Source: an optimization exercise on an open RTL-to-GDS flow (aim: small area). Production flows keep margins and buffers that such runs may drop. At most, simulation tests tie the RTL to the original design; equivalence was not proved. Some runs may be left out. An edit can pass the tests and still lose a function that they never use. Only the layout flow was run in runs 2 to 4; the RTL was not checked for function there. Power is estimated from default activity; no workload was simulated.

===== flow/config.mk =====
export PLATFORM = sky130hd
export DESIGN_NAME = top
export DESIGN_NICKNAME = top
export VERILOG_FILES = /design/flow/design.v
export SDC_FILE = /design/flow/constraint.sdc
export NUM_CORES = 4
export LEC_CHECK = 0
export CAP_MARGIN = 20
export CORE_MARGIN = 2
export CORE_UTILIZATION = 40
export SLEW_MARGIN = 20

===== flow/constraint.sdc =====
create_clock -name core_clock -period 14.0 [get_ports {clk}]
set_input_delay 2.8000 -clock core_clock [delete_from_list [all_inputs] [get_ports {clk}]]
set_output_delay 2.8000 -clock core_clock [all_outputs]
set_load 0.01 [all_outputs]

===== flow/design.v =====
module music_rom (
    input side,
    input song,
    input [5:0] idx,
    output reg [6:0] w
);
always @(*) begin
    case ({side, song, idx})
        8'b00000000: w = 7'b0001_010;
        8'b00000001: w = 7'b0100_010;
        8'b00000010: w = 7'b0101_010;
        8'b00000011: w = 7'b0110_010;
        8'b00000100: w = 7'b1010_010;
        8'b00000101: w = 7'b1101_100;
        8'b00000110: w = 7'b0110_010;
        8'b00000111: w = 7'b1000_010;
        8'b00001000: w = 7'b1100_100;
        8'b00001001: w = 7'b0110_010;
        8'b00001010: w = 7'b1010_010;
        8'b00001011: w = 7'b1011_100;
        8'b00001100: w = 7'b0110_010;
        8'b00001101: w = 7'b1010_010;
        8'b00001110: w = 7'b1101_010;
        8'b00001111: w = 7'b1010_010;
        8'b00010000: w = 7'b0110_010;
        8'b00010001: w = 7'b1000_010;
        8'b00010010: w = 7'b1100_010;
        8'b00010011: w = 7'b1000_010;
        8'b00010100: w = 7'b0110_010;
        8'b00010101: w = 7'b1001_010;
        8'b00010110: w = 7'b1100_010;
        8'b00010111: w = 7'b1001_010;
        8'b00011000: w = 7'b0011_010;
        8'b00011001: w = 7'b0111_010;
        8'b00011010: w = 7'b1011_010;
        8'b00011011: w = 7'b0111_010;
        8'b00011100: w = 7'b0011_010;
        8'b00011101: w = 7'b0111_010;
        8'b00011110: w = 7'b1011_010;
        8'b00011111: w = 7'b1010_010;
        8'b00100000: w = 7'b0110_010;
        8'b00100001: w = 7'b1010_010;
        8'b00100010: w = 7'b1101_100;
        8'b00100011: w = 7'b0110_010;
        8'b00100100: w = 7'b1000_010;
        8'b00100101: w = 7'b1100_100;
        8'b00100110: w = 7'b0101_010;
        8'b00100111: w = 7'b1010_010;
        8'b00101000: w = 7'b1011_100;
        8'b00101001: w = 7'b0110_010;
        8'b00101010: w = 7'b1010_010;
        8'b00101011: w = 7'b1101_010;
        8'b00101100: w = 7'b1010_010;
        8'b00101101: w = 7'b0010_010;
        8'b00101110: w = 7'b0110_010;
        8'b00101111: w = 7'b1100_010;
        8'b00110000: w = 7'b0110_010;
        8'b00110001: w = 7'b0011_010;
        8'b00110010: w = 7'b0111_010;
        8'b00110011: w = 7'b1011_100;
        8'b00110100: w = 7'b0110_010;
        8'b00110101: w = 7'b1010_010;
        8'b00110110: w = 7'b1101_010;
        8'b00110111: w = 7'b1010_010;
        8'b00111000: w = 7'b0110_010;
        8'b00111001: w = 7'b1010_010;
        8'b00111010: w = 7'b1101_100;
        8'b00111011: w = 7'b0001_000;
        8'b00111100: w = 7'b0001_000;
        8'b00111101: w = 7'b0001_000;
        8'b00111110: w = 7'b0001_000;
        8'b00111111: w = 7'b0001_000;
        8'b01000000: w = 7'b0101_100;
        8'b01000001: w = 7'b0101_100;
        8'b01000010: w = 7'b0011_010;
        8'b01000011: w = 7'b0101_010;
        8'b01000100: w = 7'b0111_010;
        8'b01000101: w = 7'b0101_010;
        8'b01000110: w = 7'b1000_010;
        8'b01000111: w = 7'b0101_010;
        8'b01001000: w = 7'b0111_010;
        8'b01001001: w = 7'b0101_010;
        8'b01001010: w = 7'b0100_010;
        8'b01001011: w = 7'b0110_010;
        8'b01001100: w = 7'b1000_010;
        8'b01001101: w = 7'b0110_010;
        8'b01001110: w = 7'b1001_010;
        8'b01001111: w = 7'b0110_010;
        8'b01010000: w = 7'b1000_010;
        8'b01010001: w = 7'b0110_010;
        8'b01010010: w = 7'b0011_010;
        8'b01010011: w = 7'b0101_010;
        8'b01010100: w = 7'b0111_010;
        8'b01010101: w = 7'b0101_010;
        8'b01010110: w = 7'b1000_010;
        8'b01010111: w = 7'b0101_010;
        8'b01011000: w = 7'b0111_010;
        8'b01011001: w = 7'b0101_010;
        8'b01011010: w = 7'b0010_010;
        8'b01011011: w = 7'b0100_010;
        8'b01011100: w = 7'b0111_010;
        8'b01011101: w = 7'b0100_010;
        8'b01011110: w = 7'b1000_010;
        8'b01011111: w = 7'b0100_010;
        8'b01100000: w = 7'b0111_010;
        8'b01100001: w = 7'b0100_010;
        8'b01100010: w = 7'b0011_010;
        8'b01100011: w = 7'b0101_010;
        8'b01100100: w = 7'b0111_010;
        8'b01100101: w = 7'b0101_010;
        8'b01100110: w = 7'b1000_010;
        8'b01100111: w = 7'b0101_010;
        8'b01101000: w = 7'b0111_010;
        8'b01101001: w = 7'b0101_010;
        8'b01101010: w = 7'b0100_010;
        8'b01101011: w = 7'b0110_010;
        8'b01101100: w = 7'b1000_010;
        8'b01101101: w = 7'b0110_010;
        8'b01101110: w = 7'b1001_010;
        8'b01101111: w = 7'b0110_010;
        8'b01110000: w = 7'b1000_010;
        8'b01110001: w = 7'b0110_010;
        8'b01110010: w = 7'b0011_010;
        8'b01110011: w = 7'b0101_010;
        8'b01110100: w = 7'b0111_010;
        8'b01110101: w = 7'b0101_010;
        8'b01110110: w = 7'b1101_010;
        8'b01110111: w = 7'b1010_010;
        8'b01111000: w = 7'b0110_010;
        8'b01111001: w = 7'b1010_010;
        8'b01111010: w = 7'b1101_100;
        8'b01111011: w = 7'b0001_000;
        8'b01111100: w = 7'b0001_000;
        8'b01111101: w = 7'b0001_000;
        8'b01111110: w = 7'b0001_000;
        8'b01111111: w = 7'b0001_000;
        8'b10000000: w = 7'b0001_010;
        8'b10000001: w = 7'b0101_010;
        8'b10000010: w = 7'b0101_010;
        8'b10000011: w = 7'b0110_010;
        8'b10000100: w = 7'b0111_010;
        8'b10000101: w = 7'b0111_010;
        8'b10000110: w = 7'b1001_010;
        8'b10000111: w = 7'b1001_010;
        8'b10001000: w = 7'b1001_010;
        8'b10001001: w = 7'b1000_010;
        8'b10001010: w = 7'b0001_010;
        8'b10001011: w = 7'b0101_010;
        8'b10001100: w = 7'b0110_010;
        8'b10001101: w = 7'b0110_010;
        8'b10001110: w = 7'b1000_010;
        8'b10001111: w = 7'b1001_001;
        8'b10010000: w = 7'b1000_011;
        8'b10010001: w = 7'b0111_010;
        8'b10010010: w = 7'b0001_100;
        8'b10010011: w = 7'b0101_010;
        8'b10010100: w = 7'b0101_010;
        8'b10010101: w = 7'b0111_010;
        8'b10010110: w = 7'b1000_001;
        8'b10010111: w = 7'b0111_011;
        8'b10011000: w = 7'b0110_010;
        8'b10011001: w = 7'b0011_010;
        8'b10011010: w = 7'b0100_010;
        8'b10011011: w = 7'b0101_100;
        8'b10011100: w = 7'b0111_010;
        8'b10011101: w = 7'b1000_001;
        8'b10011110: w = 7'b0111_011;
        8'b10011111: w = 7'b0110_010;
        8'b10100000: w = 7'b0001_010;
        8'b10100001: w = 7'b0010_010;
        8'b10100010: w = 7'b0111_100;
        8'b10100011: w = 7'b1001_010;
        8'b10100100: w = 7'b1001_010;
        8'b10100101: w = 7'b1001_010;
        8'b10100110: w = 7'b1000_010;
        8'b10100111: w = 7'b0001_010;
        8'b10101000: w = 7'b0101_010;
        8'b10101001: w = 7'b0110_100;
        8'b10101010: w = 7'b1000_010;
        8'b10101011: w = 7'b1001_001;
        8'b10101100: w = 7'b1000_011;
        8'b10101101: w = 7'b0111_010;
        8'b10101110: w = 7'b0001_010;
        8'b10101111: w = 7'b0101_100;
        8'b10110000: w = 7'b1010_010;
        8'b10110001: w = 7'b0001_010;
        8'b10110010: w = 7'b0101_010;
        8'b10110011: w = 7'b0100_010;
        8'b10110100: w = 7'b0111_100;
        8'b10110101: w = 7'b0111_010;
        8'b10110110: w = 7'b0111_010;
        8'b10110111: w = 7'b0101_010;
        8'b10111000: w = 7'b0001_010;
        8'b10111001: w = 7'b0110_001;
        8'b10111010: w = 7'b0101_111;
        8'b10111011: w = 7'b0001_000;
        8'b10111100: w = 7'b0001_000;
        8'b10111101: w = 7'b0001_000;
        8'b10111110: w = 7'b0001_000;
        8'b10111111: w = 7'b0001_000;
        8'b11000000: w = 7'b0110_011;
        8'b11000001: w = 7'b0111_011;
        8'b11000010: w = 7'b1000_100;
        8'b11000011: w = 7'b1000_100;
        8'b11000100: w = 7'b1000_100;
        8'b11000101: w = 7'b1000_100;
        8'b11000110: w = 7'b0111_010;
        8'b11000111: w = 7'b0110_010;
        8'b11001000: w = 7'b0101_010;
        8'b11001001: w = 7'b0110_010;
        8'b11001010: w = 7'b0101_010;
        8'b11001011: w = 7'b0100_110;
        8'b11001100: w = 7'b0010_010;
        8'b11001101: w = 7'b0011_111;
        8'b11001110: w = 7'b0001_111;
        8'b11001111: w = 7'b0001_101;
        8'b11010000: w = 7'b0001_111;
        8'b11010001: w = 7'b0110_011;
        8'b11010010: w = 7'b0111_011;
        8'b11010011: w = 7'b1000_100;
        8'b11010100: w = 7'b1000_100;
        8'b11010101: w = 7'b1000_100;
        8'b11010110: w = 7'b1000_100;
        8'b11010111: w = 7'b0111_010;
        8'b11011000: w = 7'b0110_010;
        8'b11011001: w = 7'b0101_010;
        8'b11011010: w = 7'b0110_010;
        8'b11011011: w = 7'b0101_010;
        8'b11011100: w = 7'b0100_110;
        8'b11011101: w = 7'b0010_010;
        8'b11011110: w = 7'b0011_111;
        8'b11011111: w = 7'b0001_111;
        8'b11100000: w = 7'b0101_010;
        8'b11100001: w = 7'b0110_010;
        8'b11100010: w = 7'b0101_010;
        8'b11100011: w = 7'b0100_110;
        8'b11100100: w = 7'b1001_010;
        8'b11100101: w = 7'b1001_010;
        8'b11100110: w = 7'b1000_010;
        8'b11100111: w = 7'b0001_010;
        8'b11101000: w = 7'b0101_010;
        8'b11101001: w = 7'b0110_100;
        8'b11101010: w = 7'b1000_010;
        8'b11101011: w = 7'b1001_001;
        8'b11101100: w = 7'b1000_011;
        8'b11101101: w = 7'b0111_010;
        8'b11101110: w = 7'b0001_010;
        8'b11101111: w = 7'b0101_100;
        8'b11110000: w = 7'b1010_010;
        8'b11110001: w = 7'b0001_010;
        8'b11110010: w = 7'b0101_010;
        8'b11110011: w = 7'b0100_010;
        8'b11110100: w = 7'b0111_100;
        8'b11110101: w = 7'b0111_010;
        8'b11110110: w = 7'b0111_010;
        8'b11110111: w = 7'b0101_010;
        8'b11111000: w = 7'b0001_010;
        8'b11111001: w = 7'b0110_001;
        8'b11111010: w = 7'b0101_111;
        8'b11111011: w = 7'b0001_000;
        8'b11111100: w = 7'b0001_000;
        8'b11111101: w = 7'b0001_000;
        8'b11111110: w = 7'b0001_000;
        8'b11111111: w = 7'b0001_000;
        default: w = 7'b0001_000;
    endcase
end
endmodule
module top(
    input clk,
    input rst,
    input [1:0] mode_switch,
    output [1:0] rail,
    input [3:0] row1,
    output [2:0] col1,
    output speaker1,
    input [3:0] row2,
    output [2:0] col2,
    output speaker2,
    input wire uart_rx,
    output wire uart_tx,
    output notes_left,
    output notes_right,
    output [6:0] seg,
    output [7:0] an,
    output red, green, blue,
    output red_r, green_r, blue_r,
    output reg [1:0] send_note,
    output counter
);
    localparam [13:0] L14_1     = 14'h0001;
    localparam [13:0] L14_5208  = 14'h3027;
    localparam [13:0] L14_6246  = 14'h2206;
    localparam [13:0] L14_10415 = 14'h1be3;
    localparam [13:0] L14_10416 = 14'h37c6;
    localparam [13:0] L14_M3    = 14'h3800;   
    localparam [13:0] L14_M2    = 14'h3000;   
    localparam [15:0] L16_50000 = 16'h290f;
    localparam [23:0] L24_2001  = 24'h127758;
    localparam [23:0] L24_IDLE  = 24'h42d9e8;  
    localparam [7:0]  L8_249    = 8'hec;
    localparam [7:0]  L8_M1     = 8'h80;       
    function [13:0] l14(input [13:0] x);
        l14 = {x[12:0], ~(x[13] ^ x[4] ^ x[2] ^ x[0])};
    endfunction
    function [15:0] l16(input [15:0] x);
        l16 = {x[14:0], ~(x[15] ^ x[14] ^ x[12] ^ x[3])};
    endfunction
    function [23:0] l24(input [23:0] x);
        l24 = {x[22:0], ~(x[23] ^ x[22] ^ x[21] ^ x[16])};
    endfunction
    function [7:0] l8(input [7:0] x);
        l8 = {x[6:0], ~(x[7] ^ x[5] ^ x[4] ^ x[3])};
    endfunction
    reg [13:0] sr;           
    reg [3:0]  sq;           
    reg [1:0]  col_sel;
    reg [2:0]  col;
    reg [7:0]  blk;          
    wire sr_end    = (sr == L14_10416);
    wire scan_wrap = (sq == 4'd9) && (sr == L14_6246);
    always @(posedge clk) begin
        if (!rst || scan_wrap || sr_end) sr <= 14'd0;
        else sr <= l14(sr);
    end
    always @(posedge clk or negedge rst) begin
        if (!rst) begin
            sq <= 4'd0;
            col_sel <= 2'd0;
            col <= 3'b000;
            blk <= L8_M1;
        end else begin
            if (scan_wrap) begin
                sq <= 4'd0;
                col_sel <= (col_sel == 2'd2) ? 2'd0 : col_sel + 2'd1;
                blk <= (blk == L8_249) ? 8'd0 : l8(blk);
            end else if (sr_end)
                sq <= sq + 4'd1;
            case (col_sel)
                2'd0: col <= 3'b100;
                2'd1: col <= 3'b010;
                default: col <= 3'b001;
            endcase
        end
    end
    assign col1 = col;
    assign col2 = col;
    reg [7:0] cnt_val;
    reg       cnt_tx;
    wire cnt_load = (blk == L8_249) && (sr == L14_1);
    always @(posedge clk or negedge rst) begin
        if (!rst) begin
            cnt_val <= 8'd0;
            cnt_tx <= 1'b1;
        end else if (cnt_load) begin
            case (sq)
                4'd0: cnt_tx <= 1'b0;
                4'd1: cnt_tx <= cnt_val[0];
                4'd2: cnt_tx <= cnt_val[1];
                4'd3: cnt_tx <= cnt_val[2];
                4'd4: cnt_tx <= cnt_val[3];
                4'd5: cnt_tx <= cnt_val[4];
                4'd6: cnt_tx <= cnt_val[5];
                4'd7: cnt_tx <= cnt_val[6];
                4'd8: cnt_tx <= cnt_val[7];
                default: cnt_tx <= 1'b1;
            endcase
            if (sq == 4'd9) cnt_val <= cnt_val + 8'd1;
        end
    end
    assign counter = cnt_tx;
    wire k1 = |row1;
    wire k2 = |row2;
    reg [23:0] kc1, kc2;
    reg pk1, pk2, kp1, kp2;
    reg [3:0] note1, note2;
    wire [23:0] kv1 = (k1 == pk1) ? kc1 : 24'd0;
    wire [23:0] kv2 = (k2 == pk2) ? kc2 : 24'd0;
    wire trig1 = k1 & pk1 & ~kp1 & (kc1 == L24_2001);
    wire trig2 = k2 & pk2 & ~kp2 & (kc2 == L24_2001);
    wire idle1 = ~k1 & ~pk1 & (kc1 == L24_IDLE);
    wire idle2 = ~k2 & ~pk2 & (kc2 == L24_IDLE);
    reg [3:0] dec1, dec2;
    always @(*) begin
        case ({row1, col_sel})
            6'b1000_00: dec1 = 4'd12;
            6'b1000_01: dec1 = 4'd11;
            6'b1000_10: dec1 = 4'd10;
            6'b0100_00: dec1 = 4'd9;
            6'b0100_01: dec1 = 4'd8;
            6'b0100_10: dec1 = 4'd7;
            6'b0010_00: dec1 = 4'd6;
            6'b0010_01: dec1 = 4'd5;
            6'b0010_10: dec1 = 4'd4;
            6'b0001_00: dec1 = 4'd3;
            6'b0001_01: dec1 = 4'd2;
            6'b0001_10: dec1 = 4'd1;
            default: dec1 = 4'd15;
        endcase
        case ({row2, col_sel})
            6'b1000_00: dec2 = 4'd11;
            6'b1000_01: dec2 = 4'd12;
            6'b1000_10: dec2 = 4'd10;
            6'b0100_00: dec2 = 4'd8;
            6'b0100_01: dec2 = 4'd9;
            6'b0100_10: dec2 = 4'd7;
            6'b0010_00: dec2 = 4'd5;
            6'b0010_01: dec2 = 4'd6;
            6'b0010_10: dec2 = 4'd4;
            6'b0001_00: dec2 = 4'd2;
            6'b0001_01: dec2 = 4'd3;
            6'b0001_10: dec2 = 4'd1;
            default: dec2 = 4'd15;
        endcase
    end
    always @(posedge clk) begin
        if (!rst) begin
            kc1 <= 24'd0;
            kc2 <= 24'd0;
        end else begin
            kc1 <= l24(kv1);
            kc2 <= l24(kv2);
        end
    end
    always @(posedge clk or negedge rst) begin
        if (!rst) begin
            pk1 <= 1'b0; pk2 <= 1'b0;
            kp1 <= 1'b0; kp2 <= 1'b0;
            note1 <= 4'd15;
            note2 <= 4'd0;
        end else begin
            pk1 <= k1; pk2 <= k2;
            kp1 <= k1 & (kp1 | trig1);
            kp2 <= k2 & (kp2 | trig2);
            if (trig1) note1 <= dec1;
            else if (idle1) note1 <= 4'd15;
            if (trig2) note2 <= dec2;
            else if (idle2) note2 <= 4'd15;
        end
    end
    reg [18:0] tp1;
    reg [16:0] tp2;
    always @(*) begin
        case ({mode_switch, note1})
            6'h01: tp1 = 142975;
            6'h02: tp1 = 127551;
            6'h03: tp1 = 113636;
            6'h04: tp1 = 101192;
            6'h05: tp1 = 95556;
            6'h06: tp1 = 85122;
            6'h07: tp1 = 71563;
            6'h08: tp1 = 67515;
            6'h09: tp1 = 63776;
            6'h0a: tp1 = 50619;
            6'h0b: tp1 = 47778;
            6'h0c: tp1 = 37927;
            6'h11: tp1 = 142975;
            6'h12: tp1 = 113636;
            6'h13: tp1 = 95556;
            6'h14: tp1 = 75850;
            6'h15: tp1 = 63776;
            6'h16: tp1 = 56818;
            6'h17: tp1 = 47778;
            6'h18: tp1 = 37927;
            6'h21: tp1 = 286255;
            6'h22: tp1 = 255102;
            6'h23: tp1 = 227273;
            6'h24: tp1 = 214617;
            6'h25: tp1 = 191076;
            default: tp1 = 0;
        endcase
        case ({mode_switch, note2})
            6'h01: tp2 = 63766;
            6'h02: tp2 = 56818;
            6'h03: tp2 = 50619;
            6'h04: tp2 = 47778;
            6'h05: tp2 = 42551;
            6'h06: tp2 = 37927;
            6'h07: tp2 = 35794;
            6'h08: tp2 = 31888;
            6'h09: tp2 = 28409;
            6'h11: tp2 = 75850;
            6'h12: tp2 = 63776;
            6'h13: tp2 = 56818;
            6'h14: tp2 = 50619;
            6'h15: tp2 = 47778;
            6'h16: tp2 = 42551;
            6'h17: tp2 = 37927;
            6'h21: tp2 = 95556;
            6'h22: tp2 = 85122;
            6'h23: tp2 = 75850;
            6'h24: tp2 = 71563;
            6'h25: tp2 = 63776;
            6'h26: tp2 = 56818;
            6'h27: tp2 = 53603;
            6'h28: tp2 = 47778;
            6'h29: tp2 = 42551;
            default: tp2 = 0;
        endcase
    end
    reg [18:0] pc1;
    reg [16:0] pc2;
    reg spk1, spk2;
    wire z1 = (tp1 == 19'd0);
    wire z2 = (tp2 == 17'd0);
    wire w1 = (pc1 >= tp1);
    wire w2 = (pc2 >= tp2);
    always @(posedge clk) begin
        if (!rst || z1 || w1) pc1 <= 19'd0;
        else pc1 <= pc1 + 19'd1;
        if (!rst || z2 || w2) pc2 <= 17'd0;
        else pc2 <= pc2 + 17'd1;
    end
    always @(posedge clk or negedge rst) begin
        if (!rst) begin
            spk1 <= 1'b0;
            spk2 <= 1'b0;
        end else begin
            spk1 <= ~z1 & (spk1 ^ w1);
            spk2 <= ~z2 & (spk2 ^ w2);
        end
    end
    assign speaker1 = spk1;
    assign speaker2 = spk2;
    reg [15:0] dc1 [0:3];
    reg [15:0] dc2 [0:3];
    reg [3:0] st1, st2;
    wire [3:0] mis1 = note1 ^ st1;
    wire [3:0] mis2 = note2 ^ st2;
    wire [3:0] hit1, hit2;
    genvar gi;
    generate
        for (gi = 0; gi < 4; gi = gi + 1) begin : g_deb
            assign hit1[gi] = mis1[gi] & (dc1[gi] == L16_50000);
            assign hit2[gi] = mis2[gi] & (dc2[gi] == L16_50000);
            always @(posedge clk) begin
                if (!rst || !mis1[gi] || hit1[gi]) dc1[gi] <= 16'd0;
                else dc1[gi] <= l16(dc1[gi]);
                if (!rst || !mis2[gi] || hit2[gi]) dc2[gi] <= 16'd0;
                else dc2[gi] <= l16(dc2[gi]);
            end
        end
    endgenerate
    wire [3:0] st1_n = st1 ^ hit1;
    wire [3:0] st2_n = st2 ^ hit2;
    wire kx = ((|hit1) & ~(&st1_n)) | ((|hit2) & ~(&st2_n));
    reg kd1, btn;
    always @(posedge clk or negedge rst) begin
        if (!rst) begin
            st1 <= 4'b1111;
            st2 <= 4'b1111;
            kd1 <= 1'b0;
            btn <= 1'b0;
        end else begin
            st1 <= st1_n;
            st2 <= st2_n;
            kd1 <= kx;
            btn <= kd1;
        end
    end
    reg endgame, right_win;
    reg [1:0] ust;
    reg usend;
    reg [5:0] ud;           
    reg [1:0] txs;
    reg [3:0] bidx;
    reg txb;
    reg [13:0] btm;
    wire uready = (txs == 2'd0);
    wire bdone = (btm == L14_10416);
    always @(posedge clk or negedge rst) begin
        if (!rst) begin
            ust <= 2'd0;
            usend <= 1'b0;
        end else begin
            usend <= 1'b0;
            if (endgame) begin
                case (ust)
                    2'd0: if (btn) ust <= 2'd1;
                    2'd1: if (uready) begin usend <= 1'b1; ust <= 2'd2; end
                    default: ust <= 2'd0;
                endcase
            end else begin
                case (ust)
                    2'd0: if (btn) ust <= 2'd1;
                    2'd1: if (uready) begin usend <= 1'b1; ust <= 2'd2; end
                    2'd2: if (!usend && uready) ust <= 2'd3;
                    default: if (uready) begin usend <= 1'b1; ust <= 2'd0; end
                endcase
            end
        end
    end
    always @(posedge clk) begin
        if (uready) begin
            if (endgame) begin
                if (ust == 2'd1) ud <= 6'b01_0010;
            end else begin
                if (ust == 2'd1) ud <= {2'b00, note1};
                else if (ust == 2'd3) ud <= {2'b10, note2};
            end
        end
    end
    reg fbit;
    always @(*) begin
        case (bidx)
            4'd0: fbit = 1'b0;
            4'd1: fbit = ud[0];
            4'd2: fbit = ud[1];
            4'd3: fbit = ud[2];
            4'd4: fbit = ud[3];
            4'd5: fbit = ud[4];
            4'd6: fbit = ud[5];
            4'd7: fbit = 1'b1;
            4'd8: fbit = 1'b0;
            default: fbit = 1'b1;
        endcase
    end
    always @(posedge clk or negedge rst) begin
        if (!rst) begin
            txs <= 2'd0;
            txb <= 1'b1;
        end else begin
            case (txs)
                2'd0: if (usend) txs <= 2'd1;
                2'd1: begin txb <= fbit; txs <= 2'd2; end
                2'd2: if (bdone && bidx == 4'd9) txs <= 2'd0;
                      else if (bdone) txs <= 2'd1;
                default: txs <= 2'd0;
            endcase
        end
    end
    always @(posedge clk) begin
        if (txs == 2'd0) bidx <= 4'd0;
        else if (txs == 2'd2 && bdone) bidx <= bidx + 4'd1;
        if (uready || bdone) btm <= 14'd0;
        else btm <= l14(btm);
    end
    assign uart_tx = txb;
    reg [1:0] rxs;
    reg [13:0] rtm;
    reg [2:0] ridx;
    reg [7:0] sh;
    reg rdy, rdy_d;
    wire r_mid = (rtm == L14_5208);
    wire r_end = (rtm == L14_10416);
    always @(posedge clk or negedge rst) begin
        if (!rst) begin
            rxs <= 2'd0;
            rdy <= 1'b0;
            rdy_d <= 1'b0;
        end else begin
            rdy_d <= rdy;
            rdy <= 1'b0;
            case (rxs)
                2'd0: if (!uart_rx) rxs <= 2'd1;
                2'd1: if (r_mid) rxs <= uart_rx ? 2'd0 : 2'd2;
                2'd2: if (r_end && ridx == 3'd7) rxs <= 2'd3;
                default: if (r_end) begin rdy <= uart_rx; rxs <= 2'd0; end
            endcase
        end
    end
    always @(posedge clk) begin
        if (rxs == 2'd0) begin
            rtm <= 14'd0;
            ridx <= 3'd0;
        end else if ((rxs == 2'd1 && r_mid) || (rxs == 2'd2 && r_end)) begin
            rtm <= 14'd0;
        end else begin
            rtm <= l14(rtm);
        end
        if (rxs == 2'd2 && r_end) begin
            ridx <= ridx + 3'd1;
            sh <= {uart_rx, sh[7:1]};
        end
    end
    wire isC = (sh == 8'h43);
    wire isc = (sh == 8'h63);
    wire isR = (sh == 8'h52);
    wire isr = (sh == 8'h72);
    reg [4:0] q1, q2;
    reg [3:0] o1, o2;
    wire inc1 = rdy_d & isC;
    wire inc2 = rdy_d & isc;
    wire ge1 = q1[4] | q1[3] | (q1[2] & q1[1]);
    wire ge2 = q2[4] | q2[3] | (q2[2] & q2[1]);
    wire [1:0] sn_next = (rdy & isR) ? 2'b01 : (rdy & isr) ? 2'b10 : send_note;
    always @(posedge clk or negedge rst) begin
        if (!rst) begin
            q1 <= 5'd0; o1 <= 4'd0;
            q2 <= 5'd0; o2 <= 4'd0;
            endgame <= 1'b0;
            right_win <= 1'b0;
            send_note <= 2'b00;
        end else begin
            send_note <= sn_next;
            if (inc1) begin
                if (q1 == 5'd25 && o1 == 4'd5) begin q1 <= 5'd0; o1 <= 4'd0; end
                else if (o1 == 4'd9) begin q1 <= q1 + 5'd1; o1 <= 4'd0; end
                else o1 <= o1 + 4'd1;
            end
            if (inc2) begin
                if (q2 == 5'd25 && o2 == 4'd5) begin q2 <= 5'd0; o2 <= 4'd0; end
                else if (o2 == 4'd9) begin q2 <= q2 + 5'd1; o2 <= 4'd0; end
                else o2 <= o2 + 4'd1;
            end
            if (ge1) begin
                endgame <= 1'b1;
                right_win <= 1'b0;
            end else if (ge2) begin
                endgame <= 1'b1;
                right_win <= 1'b1;
            end
        end
    end
    reg [20:0] gt;
    always @(posedge clk or negedge rst) begin
        if (!rst) gt <= 21'd2047;
        else gt <= gt + 21'd1;
    end
    wire [2:0] dsel = gt[13:11];
    reg [3:0] digit;
    always @(*) begin
        case (dsel)
            3'd0: digit = o2;
            3'd1: digit = q2[3:0];
            3'd4: digit = o1;
            3'd5: digit = q1[3:0];
            default: digit = 4'd15;
        endcase
    end
    assign an = ~(8'b00000001 << dsel);
    reg [6:0] segr;
    always @(*) begin
        case (digit)
            4'd0: segr = 7'b1000000;
            4'd1: segr = 7'b1111001;
            4'd2: segr = 7'b0100100;
            4'd3: segr = 7'b0110000;
            4'd4: segr = 7'b0011001;
            4'd5: segr = 7'b0010010;
            4'd6: segr = 7'b0000010;
            4'd7: segr = 7'b1111000;
            4'd8: segr = 7'b0000000;
            4'd9: segr = 7'b0010000;
            default: segr = 7'b1111111;
        endcase
    end
    assign seg = segr;
    reg [6:0] pm;            
    reg [1:0] dir;
    reg [7:0] pa, pb;
    reg lr, lg, lb;
    wire lev = (gt == 21'h1007ff);
    wire pm_zero = (gt[18:0] == 19'd2046) || (pm == 7'd100);
    always @(posedge clk) begin
        if (!rst || pm_zero) pm <= 7'd0;
        else pm <= pm + 7'd1;
    end
    wire lta = (pm < pa);
    wire ltb = (pm < pb);
    always @(posedge clk or negedge rst) begin
        if (!rst) begin
            dir <= 2'd0;
            pa <= 8'd50;
            pb <= 8'd0;
            lr <= 1'b0; lg <= 1'b0; lb <= 1'b0;
        end else begin
            lr <= (dir == 2'd0 & lta) | (dir == 2'd2 & ltb);
            lg <= (dir == 2'd1 & lta) | (dir == 2'd0 & ltb);
            lb <= (dir == 2'd2 & lta) | (dir == 2'd1 & ltb);
            if (lev) begin
                if (endgame) begin
                    pa <= 8'd50;
                    pb <= 8'd0;
                    dir <= right_win ? 2'd0 : 2'd2;
                end else if (pa != 8'd0) begin
                    pa <= pa - 8'd1;
                    pb <= pb + 8'd1;
                end else begin
                    pa <= pb + 8'd1;
                    pb <= 8'd0;
                    dir <= (dir == 2'd2) ? 2'd0 : dir + 2'd1;
                end
            end
        end
    end
    assign red = lr;
    assign green = lg;
    assign blue = lb;
    assign red_r = lr;
    assign green_r = lg;
    assign blue_r = lb;
    reg [3:0] lf;
    always @(posedge clk or negedge rst) begin
        if (!rst) lf <= 4'b1011;
        else lf <= {lf[2:0], lf[3] ^ lf[2]};
    end
    assign rail = {lf[2], lf[1] | (lf[3:1] == 3'b000)};
    wire mclr = (send_note == 2'b00) || (sn_next != send_note);
    wire mside = send_note[1];
    reg [3:0] mslot;
    reg msidx;
    reg [13:0] mbaud;
    reg [5:0] midx;
    reg mcs, msd;
    wire mend = (mbaud == L14_10415);
    wire [6:0] nn = msd ? (mside ? 7'd36 : 7'd54) : 7'd59;
    always @(posedge clk) begin
        if (mclr) begin
            mslot <= 4'd15;
            midx <= 6'd0;
            msd <= 1'b0;
        end else begin
            msd <= mode_switch[0];
            if (mslot == 4'd15) begin
                if ({1'b0, midx} < nn) begin
                    mcs <= mode_switch[0];
                    msidx <= 1'b0;
                    mbaud <= L14_M2;
                    mslot <= 4'd0;
                end
            end else if (mend) begin
                if (mslot == 4'd9) begin
                    if (!msidx) begin
                        msidx <= 1'b1;
                        mslot <= 4'd0;
                        mbaud <= L14_M3;
                    end else begin
                        mslot <= 4'd10;
                    end
                end else if (mslot == 4'd10) begin
                    midx <= midx + 6'd1;
                    mslot <= 4'd15;
                end else begin
                    mslot <= mslot + 4'd1;
                    mbaud <= 14'd0;
                end
            end else begin
                mbaud <= l14(mbaud);
            end
        end
    end
    wire [6:0] mw;
    music_rom rom (.side(mside), .song(mcs), .idx(midx), .w(mw));
    reg [7:0] mbyte;
    always @(*) begin
        if (!msidx)
            mbyte = {2'b01, mside, 1'b0, mw[6:3]};
        else if (!mside)
            mbyte = (mw[2:0] == 3'b010) ? 8'h32 : (mw[2:0] == 3'b100) ? 8'h34 : 8'h58;
        else
            mbyte = (mw[2:0] == 3'b000) ? 8'h58 : {5'b00110, mw[2:0]};
    end
    reg mtx;
    always @(*) begin
        case (mslot)
            4'd1: mtx = 1'b0;
            4'd2: mtx = mbyte[0];
            4'd3: mtx = mbyte[1];
            4'd4: mtx = mbyte[2];
            4'd5: mtx = mbyte[3];
            4'd6: mtx = mbyte[4];
            4'd7: mtx = mbyte[5];
            4'd8: mtx = mbyte[6];
            4'd9: mtx = mbyte[7];
            default: mtx = 1'b1;
        endcase
    end
    assign notes_left = ~send_note[0] | mtx;
    assign notes_right = ~send_note[1] | mtx;
endmodule

===== flow/run.sh =====
#!/bin/bash
# synth_recipe.tcl (not shown) runs the flow's synth.tcl, then flattens the netlist and writes it again
# the make line also repeats each setting of config.mk as NAME=value (left out here)
make -C /OpenROAD-flow-scripts/flow DESIGN_CONFIG=/design/flow/config.mk WORK_HOME=/design/flow/orfs CLKGATE_MAP_FILE= SYNTH_SCRIPT=/design/flow/synth_recipe.tcl finish

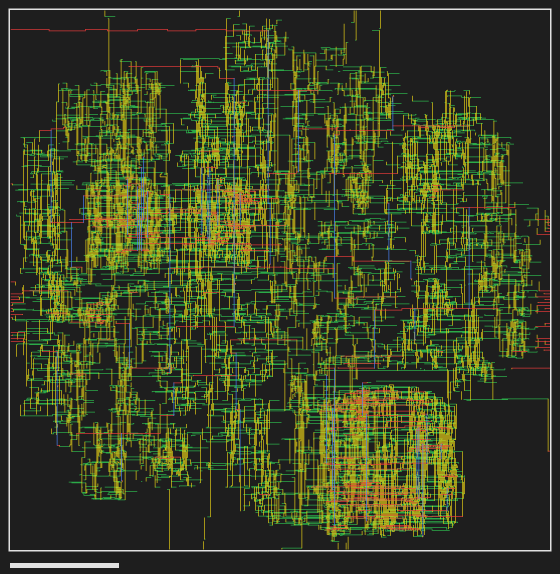
run_1/metal_stack.png
Bar = 50 um.
- met4: blue (wire length 1430 um)
- met3: red (wire length 2970 um)
- met2: yellow (wire length 24.9 mm)
- met1: green (wire length 24.7 mm)
drt wl/cell: 15.9 um
Routed WL: 54000 um
Overall Global Routing Usage: 0.177
vias after detailed routing: 18600

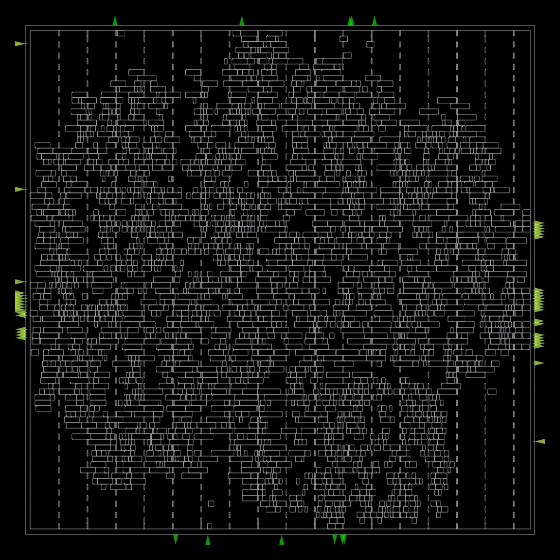
run_1/final_placement.png
final core utilization: 0.445
fillers: 5673
core area: 58800 um2
row count: 89
sequential share of cell area: 0.373

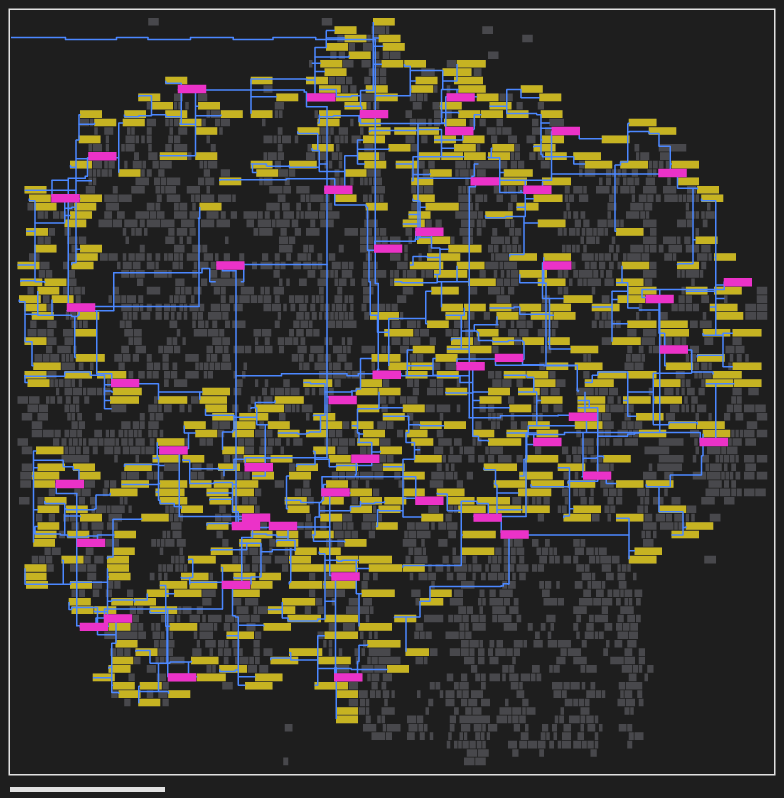
run_1/clock_map.png
Bar = 50 um.
- clock wires: blue (length 5770 um)
- cells driving clock nets: magenta (count 47)
- flip-flops: yellow (count 437)
- routed clock nets: 48
- flops lie: widely spread

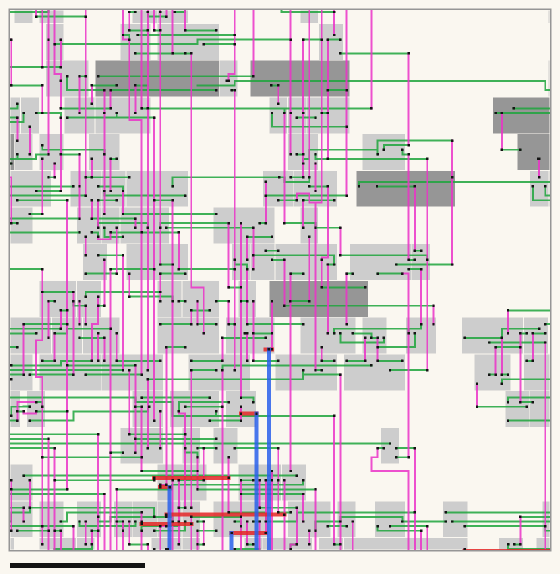
run_1/zoom.png
Bar = 10 um. Window x 42 to 82, y 165 to 205 um. Cells in grey, sequential cells in the stronger grey; small squares are vias.
- met2: magenta
- met3: red
- met4: blue
- met1: green
- most frequent: ha_1 (15), nor2_1 (13), a21oi_1 (9)
- cells with their middle in the window: 88
- sequential cells in the window: 5
- netlist names of flops here include: pc1 (3)

==> results.txt, run 1 <==
prevailing post-synth register cell=dfxtp_1; Layout Nets=2754; fraction of area in multi-input gates=0.493; share of layout cells above drive strength 1=0.0627; clock buf count=74; Switching Share=0.229; most frequent cells in the layout=274 x dfxtp_1, 227 x nor2_1, 223 x and2_1; Critical Path, Cell by Cell=inv_1 > ha_1 > nor3_1 > o211a_1 > or4_1 > nand2_1 > o311ai_0 > a2111oi_4 > nand4_1 > clkdlybuf4s50_1; PostCTS Resize Cnt=0; gr busiest metal=met2; Final setup viols=0; Clock buf/inv share=0.0590; internal power=2050 uW; WHS Endpoint=lf[1]; # port buffers=49; FF-to-FF setup slack=9.42 ns; area share of the largest cell type after synthesis=0.234; biggest regs=dc1 (64), dc2 (64); Max Used Layer=met4; H-tree lvl count=2; Setup crit end kind=primary output; Top pwr grp=registers; register area=9760 um2; Period minus WS final=7.76 ns; CP Max Fanout=17; mapped cell area=23700 um2; n_taps=773; Worst-Skew Late Latency=0.61 ns; Worst EP required=11.20 ns; Tcrit/Tclk final=0.554; gpl congestion=0.921; total grt overflow=0; status=timing/DRC/antenna clean; syn nets=2779; crit path to=notes_left; vias in the first global route=17900; pin count of the biggest net entering global routing=81; WL met1=24700 um; final hold slack=0.356 ns; met2 routed WL=24900 um; worst hold stages=0; metal3 WL=2970 um; Worst Tran Pin Value=0.844 ns; maximum vdd ir drop=0.0000916 V; cells after synthesis=2619; top cell category=multi-input combinational cells; die width=247 um; Power Total=2650 uW; Clock Power=1220 uW; Clock Skews=0.0440 ns; number of vias per cell=5.45; Synth Area per Inst=9.04 um2; most common cell after layout, fill and taps aside=dfxtp_1; diode count=0; most frequent cell after synthesis=dfxtp_1; Placed Instances=3318; Psw=608 uW; Final Hold Fails=0; Setup TNS=0 ns; crit path DAT=4.96 ns; number of CTS-inserted buffers=47; synth warn=4; Hold-fix buffers, CTS=0; max cap viols=0; area grow syn2layout=10.5%; clk slew on worst S/H paths=0.06 ns; critical path class=flop to primary output; dpl ws=6.84 ns; HPWL after DPL=37000 um; slew margin rel.=0.438; max incr delay on CP=0.83 ns; crit-path leading delay family=simple AND/OR/NAND/NOR gates; Critical Path Start=midx[0]; Adder-Cell Fraction of Synth Area=0.0777; fin. max-slew vios=0; cell count along the critical path=10; FFs w/ async S/R, synth=0.293; highest clock rate=0.129 GHz; Post-synth EDFFs=33; Top Ports=50; compound-gate portion of the synthesized area=0.140; DR pass1 iterations=5; GR Util met1=0.237; Finished Layout Cells=3405; first-pass GRT wire length=90400 um; CTS sink count=437; area post-placement=24600 um2; Hold/Removal Path Class=flop to flop; r2r startpoint=note2[0]; XOR/XNOR share of the synthesized area=0.0522; Synth cell types=100; power in combinational cells=130 uW; met2 Resource Use GR=0.292; Buffers excl. clock=63
==> run 1 -> run 2 <==
--- a/flow/design.v
+++ b/flow/design.v
@@ -323,7 +323,7 @@
         if (!rst || scan_wrap || sr_end) sr <= 14'd0;
         else sr <= l14(sr);
     end
-    always @(posedge clk or negedge rst) begin
+    always @(posedge clk) begin
         if (!rst) begin
             sq <= 4'd0;
             col_sel <= 2'd0;
@@ -348,7 +348,7 @@
     reg [7:0] cnt_val;
     reg       cnt_tx;
     wire cnt_load = (blk == L8_249) && (sr == L14_1);
-    always @(posedge clk or negedge rst) begin
+    always @(posedge clk) begin
         if (!rst) begin
             cnt_val <= 8'd0;
             cnt_tx <= 1'b1;
@@ -422,7 +422,7 @@
             kc2 <= l24(kv2);
         end
     end
-    always @(posedge clk or negedge rst) begin
+    always @(posedge clk) begin
         if (!rst) begin
             pk1 <= 1'b0; pk2 <= 1'b0;
             kp1 <= 1'b0; kp2 <= 1'b0;
@@ -511,7 +511,7 @@
         if (!rst || z2 || w2) pc2 <= 17'd0;
         else pc2 <= pc2 + 17'd1;
     end
-    always @(posedge clk or negedge rst) begin
+    always @(posedge clk) begin
         if (!rst) begin
             spk1 <= 1'b0;
             spk2 <= 1'b0;
@@ -545,7 +545,7 @@
     wire [3:0] st2_n = st2 ^ hit2;
     wire kx = ((|hit1) & ~(&st1_n)) | ((|hit2) & ~(&st2_n));
     reg kd1, btn;
-    always @(posedge clk or negedge rst) begin
+    always @(posedge clk) begin
         if (!rst) begin
             st1 <= 4'b1111;
             st2 <= 4'b1111;
@@ -568,7 +568,7 @@
     reg [13:0] btm;
     wire uready = (txs == 2'd0);
     wire bdone = (btm == L14_10416);
-    always @(posedge clk or negedge rst) begin
+    always @(posedge clk) begin
         if (!rst) begin
             ust <= 2'd0;
             usend <= 1'b0;
@@ -615,7 +615,7 @@
             default: fbit = 1'b1;
         endcase
     end
-    always @(posedge clk or negedge rst) begin
+    always @(posedge clk) begin
         if (!rst) begin
             txs <= 2'd0;
             txb <= 1'b1;
@@ -643,7 +643,7 @@
     reg rdy, rdy_d;
     wire r_mid = (rtm == L14_5208);
     wire r_end = (rtm == L14_10416);
-    always @(posedge clk or negedge rst) begin
+    always @(posedge clk) begin
         if (!rst) begin
             rxs <= 2'd0;
             rdy <= 1'b0;
@@ -684,7 +684,7 @@
     wire ge1 = q1[4] | q1[3] | (q1[2] & q1[1]);
     wire ge2 = q2[4] | q2[3] | (q2[2] & q2[1]);
     wire [1:0] sn_next = (rdy & isR) ? 2'b01 : (rdy & isr) ? 2'b10 : send_note;
-    always @(posedge clk or negedge rst) begin
+    always @(posedge clk) begin
         if (!rst) begin
             q1 <= 5'd0; o1 <= 4'd0;
             q2 <= 5'd0; o2 <= 4'd0;
@@ -713,7 +713,7 @@
         end
     end
     reg [20:0] gt;
-    always @(posedge clk or negedge rst) begin
+    always @(posedge clk) begin
         if (!rst) gt <= 21'd2047;
         else gt <= gt + 21'd1;
     end
@@ -758,7 +758,7 @@
     end
     wire lta = (pm < pa);
     wire ltb = (pm < pb);
-    always @(posedge clk or negedge rst) begin
+    always @(posedge clk) begin
         if (!rst) begin
             dir <= 2'd0;
             pa <= 8'd50;
@@ -791,7 +791,7 @@
     assign green_r = lg;
     assign blue_r = lb;
     reg [3:0] lf;
-    always @(posedge clk or negedge rst) begin
+    always @(posedge clk) begin
         if (!rst) lf <= 4'b1011;
         else lf <= {lf[2:0], lf[3] ^ lf[2]};
     end
--- a/flow/config.mk
+++ b/flow/config.mk
@@ -5,6 +5,7 @@
 export SDC_FILE = /design/flow/constraint.sdc
 export NUM_CORES = 4
 export LEC_CHECK = 0
+export ABC_AREA = 1
 export CAP_MARGIN = 20
 export CORE_MARGIN = 2
 export CORE_UTILIZATION = 40
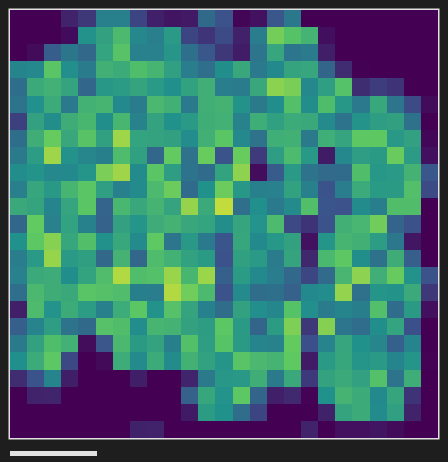
run_2/density.png
Bar = 50 um. 25 x 25 tiles, from dark purple (low) to yellow (high), 0 to 100% covered.
- nearly empty tiles: 15%
- tiles over 75% full: 5.3%
- fullest tile: 91%
- mean over tiles: 42%

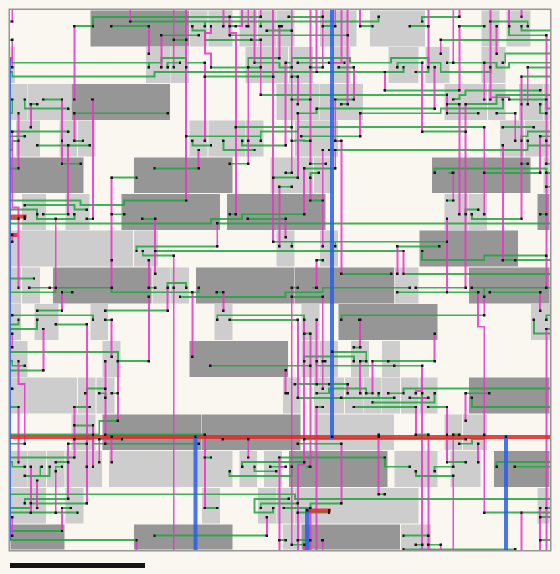
run_2/zoom.png
Bar = 10 um. Window x 41 to 81, y 164 to 204 um. Cells in grey, sequential cells in the stronger grey; small squares are vias.
- met2: magenta
- met3: red
- met4: blue
- met1: green
- most frequent: dfxtp_1 (22), nand2_1 (17), nor2_1 (16)
- cells with their middle in the window: 114
- sequential cells in the window: 22
- netlist names of flops here include: sr (8), pb (4), q1 (3)

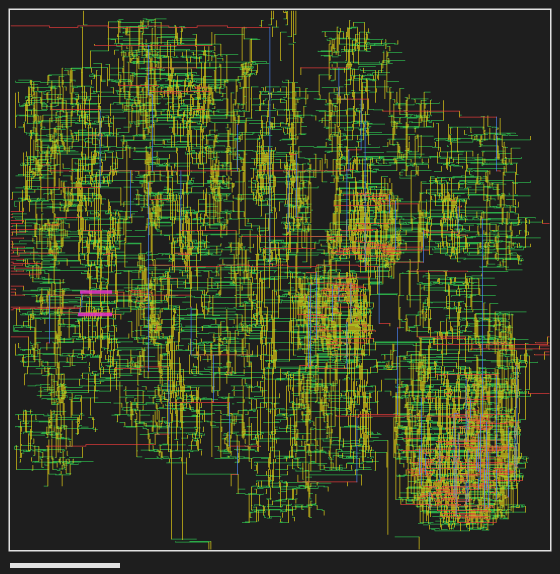
run_2/metal_stack.png
Bar = 50 um.
- met2: yellow (wire length 24.0 mm)
- met3: red (wire length 3300 um)
- met4: blue (wire length 1640 um)
- met1: green (wire length 26.1 mm)
- met5: magenta (wire length 26.7 um)

==> run 2 against run 1 <==
- first-iteration DRC count fell by 18%
- highest routed layer is now met5
- core utilization rose by 0.75 points
- via count rose by 8.8%
- synthesized area fell by 1.4%
- still clean
==> results.txt, run 2 <==
crit-path leading delay family=buffers and inverters; clk slew on worst S/H paths=0.06 ns (about the same); Hold-fix buffers, CTS=0 (unchanged); Setup TNS=0 ns (unchanged); Adder-Cell Fraction of Synth Area=0.0783 (+0.000535); Synth Area per Inst=7.19 um2 (-20%); slew margin rel.=0.362 (-0.0751); prevailing post-synth register cell=dfxtp_1; H-tree lvl count=2 (unchanged); total grt overflow=0 (unchanged); Layout Nets=3425 (+24%); status=timing/DRC/antenna clean; Tcrit/Tclk final=0.499 (-0.0556); fraction of area in multi-input gates=0.448 (-0.0454); number of CTS-inserted buffers=50 (+6.4%); clock buf count=69 (-6.8%); pin count of the biggest net entering global routing=54 (-33%); gpl congestion=0.938 (+1.8%); Top Ports=50 (unchanged); Finished Layout Cells=4070 (+20%); GR Util met1=0.243 (+0.00636); metal3 WL=3300 um (+11%); Synth cell types=70 (-30%); synth warn=4 (unchanged); cells after synthesis=3248 (+24%); fillers=5953 (+4.9%); CP Max Fanout=21 (+4); crit path DAT=4.18 ns (-0.78 ns); gr busiest metal=met2; maximum vdd ir drop=0.000101 V (+10%); cell count along the critical path=15 (+5); n_taps=765 (-1.0%); Final setup viols=0 (unchanged); Post-synth EDFFs=33 (unchanged); diode count=0 (unchanged); WHS Endpoint=dc1[1][12]; Psw=725 uW (+19%); final core utilization=0.452 (+0.00751); CTS sink count=437 (unchanged); FF-to-FF setup slack=10.13 ns (+0.71 ns); Period minus WS final=6.98 ns (-0.779 ns); crit path to=notes_right; first-pass GRT wire length=92300 um (+2.1%); # port buffers=49 (unchanged); Max Used Layer=met5; dpl ws=7.70 ns (+0.861 ns); Final Hold Fails=0 (unchanged); highest clock rate=0.143 GHz (+11%); sequential share of cell area=0.348 (-0.0254); worst hold stages=2 (+2); internal power=2180 uW (+6.7%); vias after detailed routing=20200 (+8.8%); met2 routed WL=24000 um (-3.9%); share of layout cells above drive strength 1=0.0533 (-0.00944); die width=246 um (-0.67%); area post-placement=24400 um2 (-0.93%); Setup crit end kind=primary output
==> run 2 -> run 3 <==
--- a/flow/design.v
+++ b/flow/design.v
@@ -1,3 +1,107 @@
+module tone_table1 (
+    input [1:0] mode,
+    input [3:0] note,
+    output [18:0] tp,
+    output zero
+);
+    wire [24:0] oh;
+    assign oh[0] = ({mode, note} == 6'h01);   
+    assign oh[1] = ({mode, note} == 6'h02);   
+    assign oh[2] = ({mode, note} == 6'h03);   
+    assign oh[3] = ({mode, note} == 6'h04);   
+    assign oh[4] = ({mode, note} == 6'h05);   
+    assign oh[5] = ({mode, note} == 6'h06);   
+    assign oh[6] = ({mode, note} == 6'h07);   
+    assign oh[7] = ({mode, note} == 6'h08);   
+    assign oh[8] = ({mode, note} == 6'h09);   
+    assign oh[9] = ({mode, note} == 6'h0a);   
+    assign oh[10] = ({mode, note} == 6'h0b);   
+    assign oh[11] = ({mode, note} == 6'h0c);   
+    assign oh[12] = ({mode, note} == 6'h11);   
+    assign oh[13] = ({mode, note} == 6'h12);   
+    assign oh[14] = ({mode, note} == 6'h13);   
+    assign oh[15] = ({mode, note} == 6'h14);   
+    assign oh[16] = ({mode, note} == 6'h15);   
+    assign oh[17] = ({mode, note} == 6'h16);   
+    assign oh[18] = ({mode, note} == 6'h17);   
+    assign oh[19] = ({mode, note} == 6'h18);   
+    assign oh[20] = ({mode, note} == 6'h21);   
+    assign oh[21] = ({mode, note} == 6'h22);   
+    assign oh[22] = ({mode, note} == 6'h23);   
+    assign oh[23] = ({mode, note} == 6'h24);   
+    assign oh[24] = ({mode, note} == 6'h25);   
+    assign tp[0] = oh[0] | oh[1] | oh[6] | oh[7] | oh[9] | oh[11] | oh[12] | oh[19] | oh[20] | oh[22] | oh[23];
+    assign tp[1] = oh[0] | oh[1] | oh[5] | oh[6] | oh[7] | oh[9] | oh[10] | oh[11] | oh[12] | oh[15] | oh[17] | oh[18] | oh[19] | oh[20] | oh[21];
+    assign tp[2] = oh[0] | oh[1] | oh[2] | oh[4] | oh[11] | oh[12] | oh[13] | oh[14] | oh[19] | oh[20] | oh[21] | oh[24];
+    assign tp[3] = oh[0] | oh[1] | oh[3] | oh[6] | oh[7] | oh[9] | oh[12] | oh[15] | oh[20] | oh[21] | oh[22] | oh[23];
+    assign tp[4] = oh[0] | oh[1] | oh[7] | oh[9] | oh[12] | oh[17] | oh[21] | oh[23];
+    assign tp[5] = oh[0] | oh[1] | oh[2] | oh[7] | oh[8] | oh[9] | oh[10] | oh[11] | oh[12] | oh[13] | oh[16] | oh[17] | oh[18] | oh[19] | oh[20] | oh[21] | oh[24];
+    assign tp[6] = oh[0] | oh[2] | oh[3] | oh[4] | oh[12] | oh[13] | oh[14] | oh[15] | oh[17] | oh[21] | oh[22] | oh[23] | oh[24];
+    assign tp[7] = oh[2] | oh[5] | oh[6] | oh[7] | oh[9] | oh[10] | oh[13] | oh[17] | oh[18] | oh[22];
+    assign tp[8] = oh[2] | oh[3] | oh[4] | oh[6] | oh[7] | oh[8] | oh[9] | oh[13] | oh[14] | oh[16] | oh[17] | oh[22];
+    assign tp[9] = oh[0] | oh[1] | oh[2] | oh[3] | oh[6] | oh[7] | oh[10] | oh[12] | oh[13] | oh[18] | oh[20] | oh[22] | oh[23] | oh[24];
+    assign tp[10] = oh[0] | oh[4] | oh[5] | oh[6] | oh[7] | oh[9] | oh[11] | oh[12] | oh[14] | oh[17] | oh[19] | oh[20] | oh[21] | oh[22] | oh[23];
+    assign tp[11] = oh[0] | oh[2] | oh[3] | oh[5] | oh[8] | oh[10] | oh[12] | oh[13] | oh[15] | oh[16] | oh[17] | oh[18] | oh[20] | oh[24];
+    assign tp[12] = oh[1] | oh[2] | oh[4] | oh[6] | oh[8] | oh[10] | oh[11] | oh[13] | oh[14] | oh[16] | oh[17] | oh[18] | oh[19] | oh[20] | oh[22];
+    assign tp[13] = oh[0] | oh[1] | oh[2] | oh[4] | oh[8] | oh[10] | oh[12] | oh[13] | oh[14] | oh[15] | oh[16] | oh[18] | oh[21] | oh[22] | oh[24];
+    assign tp[14] = oh[1] | oh[4] | oh[5] | oh[8] | oh[9] | oh[14] | oh[16] | oh[17] | oh[20] | oh[21] | oh[22] | oh[23] | oh[24];
+    assign tp[15] = oh[1] | oh[2] | oh[3] | oh[8] | oh[9] | oh[10] | oh[11] | oh[13] | oh[16] | oh[17] | oh[18] | oh[19] | oh[21] | oh[24];
+    assign tp[16] = oh[1] | oh[2] | oh[3] | oh[4] | oh[5] | oh[6] | oh[7] | oh[13] | oh[14] | oh[15] | oh[21] | oh[22] | oh[23];
+    assign tp[17] = oh[0] | oh[12] | oh[21] | oh[22] | oh[23] | oh[24];
+    assign tp[18] = oh[20];
+    assign zero = ~|oh;
+endmodule
+module tone_table2 (
+    input [1:0] mode,
+    input [3:0] note,
+    output [16:0] tp,
+    output zero
+);
+    wire [24:0] oh;
+    assign oh[0] = ({mode, note} == 6'h01);   
+    assign oh[1] = ({mode, note} == 6'h02);   
+    assign oh[2] = ({mode, note} == 6'h03);   
+    assign oh[3] = ({mode, note} == 6'h04);   
+    assign oh[4] = ({mode, note} == 6'h05);   
+    assign oh[5] = ({mode, note} == 6'h06);   
+    assign oh[6] = ({mode, note} == 6'h07);   
+    assign oh[7] = ({mode, note} == 6'h08);   
+    assign oh[8] = ({mode, note} == 6'h09);   
+    assign oh[9] = ({mode, note} == 6'h11);   
+    assign oh[10] = ({mode, note} == 6'h12);   
+    assign oh[11] = ({mode, note} == 6'h13);   
+    assign oh[12] = ({mode, note} == 6'h14);   
+    assign oh[13] = ({mode, note} == 6'h15);   
+    assign oh[14] = ({mode, note} == 6'h16);   
+    assign oh[15] = ({mode, note} == 6'h17);   
+    assign oh[16] = ({mode, note} == 6'h21);   
+    assign oh[17] = ({mode, note} == 6'h22);   
+    assign oh[18] = ({mode, note} == 6'h23);   
+    assign oh[19] = ({mode, note} == 6'h24);   
+    assign oh[20] = ({mode, note} == 6'h25);   
+    assign oh[21] = ({mode, note} == 6'h26);   
+    assign oh[22] = ({mode, note} == 6'h27);   
+    assign oh[23] = ({mode, note} == 6'h28);   
+    assign oh[24] = ({mode, note} == 6'h29);   
+    assign tp[0] = oh[2] | oh[4] | oh[5] | oh[8] | oh[12] | oh[14] | oh[15] | oh[19] | oh[22] | oh[24];
+    assign tp[1] = oh[0] | oh[1] | oh[2] | oh[3] | oh[4] | oh[5] | oh[6] | oh[9] | oh[11] | oh[12] | oh[13] | oh[14] | oh[15] | oh[17] | oh[18] | oh[19] | oh[21] | oh[22] | oh[23] | oh[24];
+    assign tp[2] = oh[0] | oh[4] | oh[5] | oh[14] | oh[15] | oh[16] | oh[24];
+    assign tp[3] = oh[2] | oh[8] | oh[9] | oh[12] | oh[18] | oh[19];
+    assign tp[4] = oh[0] | oh[1] | oh[2] | oh[4] | oh[6] | oh[7] | oh[8] | oh[11] | oh[12] | oh[14] | oh[21] | oh[24];
+    assign tp[5] = oh[1] | oh[2] | oh[3] | oh[4] | oh[5] | oh[8] | oh[10] | oh[11] | oh[12] | oh[13] | oh[14] | oh[15] | oh[20] | oh[21] | oh[22] | oh[23] | oh[24];
+    assign tp[6] = oh[1] | oh[6] | oh[8] | oh[9] | oh[11] | oh[16] | oh[18] | oh[21] | oh[22];
+    assign tp[7] = oh[1] | oh[2] | oh[3] | oh[6] | oh[7] | oh[8] | oh[11] | oh[12] | oh[13] | oh[17] | oh[19] | oh[21] | oh[23];
+    assign tp[8] = oh[0] | oh[1] | oh[2] | oh[6] | oh[10] | oh[11] | oh[12] | oh[16] | oh[19] | oh[20] | oh[21] | oh[22];
+    assign tp[9] = oh[3] | oh[4] | oh[6] | oh[8] | oh[13] | oh[14] | oh[19] | oh[23] | oh[24];
+    assign tp[10] = oh[1] | oh[2] | oh[4] | oh[5] | oh[7] | oh[8] | oh[11] | oh[12] | oh[14] | oh[15] | oh[16] | oh[17] | oh[19] | oh[21] | oh[24];
+    assign tp[11] = oh[0] | oh[1] | oh[3] | oh[6] | oh[7] | oh[8] | oh[9] | oh[10] | oh[11] | oh[13] | oh[17] | oh[18] | oh[20] | oh[21] | oh[23];
+    assign tp[12] = oh[0] | oh[1] | oh[3] | oh[5] | oh[7] | oh[10] | oh[11] | oh[13] | oh[15] | oh[16] | oh[19] | oh[20] | oh[21] | oh[22] | oh[23];
+    assign tp[13] = oh[0] | oh[3] | oh[4] | oh[7] | oh[8] | oh[9] | oh[10] | oh[13] | oh[14] | oh[16] | oh[18] | oh[20] | oh[23] | oh[24];
+    assign tp[14] = oh[0] | oh[1] | oh[2] | oh[7] | oh[8] | oh[10] | oh[11] | oh[12] | oh[16] | oh[17] | oh[20] | oh[21] | oh[22];
+    assign tp[15] = oh[0] | oh[1] | oh[2] | oh[3] | oh[4] | oh[5] | oh[6] | oh[10] | oh[11] | oh[12] | oh[13] | oh[14] | oh[15] | oh[20] | oh[21] | oh[22] | oh[23] | oh[24];
+    assign tp[16] = oh[9] | oh[16] | oh[17] | oh[18] | oh[19];
+    assign zero = ~|oh;
+endmodule
 module music_rom (
     input side,
     input song,
@@ -65,11 +169,11 @@
         8'b00111000: w = 7'b0110_010;
         8'b00111001: w = 7'b1010_010;
         8'b00111010: w = 7'b1101_100;
-        8'b00111011: w = 7'b0001_000;
-        8'b00111100: w = 7'b0001_000;
-        8'b00111101: w = 7'b0001_000;
-        8'b00111110: w = 7'b0001_000;
-        8'b00111111: w = 7'b0001_000;
+        8'b00111011: w = 7'b1101_100;
+        8'b00111100: w = 7'b1101_100;
+        8'b00111101: w = 7'b1101_100;
+        8'b00111110: w = 7'b1101_100;
+        8'b00111111: w = 7'b1101_100;
         8'b01000000: w = 7'b0101_100;
         8'b01000001: w = 7'b0101_100;
         8'b01000010: w = 7'b0011_010;
@@ -129,11 +233,11 @@
         8'b01111000: w = 7'b0110_010;
         8'b01111001: w = 7'b1010_010;
         8'b01111010: w = 7'b1101_100;
-        8'b01111011: w = 7'b0001_000;
-        8'b01111100: w = 7'b0001_000;
-        8'b01111101: w = 7'b0001_000;
-        8'b01111110: w = 7'b0001_000;
-        8'b01111111: w = 7'b0001_000;
+        8'b01111011: w = 7'b1101_100;
+        8'b01111100: w = 7'b1101_100;
+        8'b01111101: w = 7'b1101_100;
+        8'b01111110: w = 7'b1101_100;
+        8'b01111111: w = 7'b1101_100;
         8'b10000000: w = 7'b0001_010;
         8'b10000001: w = 7'b0101_010;
         8'b10000010: w = 7'b0101_010;
@@ -193,11 +297,11 @@
         8'b10111000: w = 7'b0001_010;
         8'b10111001: w = 7'b0110_001;
         8'b10111010: w = 7'b0101_111;
-        8'b10111011: w = 7'b0001_000;
-        8'b10111100: w = 7'b0001_000;
-        8'b10111101: w = 7'b0001_000;
-        8'b10111110: w = 7'b0001_000;
-        8'b10111111: w = 7'b0001_000;
+        8'b10111011: w = 7'b0101_111;
+        8'b10111100: w = 7'b0101_111;
+        8'b10111101: w = 7'b0101_111;
+        8'b10111110: w = 7'b0101_111;
+        8'b10111111: w = 7'b0101_111;
         8'b11000000: w = 7'b0110_011;
         8'b11000001: w = 7'b0111_011;
         8'b11000010: w = 7'b1000_100;
@@ -257,11 +361,11 @@
         8'b11111000: w = 7'b0001_010;
         8'b11111001: w = 7'b0110_001;
         8'b11111010: w = 7'b0101_111;
-        8'b11111011: w = 7'b0001_000;
-        8'b11111100: w = 7'b0001_000;
-        8'b11111101: w = 7'b0001_000;
-        8'b11111110: w = 7'b0001_000;
-        8'b11111111: w = 7'b0001_000;
+        8'b11111011: w = 7'b0101_111;
+        8'b11111100: w = 7'b0101_111;
+        8'b11111101: w = 7'b0101_111;
+        8'b11111110: w = 7'b0101_111;
+        8'b11111111: w = 7'b0101_111;
         default: w = 7'b0001_000;
     endcase
 end
@@ -293,12 +397,14 @@
     localparam [13:0] L14_6246  = 14'h2206;
     localparam [13:0] L14_10415 = 14'h1be3;
     localparam [13:0] L14_10416 = 14'h37c6;
-    localparam [13:0] L14_M3    = 14'h3800;   
-    localparam [13:0] L14_M2    = 14'h3000;   
+    localparam [13:0] L14_10417 = 14'h2f8d;
+    localparam [13:0] L14_10418 = 14'h1f1a;
     localparam [15:0] L16_50000 = 16'h290f;
     localparam [23:0] L24_2001  = 24'h127758;
     localparam [23:0] L24_IDLE  = 24'h42d9e8;  
     localparam [7:0]  L8_249    = 8'hec;
+    localparam [3:0]  L4_0      = 4'h0;
+    localparam [3:0]  L4_9      = 4'h9;
     localparam [7:0]  L8_M1     = 8'h80;       
     function [13:0] l14(input [13:0] x);
         l14 = {x[12:0], ~(x[13] ^ x[4] ^ x[2] ^ x[0])};
@@ -318,24 +424,24 @@
     reg [2:0]  col;
     reg [7:0]  blk;          
     wire sr_end    = (sr == L14_10416);
-    wire scan_wrap = (sq == 4'd9) && (sr == L14_6246);
+    wire scan_wrap = (sq == L4_9) && (sr == L14_6246);
     always @(posedge clk) begin
         if (!rst || scan_wrap || sr_end) sr <= 14'd0;
         else sr <= l14(sr);
     end
     always @(posedge clk) begin
         if (!rst) begin
-            sq <= 4'd0;
+            sq <= L4_0;
             col_sel <= 2'd0;
             col <= 3'b000;
             blk <= L8_M1;
         end else begin
             if (scan_wrap) begin
-                sq <= 4'd0;
+                sq <= L4_0;
                 col_sel <= (col_sel == 2'd2) ? 2'd0 : col_sel + 2'd1;
                 blk <= (blk == L8_249) ? 8'd0 : l8(blk);
             end else if (sr_end)
-                sq <= sq + 4'd1;
+                sq <= {sq[2:0], ~(sq[3] ^ sq[2])};
             case (col_sel)
                 2'd0: col <= 3'b100;
                 2'd1: col <= 3'b010;
@@ -347,25 +453,23 @@
     assign col2 = col;
     reg [7:0] cnt_val;
     reg       cnt_tx;
+    reg       cnt_cy;
     wire cnt_load = (blk == L8_249) && (sr == L14_1);
     always @(posedge clk) begin
         if (!rst) begin
             cnt_val <= 8'd0;
             cnt_tx <= 1'b1;
         end else if (cnt_load) begin
-            case (sq)
-                4'd0: cnt_tx <= 1'b0;
-                4'd1: cnt_tx <= cnt_val[0];
-                4'd2: cnt_tx <= cnt_val[1];
-                4'd3: cnt_tx <= cnt_val[2];
-                4'd4: cnt_tx <= cnt_val[3];
-                4'd5: cnt_tx <= cnt_val[4];
-                4'd6: cnt_tx <= cnt_val[5];
-                4'd7: cnt_tx <= cnt_val[6];
-                4'd8: cnt_tx <= cnt_val[7];
-                default: cnt_tx <= 1'b1;
-            endcase
-            if (sq == 4'd9) cnt_val <= cnt_val + 8'd1;
+            if (sq == L4_0) begin
+                cnt_tx <= 1'b0;
+                cnt_cy <= 1'b1;
+            end else if (sq == L4_9) begin
+                cnt_tx <= 1'b1;
+            end else begin
+                cnt_tx <= cnt_val[0];
+                cnt_val <= {cnt_val[0] ^ cnt_cy, cnt_val[7:1]};
+                cnt_cy <= cnt_val[0] & cnt_cy;
+            end
         end
     end
     assign counter = cnt_tx;
@@ -438,71 +542,14 @@
             else if (idle2) note2 <= 4'd15;
         end
     end
-    reg [18:0] tp1;
-    reg [16:0] tp2;
-    always @(*) begin
-        case ({mode_switch, note1})
-            6'h01: tp1 = 142975;
-            6'h02: tp1 = 127551;
-            6'h03: tp1 = 113636;
-            6'h04: tp1 = 101192;
-            6'h05: tp1 = 95556;
-            6'h06: tp1 = 85122;
-            6'h07: tp1 = 71563;
-            6'h08: tp1 = 67515;
-            6'h09: tp1 = 63776;
-            6'h0a: tp1 = 50619;
-            6'h0b: tp1 = 47778;
-            6'h0c: tp1 = 37927;
-            6'h11: tp1 = 142975;
-            6'h12: tp1 = 113636;
-            6'h13: tp1 = 95556;
-            6'h14: tp1 = 75850;
-            6'h15: tp1 = 63776;
-            6'h16: tp1 = 56818;
-            6'h17: tp1 = 47778;
-            6'h18: tp1 = 37927;
-            6'h21: tp1 = 286255;
-            6'h22: tp1 = 255102;
-            6'h23: tp1 = 227273;
-            6'h24: tp1 = 214617;
-            6'h25: tp1 = 191076;
-            default: tp1 = 0;
-        endcase
-        case ({mode_switch, note2})
-            6'h01: tp2 = 63766;
-            6'h02: tp2 = 56818;
-            6'h03: tp2 = 50619;
-            6'h04: tp2 = 47778;
-            6'h05: tp2 = 42551;
-            6'h06: tp2 = 37927;
-            6'h07: tp2 = 35794;
-            6'h08: tp2 = 31888;
-            6'h09: tp2 = 28409;
-            6'h11: tp2 = 75850;
-            6'h12: tp2 = 63776;
-            6'h13: tp2 = 56818;
-            6'h14: tp2 = 50619;
-            6'h15: tp2 = 47778;
-            6'h16: tp2 = 42551;
-            6'h17: tp2 = 37927;
-            6'h21: tp2 = 95556;
-            6'h22: tp2 = 85122;
-            6'h23: tp2 = 75850;
-            6'h24: tp2 = 71563;
-            6'h25: tp2 = 63776;
-            6'h26: tp2 = 56818;
-            6'h27: tp2 = 53603;
-            6'h28: tp2 = 47778;
-            6'h29: tp2 = 42551;
-            default: tp2 = 0;
-        endcase
-    end
+    wire [18:0] tp1;
+    wire [16:0] tp2;
+    wire z1, z2;
+    tone_table1 tt1 (.mode(mode_switch), .note(note1), .tp(tp1), .zero(z1));
+    tone_table2 tt2 (.mode(mode_switch), .note(note2), .tp(tp2), .zero(z2));
     reg [18:0] pc1;
     reg [16:0] pc2;
     reg spk1, spk2;
-    wire z1 = (tp1 == 19'd0);
-    wire z2 = (tp2 == 17'd0);
     wire w1 = (pc1 >= tp1);
     wire w2 = (pc2 >= tp2);
     always @(posedge clk) begin
@@ -712,12 +759,19 @@
             end
         end
     end
-    reg [20:0] gt;
+    reg [10:0] glo;
+    reg [9:0]  gup;
+    wire glo_last = (glo == 11'd0);
     always @(posedge clk) begin
-        if (!rst) gt <= 21'd2047;
-        else gt <= gt + 21'd1;
+        if (!rst) begin
+            glo <= 11'd0;
+            gup <= 10'd0;
+        end else begin
+            glo <= {glo[9:0], glo[10] ^ glo[8] ^ (glo[9:0] == 10'd0)};
+            gup <= gup + {9'd0, glo_last};
+        end
     end
-    wire [2:0] dsel = gt[13:11];
+    wire [2:0] dsel = gup[2:0];
     reg [3:0] digit;
     always @(*) begin
         case (dsel)
@@ -750,8 +804,8 @@
     reg [1:0] dir;
     reg [7:0] pa, pb;
     reg lr, lg, lb;
-    wire lev = (gt == 21'h1007ff);
-    wire pm_zero = (gt[18:0] == 19'd2046) || (pm == 7'd100);
+    wire lev = glo_last && (gup == 10'd512);
+    wire pm_zero = ((glo == 11'h400) && (gup[7:0] == 8'd0)) || (pm == 7'd100);
     always @(posedge clk) begin
         if (!rst || pm_zero) pm <= 7'd0;
         else pm <= pm + 7'd1;
@@ -803,54 +857,39 @@
     reg [13:0] mbaud;
     reg [5:0] midx;
     reg mcs, msd;
-    wire mend = (mbaud == L14_10415);
+    wire mend = (mslot == 4'd0)  ? (mbaud == (msidx ? L14_10418 : L14_10417)) :
+                (mslot == 4'd10) ? (mbaud == 14'd0) : (mbaud == L14_10415);
     wire [6:0] nn = msd ? (mside ? 7'd36 : 7'd54) : 7'd59;
+    wire mgo = (mslot == 4'd15) && ({1'b0, midx} < nn);
     always @(posedge clk) begin
+        if (mclr || mgo || mend) mbaud <= 14'd0;
+        else mbaud <= l14(mbaud);
         if (mclr) begin
             mslot <= 4'd15;
             midx <= 6'd0;
             msd <= 1'b0;
         end else begin
             msd <= mode_switch[0];
-            if (mslot == 4'd15) begin
-                if ({1'b0, midx} < nn) begin
-                    mcs <= mode_switch[0];
-                    msidx <= 1'b0;
-                    mbaud <= L14_M2;
-                    mslot <= 4'd0;
-                end
-            end else if (mend) begin
+            if (mgo) begin
+                mcs <= mode_switch[0];
+                msidx <= 1'b0;
+                mslot <= 4'd0;
+            end else if (mend && mslot != 4'd15) begin
                 if (mslot == 4'd9) begin
-                    if (!msidx) begin
-                        msidx <= 1'b1;
-                        mslot <= 4'd0;
-                        mbaud <= L14_M3;
-                    end else begin
-                        mslot <= 4'd10;
-                    end
+                    msidx <= 1'b1;
+                    mslot <= msidx ? 4'd10 : 4'd0;
                 end else if (mslot == 4'd10) begin
                     midx <= midx + 6'd1;
                     mslot <= 4'd15;
                 end else begin
                     mslot <= mslot + 4'd1;
-                    mbaud <= 14'd0;
                 end
-            end else begin
-                mbaud <= l14(mbaud);
             end
         end
     end
     wire [6:0] mw;
     music_rom rom (.side(mside), .song(mcs), .idx(midx), .w(mw));
-    reg [7:0] mbyte;
-    always @(*) begin
-        if (!msidx)
-            mbyte = {2'b01, mside, 1'b0, mw[6:3]};
-        else if (!mside)
-            mbyte = (mw[2:0] == 3'b010) ? 8'h32 : (mw[2:0] == 3'b100) ? 8'h34 : 8'h58;
-        else
-            mbyte = (mw[2:0] == 3'b000) ? 8'h58 : {5'b00110, mw[2:0]};
-    end
+    wire [7:0] mbyte = msidx ? {5'b00110, mw[2:0]} : {2'b01, mside, 1'b0, mw[6:3]};
     reg mtx;
     always @(*) begin
         case (mslot)
==> flow/config.mk (replaced) <==
export PLATFORM = sky130hd
export DESIGN_NAME = top
export DESIGN_NICKNAME = top
export VERILOG_FILES = /design/flow/design.v
export SDC_FILE = /design/flow/constraint.sdc
export NUM_CORES = 4
export LEC_CHECK = 0
export ABC_AREA = 0
export CAP_MARGIN = 0
export CORE_MARGIN = 2
export CORE_UTILIZATION = 70
export CTS_CLUSTER_DIAMETER = 60
export CTS_CLUSTER_SIZE = 30
export SLEW_MARGIN = 0
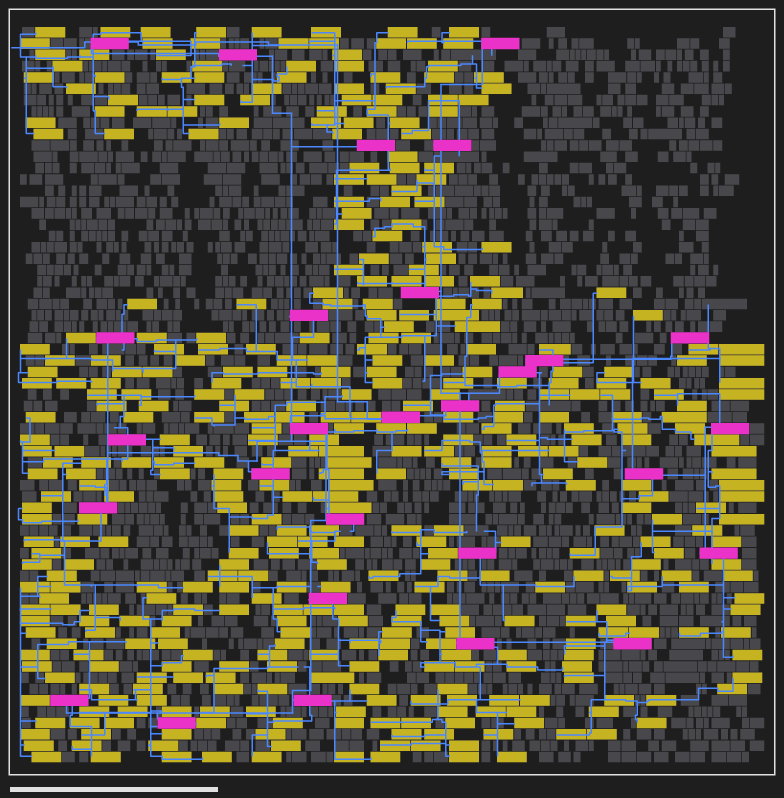
run_3/clock_map.png
Bar = 50 um.
- flip-flops: yellow (count 438)
- cells driving clock nets: magenta (count 28)
- clock wires: blue (length 4330 um)
- routed clock nets: 29
- flops lie: widely spread

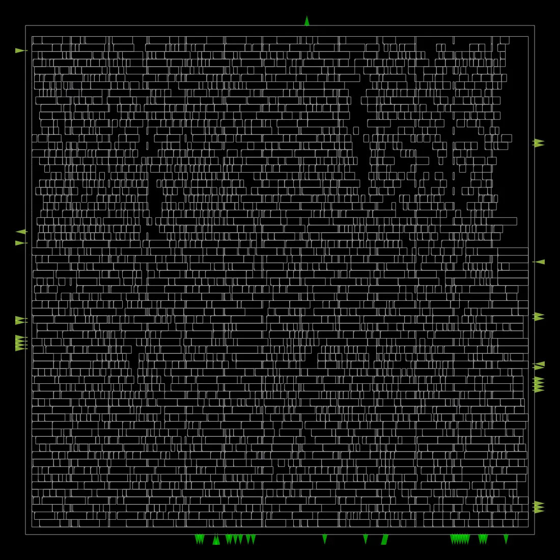
run_3/final_placement.png
row count: 65
n_taps: 402

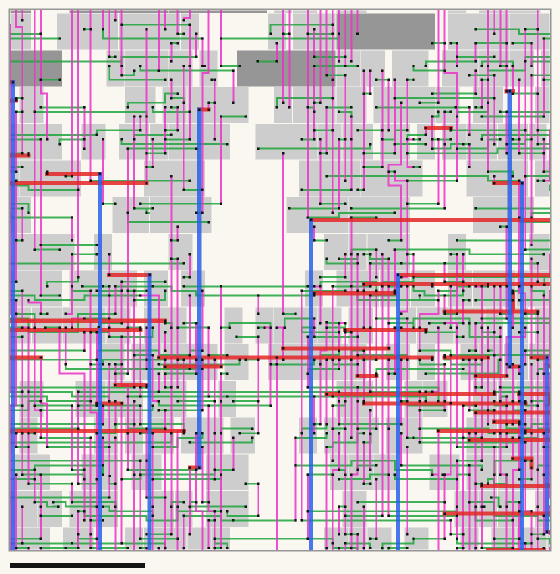
run_3/zoom.png
Bar = 10 um. Window x 26 to 66, y 118 to 158 um. Cells in grey, sequential cells in the stronger grey; small squares are vias.
- met4: blue
- met2: magenta
- met3: red
- met1: green
- sequential cells in the window: 3
- netlist names of flops here include: pc2 (2), pc1 (1)
- most frequent: a21oi_1 (27), nor2_1 (24), ha_1 (20)
- cells with their middle in the window: 166

==> run 3 against run 2 <==
- largest cell class unchanged
- hold slack gained 0.036 ns
- sequential share of layout area grew 2.4 points
- register-to-register slack worse by 0.44 ns
- critical endpoint is now notes_left
==> results.txt, run 3 <==
crit path DAT=4.66 ns (+0.48 ns); fin. max-slew vios=0; max cap viols=0; highest clock rate=0.134 GHz (-6.4%); met2 routed WL=25000 um (+4.3%); Iteration-0 DRC Markers=1502; Power Total=2440 uW; inverter count=96; # port buffers=49 (unchanged); signal buffers share of area=0.0252; Post-synth EDFFs=20 (-39%); dpl ws=6.89 ns (-0.809 ns); Worst EP required=11.20 ns; compound-gate portion of the synthesized area=0.139; final core utilization=0.762 (+0.309); clock buf count=32 (-54%); Setup TNS=0 ns (unchanged); Layout Nets=2685 (-22%); Setup crit end kind=primary output; DR pass1 iterations=7; gr busiest metal=met2; power in combinational cells=208 uW; area post-placement=23000 um2 (-5.5%); Overall Global Routing Usage=0.303; crit-path leading delay family=buffers and inverters; gpl congestion=0.989 (+5.5%); Seq group=1310 uW; largest family of logic cells by synthesized area=simple AND/OR/NAND/NOR gates; Clock buf/inv share=0.0440; RSZ-0062 raised after global routing=no; fillers=2236 (-62%); area grow syn2layout=6.86%; crit path to=notes_left; post-synthesis mux area share=0.0281; setup ws final=6.54 ns; Hold-fix buffers, CTS=0 (unchanged); internal power=1810 uW (-17%); Buffers excl. clock=66; drt wl/cell=17.4 um; top cell category=multi-input combinational cells; synth warn=4 (unchanged); cells after synthesis=2611 (-20%); XOR/XNOR share of the synthesized area=0.0517; Period minus WS final=7.46 ns (+0.477 ns); total grt overflow=0 (unchanged); Finished Layout Cells=2974 (-27%); final instance area=24100 um2; share of layout cells above drive strength 1=0.0443 (-0.00893); worst reg2reg path depth=12; H-tree lvl count=1 (-1); Pleak=0.00935 uW; CP Max Fanout=71 (+240%); final hold slack=0.435 ns; max incr delay on CP=0.71 ns; FF-to-FF setup slack=9.69 ns (-0.44 ns); Critical Path Start=midx[2]; GR Util met1=0.385 (+0.142); core area=31600 um2; Psw=635 uW (-12%); critical path class=flop to primary output; Seq cells post-synth=438; WHS Endpoint=lf[1]; Final Hold Fails=0 (unchanged); Top Ports=50 (unchanged); most common cell after layout, fill and taps aside=dfxtp_1; root buffer cell=clkbuf_16; Routed WL=51600 um; sequential share of cell area=0.372 (+0.0245); slew margin rel.=0.165 (-0.198); DRC violations left=0; vias after detailed routing=18600 (-8.0%); met3 Use GR=0.0347; Synth Area per Inst=8.64 um2 (+20%); maximum vdd ir drop=0.000143 V (+42%); metal3 WL=2760 um (-16%); Post-CTS Setup Inserts=0; Final setup viols=0 (unchanged); cell count along the critical path=11 (-4); prevailing post-synth register cell=dfxtp_1; Adder-Cell Fraction of Synth Area=0.0671 (-0.0111); worst hold stages=1 (-1); met2 Resource Use GR=0.531; first-pass GRT wire length=85900 um (-6.9%); status=timing/DRC/antenna clean; CTS tree=built; FFs w/ async S/R, synth=0; Synth cell types=84 (+20%); diode count=0 (unchanged); Clock Power=926 uW; Clock Skews=0.0168 ns; clk slew on worst S/H paths=0.10 ns (+0.04 ns); number of CTS-inserted buffers=28 (-44%); r2r startpoint=note2[1]; pin count of the biggest net entering global routing=80 (+48%); Tcrit/Tclk final=0.533 (+0.0341); largest cells by area after synthesis=dfxtp_1 37%, and2_1 7.1%, ha_1 6.7%, nor2_1 4.6%, a21oi_1 3.0%; most common library cells after synthesis=418 x dfxtp_1, 276 x nor2_1, 255 x and2_1, 151 x nand2_1, 134 x a21oi_1; PostCTS Resize Cnt=0; Hold/Removal Path Class=flop to flop; fraction of area in multi-input gates=0.523 (+0.0749); syn nets=2745; register area=8970 um2; CTS sink count=438 (+0.23%); Buf/Inv on CP=3; clock buffer depth=3; Max Used Layer=met4; die width=183 um (-25%)
==> run 3 -> run 4 <==
==> flow/config.mk (replaced) <==
export PLATFORM = sky130hd
export DESIGN_NAME = top
export DESIGN_NICKNAME = top
export VERILOG_FILES = /design/flow/design.v
export SDC_FILE = /design/flow/constraint.sdc
export NUM_CORES = 4
export LEC_CHECK = 0
export ABC_AREA = 1
export CAP_MARGIN = 0
export CORE_MARGIN = 2
export CORE_UTILIZATION = 70
export CTS_CLUSTER_DIAMETER = 100
export CTS_CLUSTER_SIZE = 25
export SLEW_MARGIN = 0
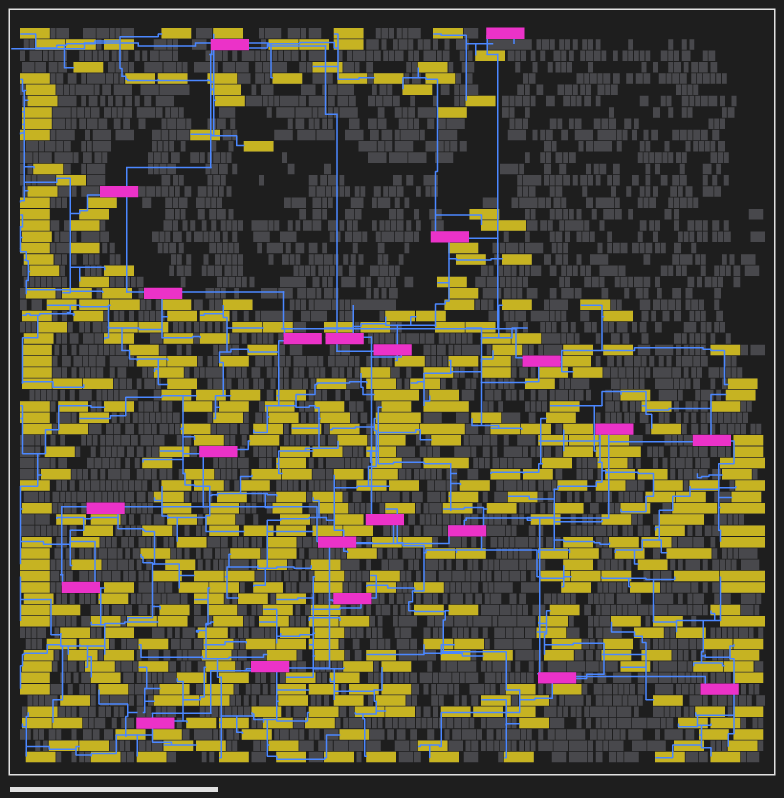
run_4/clock_map.png
Bar = 50 um.
- clock wires: blue (length 4140 um)
- cells driving clock nets: magenta (count 22)
- flip-flops: yellow (count 438)
- flops lie: widely spread
- routed clock nets: 23
Worst-Skew Late Latency: 0.57 ns
Clock Power: 702 uW
Clock Skews: 0.0395 ns
clock share of power: 0.316

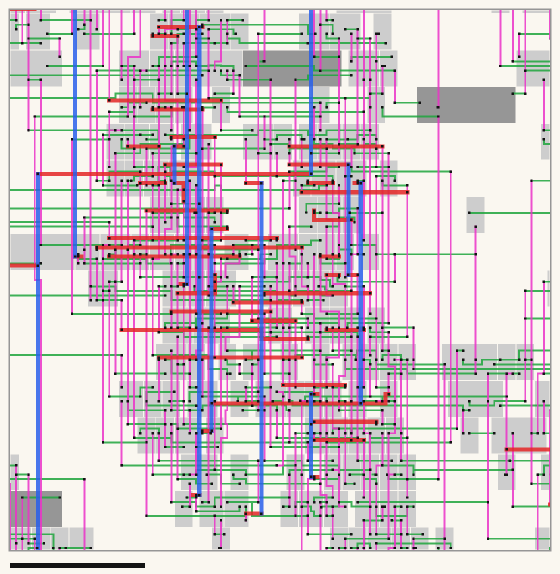
run_4/zoom.png
Bar = 10 um. Window x 26 to 66, y 118 to 158 um. Cells in grey, sequential cells in the stronger grey; small squares are vias.
- met2: magenta
- met3: red
- met1: green
- met4: blue
- cells with their middle in the window: 146
- sequential cells in the window: 3
- most frequent: nand2_1 (39), inv_1 (25), nor2_1 (21)

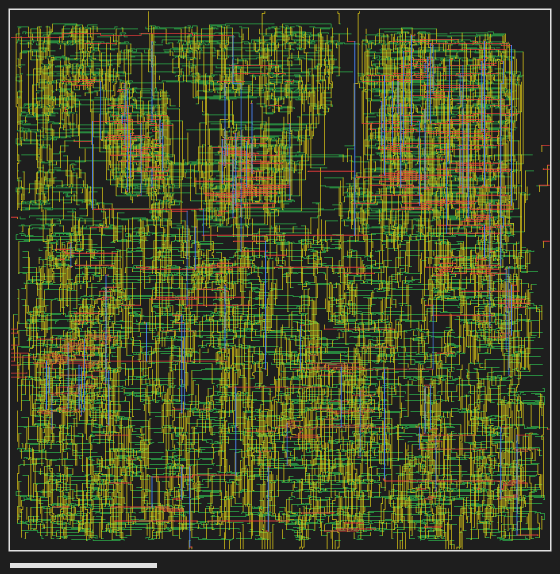
run_4/metal_stack.png
Bar = 50 um.
- met3: red (wire length 3380 um)
- met2: yellow (wire length 26.4 mm)
- met1: green (wire length 22.8 mm)
- met4: blue (wire length 2010 um)

==> run 4 against run 3 <==
- worst setup slack improved by 0.81 ns
- hold slack got worse by 0.027 ns
- register-to-register slack improved by 0.46 ns
- non-clock buffer count fell by 8
- highest routed layer unchanged
- critical path type unchanged
- clock skew rose by 0.023 ns
- sequential cell count did not move
- count of clock-buffer cells in the layout fell by 4
- first-iteration DRC count rose by 23%
==> results.txt, run 4 <==
WHS Endpoint=dc1[0][14]; post-synthesis mux area share=0 (-0.0281); CTS tree=built; core area=31700 um2 (+0.26%); Buf/Inv on CP=2 (-1); Max Used Layer=met4; Critical Path Start=midx[1]; root buffer cell=clkbuf_16; largest cells by area after synthesis=dfxtp_1 37%, nand2_1 9.3%, nor2_1 9.2%, inv_1 8.6%, ha_1 6.7%; crit-path leading delay family=simple AND/OR/NAND/NOR gates; cells after synthesis=3186 (+22%); Setup crit end kind=primary output; Tcrit/Tclk final=0.475 (-0.0581); Setup TNS=0 ns (unchanged); Top Ports=50 (unchanged); Clock buf/inv share=0.0273 (-0.0167); # port buffers=49 (unchanged); internal power=1660 uW (-8.1%); dpl ws=7.07 ns (+0.172 ns); setup ws final=7.36 ns (+0.814 ns); final hold slack=0.408 ns (-0.0268 ns); signal buffers share of area=0.0231 (-0.00210); r2r startpoint=note1[1]; worst reg2reg path depth=18 (+6); area grow syn2layout=5.69%; n_taps=402 (unchanged); diode count=0 (unchanged); gpl congestion=0.964 (-2.5%); area post-placement=23200 um2 (+0.92%); critical path class=flop to primary output; crit path DAT=3.84 ns (-0.82 ns); fin. max-slew vios=0 (unchanged); max cap viols=0 (unchanged); inverter count=536 (+460%); FF-to-FF setup slack=10.15 ns (+0.46 ns); met2 Resource Use GR=0.569 (+0.0373); Buffers excl. clock=58 (-12%); H-tree lvl count=1 (unchanged); synth warn=4 (unchanged); Pleak=0.0102 uW (+8.8%); largest family of logic cells by synthesized area=simple AND/OR/NAND/NOR gates; register area=8970 um2 (about the same); worst hold stages=2 (+1); Period minus WS final=6.64 ns (-0.814 ns); highest clock rate=0.151 GHz (+12%); compound-gate portion of the synthesized area=0.0786 (-0.0602); CP Max Fanout=12 (-83%); maximum vdd ir drop=0.000117 V (-18%); fraction of area in multi-input gates=0.469 (-0.0540); Synth Area per Inst=7.10 um2 (-18%); Power Total=2220 uW (-9.2%); final instance area=23900 um2 (-0.81%); Seq group=1310 uW (about the same); status=timing/DRC/antenna clean; slew margin rel.=0.322 (+0.157); total grt overflow=0 (unchanged); sequential share of cell area=0.375 (+0.00294); CTS sink count=438 (unchanged); Synth cell types=66 (-21%); fillers=2282 (+2.1%); die width=184 um (+0.14%); most common library cells after synthesis=560 x nand2_1, 553 x nor2_1, 519 x inv_1, 418 x dfxtp_1, 196 x nand3_1; power in combinational cells=211 uW (about the same); prevailing post-synth register cell=dfxtp_1; share of layout cells above drive strength 1=0.0347 (-0.00959); Post-synth EDFFs=20 (unchanged)
==> run 4 -> run 5 <==
--- a/flow/design.v
+++ b/flow/design.v
@@ -106,269 +106,23 @@
     input side,
     input song,
     input [5:0] idx,
-    output reg [6:0] w
+    output [6:0] w
 );
-always @(*) begin
-    case ({side, song, idx})
-        8'b00000000: w = 7'b0001_010;
-        8'b00000001: w = 7'b0100_010;
-        8'b00000010: w = 7'b0101_010;
-        8'b00000011: w = 7'b0110_010;
-        8'b00000100: w = 7'b1010_010;
-        8'b00000101: w = 7'b1101_100;
-        8'b00000110: w = 7'b0110_010;
-        8'b00000111: w = 7'b1000_010;
-        8'b00001000: w = 7'b1100_100;
-        8'b00001001: w = 7'b0110_010;
-        8'b00001010: w = 7'b1010_010;
-        8'b00001011: w = 7'b1011_100;
-        8'b00001100: w = 7'b0110_010;
-        8'b00001101: w = 7'b1010_010;
-        8'b00001110: w = 7'b1101_010;
-        8'b00001111: w = 7'b1010_010;
-        8'b00010000: w = 7'b0110_010;
-        8'b00010001: w = 7'b1000_010;
-        8'b00010010: w = 7'b1100_010;
-        8'b00010011: w = 7'b1000_010;
-        8'b00010100: w = 7'b0110_010;
-        8'b00010101: w = 7'b1001_010;
-        8'b00010110: w = 7'b1100_010;
-        8'b00010111: w = 7'b1001_010;
-        8'b00011000: w = 7'b0011_010;
-        8'b00011001: w = 7'b0111_010;
-        8'b00011010: w = 7'b1011_010;
-        8'b00011011: w = 7'b0111_010;
-        8'b00011100: w = 7'b0011_010;
-        8'b00011101: w = 7'b0111_010;
-        8'b00011110: w = 7'b1011_010;
-        8'b00011111: w = 7'b1010_010;
-        8'b00100000: w = 7'b0110_010;
-        8'b00100001: w = 7'b1010_010;
-        8'b00100010: w = 7'b1101_100;
-        8'b00100011: w = 7'b0110_010;
-        8'b00100100: w = 7'b1000_010;
-        8'b00100101: w = 7'b1100_100;
-        8'b00100110: w = 7'b0101_010;
-        8'b00100111: w = 7'b1010_010;
-        8'b00101000: w = 7'b1011_100;
-        8'b00101001: w = 7'b0110_010;
-        8'b00101010: w = 7'b1010_010;
-        8'b00101011: w = 7'b1101_010;
-        8'b00101100: w = 7'b1010_010;
-        8'b00101101: w = 7'b0010_010;
-        8'b00101110: w = 7'b0110_010;
-        8'b00101111: w = 7'b1100_010;
-        8'b00110000: w = 7'b0110_010;
-        8'b00110001: w = 7'b0011_010;
-        8'b00110010: w = 7'b0111_010;
-        8'b00110011: w = 7'b1011_100;
-        8'b00110100: w = 7'b0110_010;
-        8'b00110101: w = 7'b1010_010;
-        8'b00110110: w = 7'b1101_010;
-        8'b00110111: w = 7'b1010_010;
-        8'b00111000: w = 7'b0110_010;
-        8'b00111001: w = 7'b1010_010;
-        8'b00111010: w = 7'b1101_100;
-        8'b00111011: w = 7'b1101_100;
-        8'b00111100: w = 7'b1101_100;
-        8'b00111101: w = 7'b1101_100;
-        8'b00111110: w = 7'b1101_100;
-        8'b00111111: w = 7'b1101_100;
-        8'b01000000: w = 7'b0101_100;
-        8'b01000001: w = 7'b0101_100;
-        8'b01000010: w = 7'b0011_010;
-        8'b01000011: w = 7'b0101_010;
-        8'b01000100: w = 7'b0111_010;
-        8'b01000101: w = 7'b0101_010;
-        8'b01000110: w = 7'b1000_010;
-        8'b01000111: w = 7'b0101_010;
-        8'b01001000: w = 7'b0111_010;
-        8'b01001001: w = 7'b0101_010;
-        8'b01001010: w = 7'b0100_010;
-        8'b01001011: w = 7'b0110_010;
-        8'b01001100: w = 7'b1000_010;
-        8'b01001101: w = 7'b0110_010;
-        8'b01001110: w = 7'b1001_010;
-        8'b01001111: w = 7'b0110_010;
-        8'b01010000: w = 7'b1000_010;
-        8'b01010001: w = 7'b0110_010;
-        8'b01010010: w = 7'b0011_010;
-        8'b01010011: w = 7'b0101_010;
-        8'b01010100: w = 7'b0111_010;
-        8'b01010101: w = 7'b0101_010;
-        8'b01010110: w = 7'b1000_010;
-        8'b01010111: w = 7'b0101_010;
-        8'b01011000: w = 7'b0111_010;
-        8'b01011001: w = 7'b0101_010;
-        8'b01011010: w = 7'b0010_010;
-        8'b01011011: w = 7'b0100_010;
-        8'b01011100: w = 7'b0111_010;
-        8'b01011101: w = 7'b0100_010;
-        8'b01011110: w = 7'b1000_010;
-        8'b01011111: w = 7'b0100_010;
-        8'b01100000: w = 7'b0111_010;
-        8'b01100001: w = 7'b0100_010;
-        8'b01100010: w = 7'b0011_010;
-        8'b01100011: w = 7'b0101_010;
-        8'b01100100: w = 7'b0111_010;
-        8'b01100101: w = 7'b0101_010;
-        8'b01100110: w = 7'b1000_010;
-        8'b01100111: w = 7'b0101_010;
-        8'b01101000: w = 7'b0111_010;
-        8'b01101001: w = 7'b0101_010;
-        8'b01101010: w = 7'b0100_010;
-        8'b01101011: w = 7'b0110_010;
-        8'b01101100: w = 7'b1000_010;
-        8'b01101101: w = 7'b0110_010;
-        8'b01101110: w = 7'b1001_010;
-        8'b01101111: w = 7'b0110_010;
-        8'b01110000: w = 7'b1000_010;
-        8'b01110001: w = 7'b0110_010;
-        8'b01110010: w = 7'b0011_010;
-        8'b01110011: w = 7'b0101_010;
-        8'b01110100: w = 7'b0111_010;
-        8'b01110101: w = 7'b0101_010;
-        8'b01110110: w = 7'b1101_010;
-        8'b01110111: w = 7'b1010_010;
-        8'b01111000: w = 7'b0110_010;
-        8'b01111001: w = 7'b1010_010;
-        8'b01111010: w = 7'b1101_100;
-        8'b01111011: w = 7'b1101_100;
-        8'b01111100: w = 7'b1101_100;
-        8'b01111101: w = 7'b1101_100;
-        8'b01111110: w = 7'b1101_100;
-        8'b01111111: w = 7'b1101_100;
-        8'b10000000: w = 7'b0001_010;
-        8'b10000001: w = 7'b0101_010;
-        8'b10000010: w = 7'b0101_010;
-        8'b10000011: w = 7'b0110_010;
-        8'b10000100: w = 7'b0111_010;
-        8'b10000101: w = 7'b0111_010;
-        8'b10000110: w = 7'b1001_010;
-        8'b10000111: w = 7'b1001_010;
-        8'b10001000: w = 7'b1001_010;
-        8'b10001001: w = 7'b1000_010;
-        8'b10001010: w = 7'b0001_010;
-        8'b10001011: w = 7'b0101_010;
-        8'b10001100: w = 7'b0110_010;
-        8'b10001101: w = 7'b0110_010;
-        8'b10001110: w = 7'b1000_010;
-        8'b10001111: w = 7'b1001_001;
-        8'b10010000: w = 7'b1000_011;
-        8'b10010001: w = 7'b0111_010;
-        8'b10010010: w = 7'b0001_100;
-        8'b10010011: w = 7'b0101_010;
-        8'b10010100: w = 7'b0101_010;
-        8'b10010101: w = 7'b0111_010;
-        8'b10010110: w = 7'b1000_001;
-        8'b10010111: w = 7'b0111_011;
-        8'b10011000: w = 7'b0110_010;
-        8'b10011001: w = 7'b0011_010;
-        8'b10011010: w = 7'b0100_010;
-        8'b10011011: w = 7'b0101_100;
-        8'b10011100: w = 7'b0111_010;
-        8'b10011101: w = 7'b1000_001;
-        8'b10011110: w = 7'b0111_011;
-        8'b10011111: w = 7'b0110_010;
-        8'b10100000: w = 7'b0001_010;
-        8'b10100001: w = 7'b0010_010;
-        8'b10100010: w = 7'b0111_100;
-        8'b10100011: w = 7'b1001_010;
-        8'b10100100: w = 7'b1001_010;
-        8'b10100101: w = 7'b1001_010;
-        8'b10100110: w = 7'b1000_010;
-        8'b10100111: w = 7'b0001_010;
-        8'b10101000: w = 7'b0101_010;
-        8'b10101001: w = 7'b0110_100;
-        8'b10101010: w = 7'b1000_010;
-        8'b10101011: w = 7'b1001_001;
-        8'b10101100: w = 7'b1000_011;
-        8'b10101101: w = 7'b0111_010;
-        8'b10101110: w = 7'b0001_010;
-        8'b10101111: w = 7'b0101_100;
-        8'b10110000: w = 7'b1010_010;
-        8'b10110001: w = 7'b0001_010;
-        8'b10110010: w = 7'b0101_010;
-        8'b10110011: w = 7'b0100_010;
-        8'b10110100: w = 7'b0111_100;
-        8'b10110101: w = 7'b0111_010;
-        8'b10110110: w = 7'b0111_010;
-        8'b10110111: w = 7'b0101_010;
-        8'b10111000: w = 7'b0001_010;
-        8'b10111001: w = 7'b0110_001;
-        8'b10111010: w = 7'b0101_111;
-        8'b10111011: w = 7'b0101_111;
-        8'b10111100: w = 7'b0101_111;
-        8'b10111101: w = 7'b0101_111;
-        8'b10111110: w = 7'b0101_111;
-        8'b10111111: w = 7'b0101_111;
-        8'b11000000: w = 7'b0110_011;
-        8'b11000001: w = 7'b0111_011;
-        8'b11000010: w = 7'b1000_100;
-        8'b11000011: w = 7'b1000_100;
-        8'b11000100: w = 7'b1000_100;
-        8'b11000101: w = 7'b1000_100;
-        8'b11000110: w = 7'b0111_010;
-        8'b11000111: w = 7'b0110_010;
-        8'b11001000: w = 7'b0101_010;
-        8'b11001001: w = 7'b0110_010;
-        8'b11001010: w = 7'b0101_010;
-        8'b11001011: w = 7'b0100_110;
-        8'b11001100: w = 7'b0010_010;
-        8'b11001101: w = 7'b0011_111;
-        8'b11001110: w = 7'b0001_111;
-        8'b11001111: w = 7'b0001_101;
-        8'b11010000: w = 7'b0001_111;
-        8'b11010001: w = 7'b0110_011;
-        8'b11010010: w = 7'b0111_011;
-        8'b11010011: w = 7'b1000_100;
-        8'b11010100: w = 7'b1000_100;
-        8'b11010101: w = 7'b1000_100;
-        8'b11010110: w = 7'b1000_100;
-        8'b11010111: w = 7'b0111_010;
-        8'b11011000: w = 7'b0110_010;
-        8'b11011001: w = 7'b0101_010;
-        8'b11011010: w = 7'b0110_010;
-        8'b11011011: w = 7'b0101_010;
-        8'b11011100: w = 7'b0100_110;
-        8'b11011101: w = 7'b0010_010;
-        8'b11011110: w = 7'b0011_111;
-        8'b11011111: w = 7'b0001_111;
-        8'b11100000: w = 7'b0101_010;
-        8'b11100001: w = 7'b0110_010;
-        8'b11100010: w = 7'b0101_010;
-        8'b11100011: w = 7'b0100_110;
-        8'b11100100: w = 7'b1001_010;
-        8'b11100101: w = 7'b1001_010;
-        8'b11100110: w = 7'b1000_010;
-        8'b11100111: w = 7'b0001_010;
-        8'b11101000: w = 7'b0101_010;
-        8'b11101001: w = 7'b0110_100;
-        8'b11101010: w = 7'b1000_010;
-        8'b11101011: w = 7'b1001_001;
-        8'b11101100: w = 7'b1000_011;
-        8'b11101101: w = 7'b0111_010;
-        8'b11101110: w = 7'b0001_010;
-        8'b11101111: w = 7'b0101_100;
-        8'b11110000: w = 7'b1010_010;
-        8'b11110001: w = 7'b0001_010;
-        8'b11110010: w = 7'b0101_010;
-        8'b11110011: w = 7'b0100_010;
-        8'b11110100: w = 7'b0111_100;
-        8'b11110101: w = 7'b0111_010;
-        8'b11110110: w = 7'b0111_010;
-        8'b11110111: w = 7'b0101_010;
-        8'b11111000: w = 7'b0001_010;
-        8'b11111001: w = 7'b0110_001;
-        8'b11111010: w = 7'b0101_111;
-        8'b11111011: w = 7'b0101_111;
-        8'b11111100: w = 7'b0101_111;
-        8'b11111101: w = 7'b0101_111;
-        8'b11111110: w = 7'b0101_111;
-        8'b11111111: w = 7'b0101_111;
-        default: w = 7'b0001_000;
-    endcase
-end
+    wire [7:0] a = {side, song, idx};
+    localparam [255:0] K0 = 256'hfe001800c007e003fe00180060c1800000000000000000000000000000000000;
+    assign w[0] = K0[a];
+    localparam [255:0] K1 = 256'hfdef75ffff877fc3fdef75fbd7bb7fff03fffffffffffffc03f7fedbfffff6df;
+    assign w[1] = K1[a];
+    localparam [255:0] K2 = 256'hfc108208d079e83cfc10820408040000fc00000000000003fc08012400000920;
+    assign w[2] = K2[a];
+    localparam [255:0] K3 = 256'hfdf6e9b5ca85e542fdf6e9bd5abe8df7fc7c43bd13bc43bffc4e09447fa04825;
+    assign w[3] = K3[a];
+    localparam [255:0] K4 = 256'h02712202658632c302712206d3a230380396a9151516a91403bf778bff11be58;
+    assign w[4] = K4[a];
+    localparam [255:0] K5 = 256'hfefca30f1f860fc3fefca304ddba383efd7aafbbbbbaafbbfd55ca6d2a55536e;
+    assign w[5] = K5[a];
+    localparam [255:0] K6 = 256'h00011c700078003c00011c782041c3c0fec1504040415040fee89db6c4eeedb0;
+    assign w[6] = K6[a];
 endmodule
 module top(
     input clk,
==> flow/config.mk (replaced) <==
export PLATFORM = sky130hd
export DESIGN_NAME = top
export DESIGN_NICKNAME = top
export VERILOG_FILES = /design/flow/design.v
export SDC_FILE = /design/flow/constraint.sdc
export NUM_CORES = 4
export LEC_CHECK = 0
export ABC_AREA = 0
export CAP_MARGIN = 0
export CORE_MARGIN = 2
export CORE_UTILIZATION = 70
export CTS_CLUSTER_DIAMETER = 150
export CTS_CLUSTER_SIZE = 25
export SLEW_MARGIN = 0
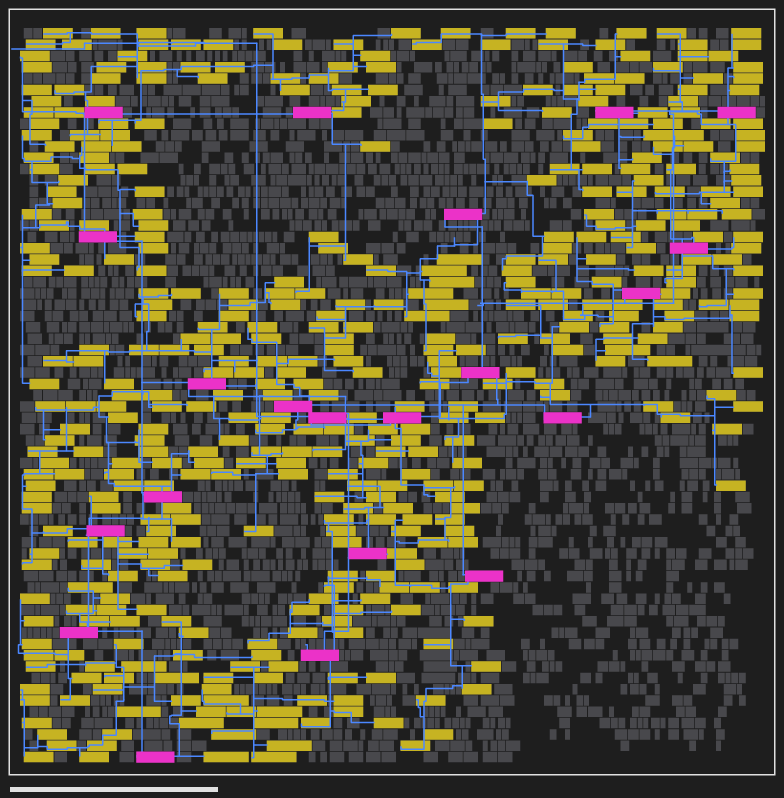
run_5/clock_map.png
Bar = 50 um.
- flip-flops: yellow (count 438)
- clock wires: blue (length 4250 um)
- cells driving clock nets: magenta (count 21)
- flops lie: widely spread
Clock Skews: 0.0229 ns
clock share of power: 0.303
Clock Power: 659 uW
Worst-Skew Late Latency: 0.55 ns

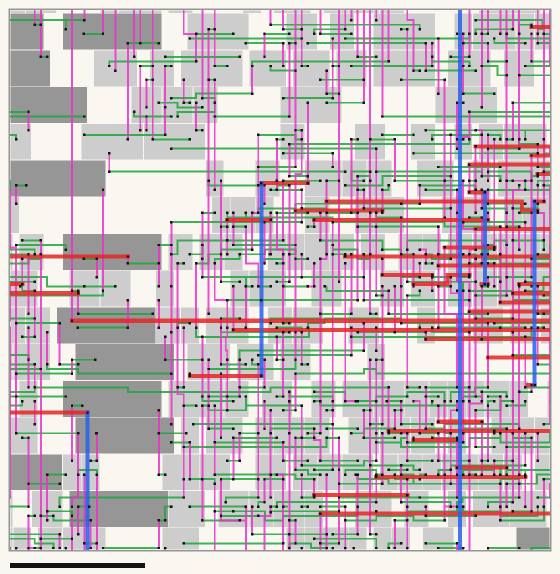
run_5/zoom.png
Bar = 10 um. Window x 26 to 66, y 118 to 158 um. Cells in grey, sequential cells in the stronger grey; small squares are vias.
- met3: red
- met2: magenta
- met1: green
- met4: blue
- sequential cells in the window: 10
- most frequent: nor2_1 (25), a21oi_1 (19), o21ai_0 (16)
- netlist names of flops here include: kc1 (4), note1 (3)
- cells with their middle in the window: 160

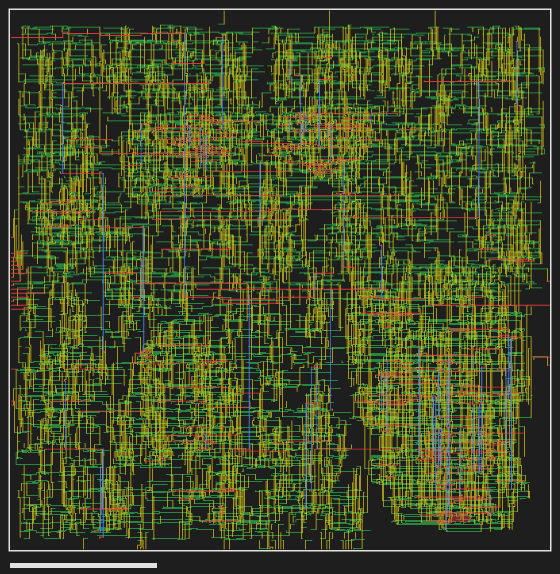
run_5/metal_stack.png
Bar = 50 um.
- met2: yellow (wire length 24.0 mm)
- met1: green (wire length 22.5 mm)
- met4: blue (wire length 1310 um)
- met3: red (wire length 2980 um)
drt wl/cell: 16.9 um
vias after detailed routing: 18800

==> run 5 against run 4 <==
- sequential share of layout area increased by 0.31 points
- largest power group unchanged
- highest routed layer unchanged
- worst setup slack got worse by 0.77 ns
- synthesized cell count decreased by 16%
- critical path type unchanged
- sequential cell count unchanged
- clock power decreased by 6.1%
- critical endpoint is now notes_left
- clock skew decreased by 0.017 ns
==> results.txt, run 5 <==
setup ws final=6.58 ns (-0.774 ns); CTS tree=built; crit-path leading delay family=compound AO/OA/AOI/OAI gates; gpl congestion=0.958 (-0.65%); Synth Area per Inst=8.50 um2 (+20%); Critical Path Start=mslot[0]; dpl ws=7.25 ns (+0.182 ns); die width=184 um (about the same); r2r startpoint=note1[1]; met2 Resource Use GR=0.500 (-0.0682); Post-synth EDFFs=20 (unchanged); worst reg2reg path depth=15 (-3); crit path DAT=4.62 ns (+0.78 ns); fin. max-slew vios=0 (unchanged); critical path class=flop to primary output; cells after synthesis=2662 (-16%); area grow syn2layout=4.79%; diode count=0 (unchanged); area post-placement=23100 um2 (-0.46%); Synth cell types=87 (+32%); signal buffers share of area=0.0277 (+0.00452); largest family of logic cells by synthesized area=simple AND/OR/NAND/NOR gates; compound-gate portion of the synthesized area=0.150 (+0.0712); Seq group=1310 uW (about the same); Buf/Inv on CP=2 (unchanged); Clock buf/inv share=0.0239 (-0.00347); final instance area=23700 um2 (-0.81%); internal power=1650 uW (-0.57%); highest clock rate=0.135 GHz (-10%); Pleak=0.00921 uW (-9.4%); fraction of area in multi-input gates=0.534 (+0.0652); total grt overflow=0 (unchanged); final core utilization=0.747; Placed Instances=2977; Psw=522 uW; # port buffers=49 (unchanged); fillers=2359 (+3.4%); n_taps=402 (unchanged); status=timing/DRC/antenna clean; Top Ports=50 (unchanged); Buffers excl. clock=73 (+26%); max cap viols=0 (unchanged); inverter count=95 (-82%); sequential share of cell area=0.378 (+0.00312); synth warn=3 (-1); Setup crit end kind=primary output; final hold slack=0.434 ns (+0.0260 ns); Period minus WS final=7.42 ns (+0.774 ns); Power Total=2180 uW (-2.0%); CTS sink count=438 (unchanged); post-synthesis mux area share=0.0199 (+0.0199); maximum vdd ir drop=0.000103 V (-12%); RSZ-0062 raised after global routing=no; H-tree lvl count=1 (unchanged); share of layout cells above drive strength 1=0.0307 (-0.00399); slew margin rel.=0.154 (-0.168)
==> run 5 -> run 6 <==
--- a/flow/config.mk
+++ b/flow/config.mk
@@ -9,6 +9,6 @@
 export CAP_MARGIN = 0
 export CORE_MARGIN = 2
 export CORE_UTILIZATION = 70
-export CTS_CLUSTER_DIAMETER = 150
+export CTS_CLUSTER_DIAMETER = 100
 export CTS_CLUSTER_SIZE = 25
 export SLEW_MARGIN = 0
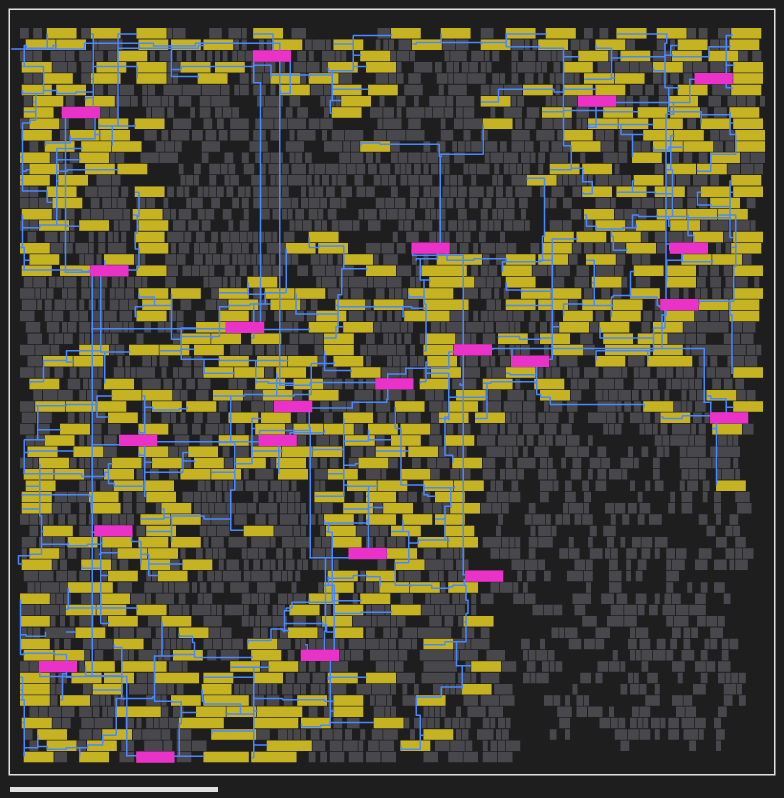
run_6/clock_map.png
Bar = 50 um.
- cells driving clock nets: magenta (count 22)
- clock wires: blue (length 4180 um)
- flip-flops: yellow (count 438)
- routed clock nets: 23
- flops lie: widely spread

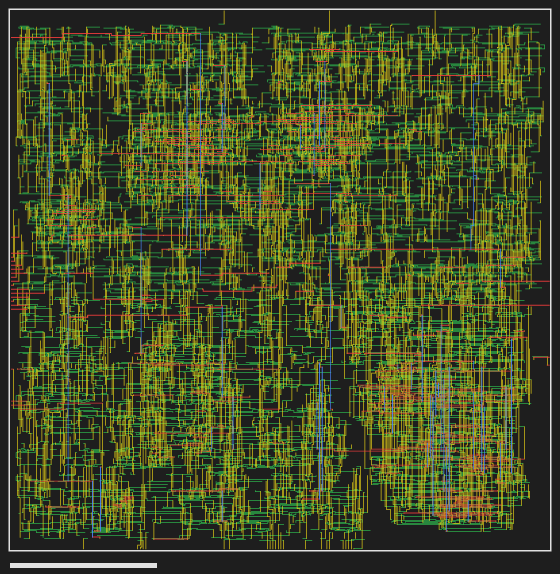
run_6/metal_stack.png
Bar = 50 um.
- met2: yellow (wire length 24.1 mm)
- met3: red (wire length 2890 um)
- met4: blue (wire length 1320 um)
- met1: green (wire length 22.6 mm)
vias after detailed routing: 18800
Routed WL: 50800 um
Overall Global Routing Usage: 0.295
drt wl/cell: 16.9 um

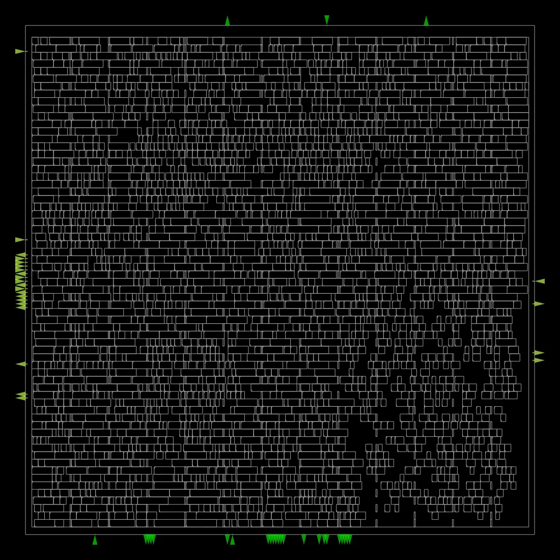
run_6/final_placement.png
core area: 31700 um2
fillers: 2360

==> run 6 against run 5 <==
- still clean on timing, DRC and antenna
- clock power increased by 5.0%
- critical path depth is the same
- count of clock-buffer cells in the layout increased by 2
- cell count is essentially flat
- critical path type unchanged
- highest routed layer unchanged
==> results.txt, run 6 <==
fraction of area in multi-input gates=0.533 (-0.00125); Psw=536 uW (+2.8%); sequential share of cell area=0.377 (-0.00104); Clock buf/inv share=0.0263 (+0.00246); initial antenna violation count=0; Clock Power=692 uW (+5.0%); met2 routed WL=24100 um; RSZ-0062 raised after global routing=no; Buffers excl. clock=73 (unchanged); final hold slack=0.434 ns (-0.000245 ns); Buf/Inv on CP=2 (unchanged); H-tree lvl count=1 (unchanged); clock buffer depth=3; row count=65; gpl congestion=0.958 (unchanged); Worst-Skew Late Latency=0.56 ns (about the same); crit path DAT=4.65 ns (+0.03 ns); met3 Use GR=0.0269; Iteration-0 DRC Markers=1868; share of layout cells above drive strength 1=0.0319 (+0.00112); Hold-fix buffers, CTS=0; DR pass1 iterations=6; worst hold stages=1; Finished Layout Cells=3007; WHS Endpoint=lf[1]; largest cells by area after synthesis=dfxtp_1 37%, and2_1 6.7%, ha_1 6.4%, nor2_1 4.9%, a21oi_1 3.3%; Period minus WS final=7.45 ns (+0.0332 ns); sequential share of power=0.592; critical path's slowest cell=ha_1; total grt overflow=0 (unchanged); crit path to=notes_left; internal power=1670 uW (+1.2%); most common library cells after synthesis=418 x dfxtp_1, 293 x nor2_1, 241 x and2_1, 170 x nand2_1, 149 x a21oi_1; Initial Utilization=0.713; cell count along the critical path=11; n_taps=402 (unchanged); Critical Path Start=mslot[0]; Clock Skews=0.0548 ns (+0.0320 ns); largest family of logic cells by synthesized area=simple AND/OR/NAND/NOR gates; met2 Resource Use GR=0.500 (about the same); most common cell after layout, fill and taps aside=dfxtp_1; highest clock rate=0.134 GHz (-0.45%); CTS tree=built; synth warn=3 (unchanged); crit-path leading delay family=compound AO/OA/AOI/OAI gates; maximum vdd ir drop=0.000131 V (+27%); CP most frequent cell=a211oi_1; Seq cells post-synth=438; Simple-Gate Fraction of Synth Area=0.275; dpl ws=7.25 ns (unchanged); die width=184 um (unchanged); Power Total=2210 uW (+1.6%); syn nets=2790; Setup crit end kind=primary output; inverter count=95 (unchanged); signal buffers share of area=0.0276 (-0.0000757); DIE HEIGHT=184 um; power in combinational cells=209 uW; Synth Area per Inst=8.50 um2 (unchanged); critical path class=flop to primary output; diode count=0 (unchanged); register area=8970 um2; r2r endpoint=pc1[3]; Placed Instances=2977 (unchanged); Post-synth EDFFs=20 (unchanged); # port buffers=49 (unchanged); most frequent cells in the layout=417 x dfxtp_1, 293 x nor2_1, 241 x and2_1; Tcrit/Tclk final=0.532; fin. max-slew vios=0 (unchanged); worst reg2reg path depth=15 (unchanged); compound-gate portion of the synthesized area=0.150 (unchanged); max incr delay on CP=0.72 ns; clock share of power=0.313 (+0.010); Seq group=1310 uW (about the same); FFs w/ async S/R, synth=0; slew margin rel.=0.185 (+0.0313); clock buf count=27; Max Used Layer=met4; status=timing/DRC/antenna clean; area post-placement=23100 um2 (unchanged); gr busiest metal=met2; cells after synthesis=2662 (unchanged); final core utilization=0.750 (+0.00205); Top Ports=50 (unchanged); Synth cell types=87 (unchanged); Pleak=0.00924 uW (+0.33%); Layout Nets=2727; final instance area=23800 um2 (+0.27%); die area=33800 um2; root buffer cell=clkbuf_16; post-synthesis mux area share=0.0199 (unchanged); Worst EP required=11.20 ns; Top pwr grp=registers; pin count of the biggest net entering global routing=63; setup ws final=6.55 ns (-0.0332 ns); CTS sink count=438 (unchanged); r2r startpoint=note1[1]; max cap viols=0 (unchanged); first-pass GRT wire length=84100 um; Hold/Removal Path Class=flop to flop; area grow syn2layout=5.08%; prevailing post-synth register cell=dfxtp_1; Switching Share=0.243

==> layout pictures side by side <==
Placed standard cells.
(a)
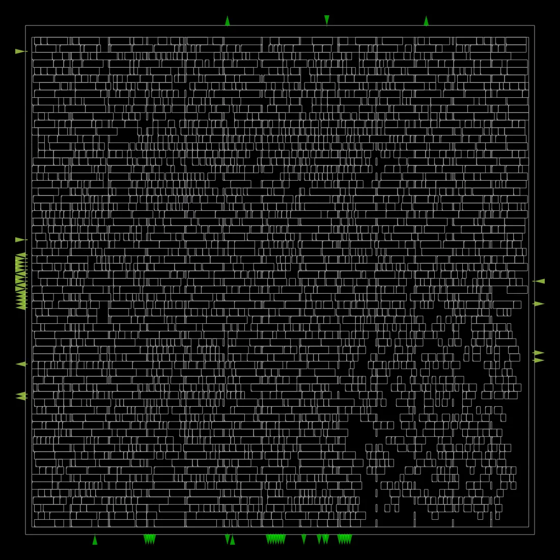
(b)
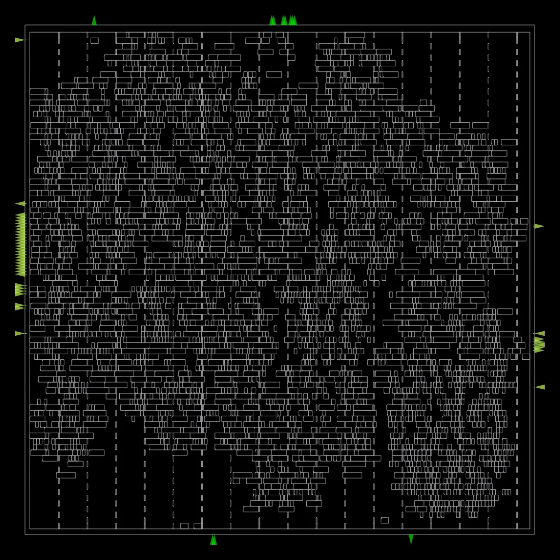
(c)
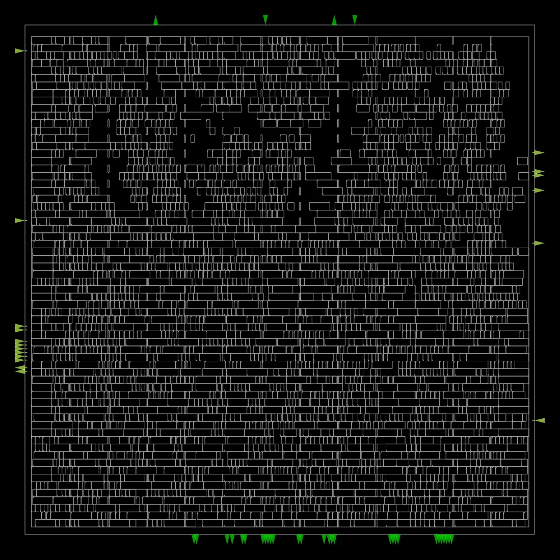
run 5 -> (a)
run 4 -> (c)
run 2 -> (b)
- fewest cells: (a)
- lowest utilization: (b)


## Gallery

Cell density map.
shot_01.png
Bar = 50 um. 18 x 18 tiles, from dark purple (low) to yellow (high), 0 to 100% covered.
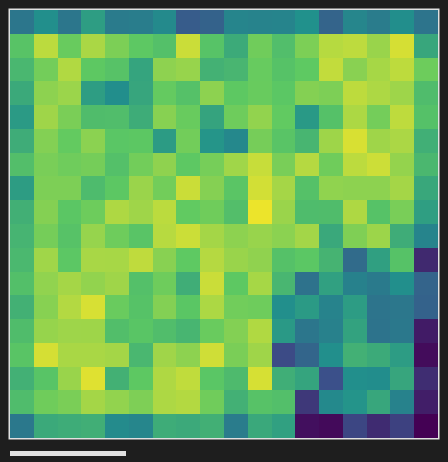
shot_02.png
Bar = 50 um. 18 x 18 tiles, from dark purple (low) to yellow (high), 0 to 100% covered.
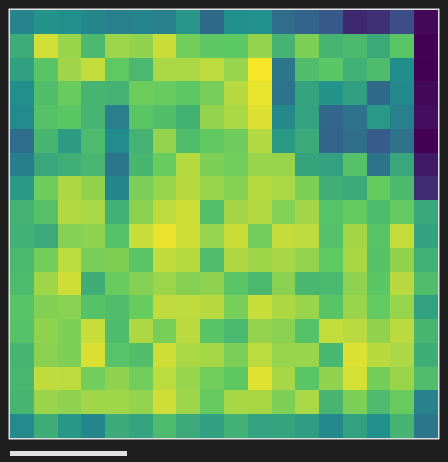
shot_03.png
Bar = 50 um. 18 x 18 tiles, from dark purple (low) to yellow (high), 0 to 100% covered.
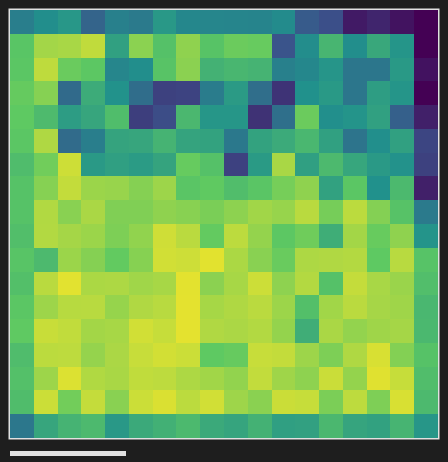
shot_04.png
Bar = 50 um. 25 x 25 tiles, from dark purple (low) to yellow (high), 0 to 100% covered.
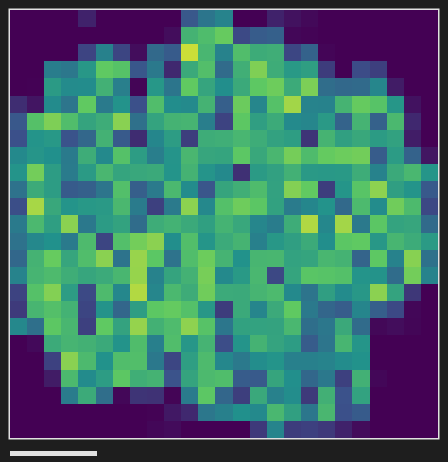
The one with the largest die is shot_04.png.
The one with the lowest utilization is shot_04.png.
shot_03.png: run 4
shot_02.png: run 3
shot_04.png: run 1
shot_01.png: run 5

==> re-timing with driven ports <==
No port has a modelled driver above. Below, the same layouts with a new extraction and two added sets of constraints. Step 1 (the two cells are an assumption about what drives the block):
set clk [get_ports {clk}]
set_driving_cell -lib_cell sky130_fd_sc_hd__clkbuf_16 $clk
set_driving_cell -lib_cell sky130_fd_sc_hd__buf_2 [delete_from_list [all_inputs] $clk]
Step 2 times the ports against the registers' clock, not the clock port: input delays grow and output delays shrink by t, the midpoint of the rising clock arrivals with the driver on. a / b / c = no drivers / after step 1 / after step 2; a / b = the first two.
| run | shift t [ns] | setup slack, ns | worst setup path at the end | worst register clock-pin slew, ns |
|---|---|---|---|---|
| run 1 | 0.641 | 6.242 / 6.184 / 6.815 | input to register | 0.07 / 0.07 |
| run 2 | 0.649 | 7.020 / 6.962 / 7.612 | register to output | 0.06 / 0.06 |
| run 3 | 0.614 | 6.543 / 6.488 / 6.730 | input to register | 0.10 / 0.10 |
| run 4 | 0.604 | 7.357 / 7.305 / 6.953 | input to register | 0.11 / 0.11 |
| run 5 | 0.592 | 6.583 / 6.527 / 7.119 | register to output | 0.10 / 0.10 |
| run 6 | 0.589 | 6.550 / 6.497 / 7.086 | register to output | 0.10 / 0.10 |
After both steps setup and hold are still met in every run listed. For run 4, which loses most, drivers alone change the setup slack by -0.052 ns; drivers and shift together by -0.404 ns.
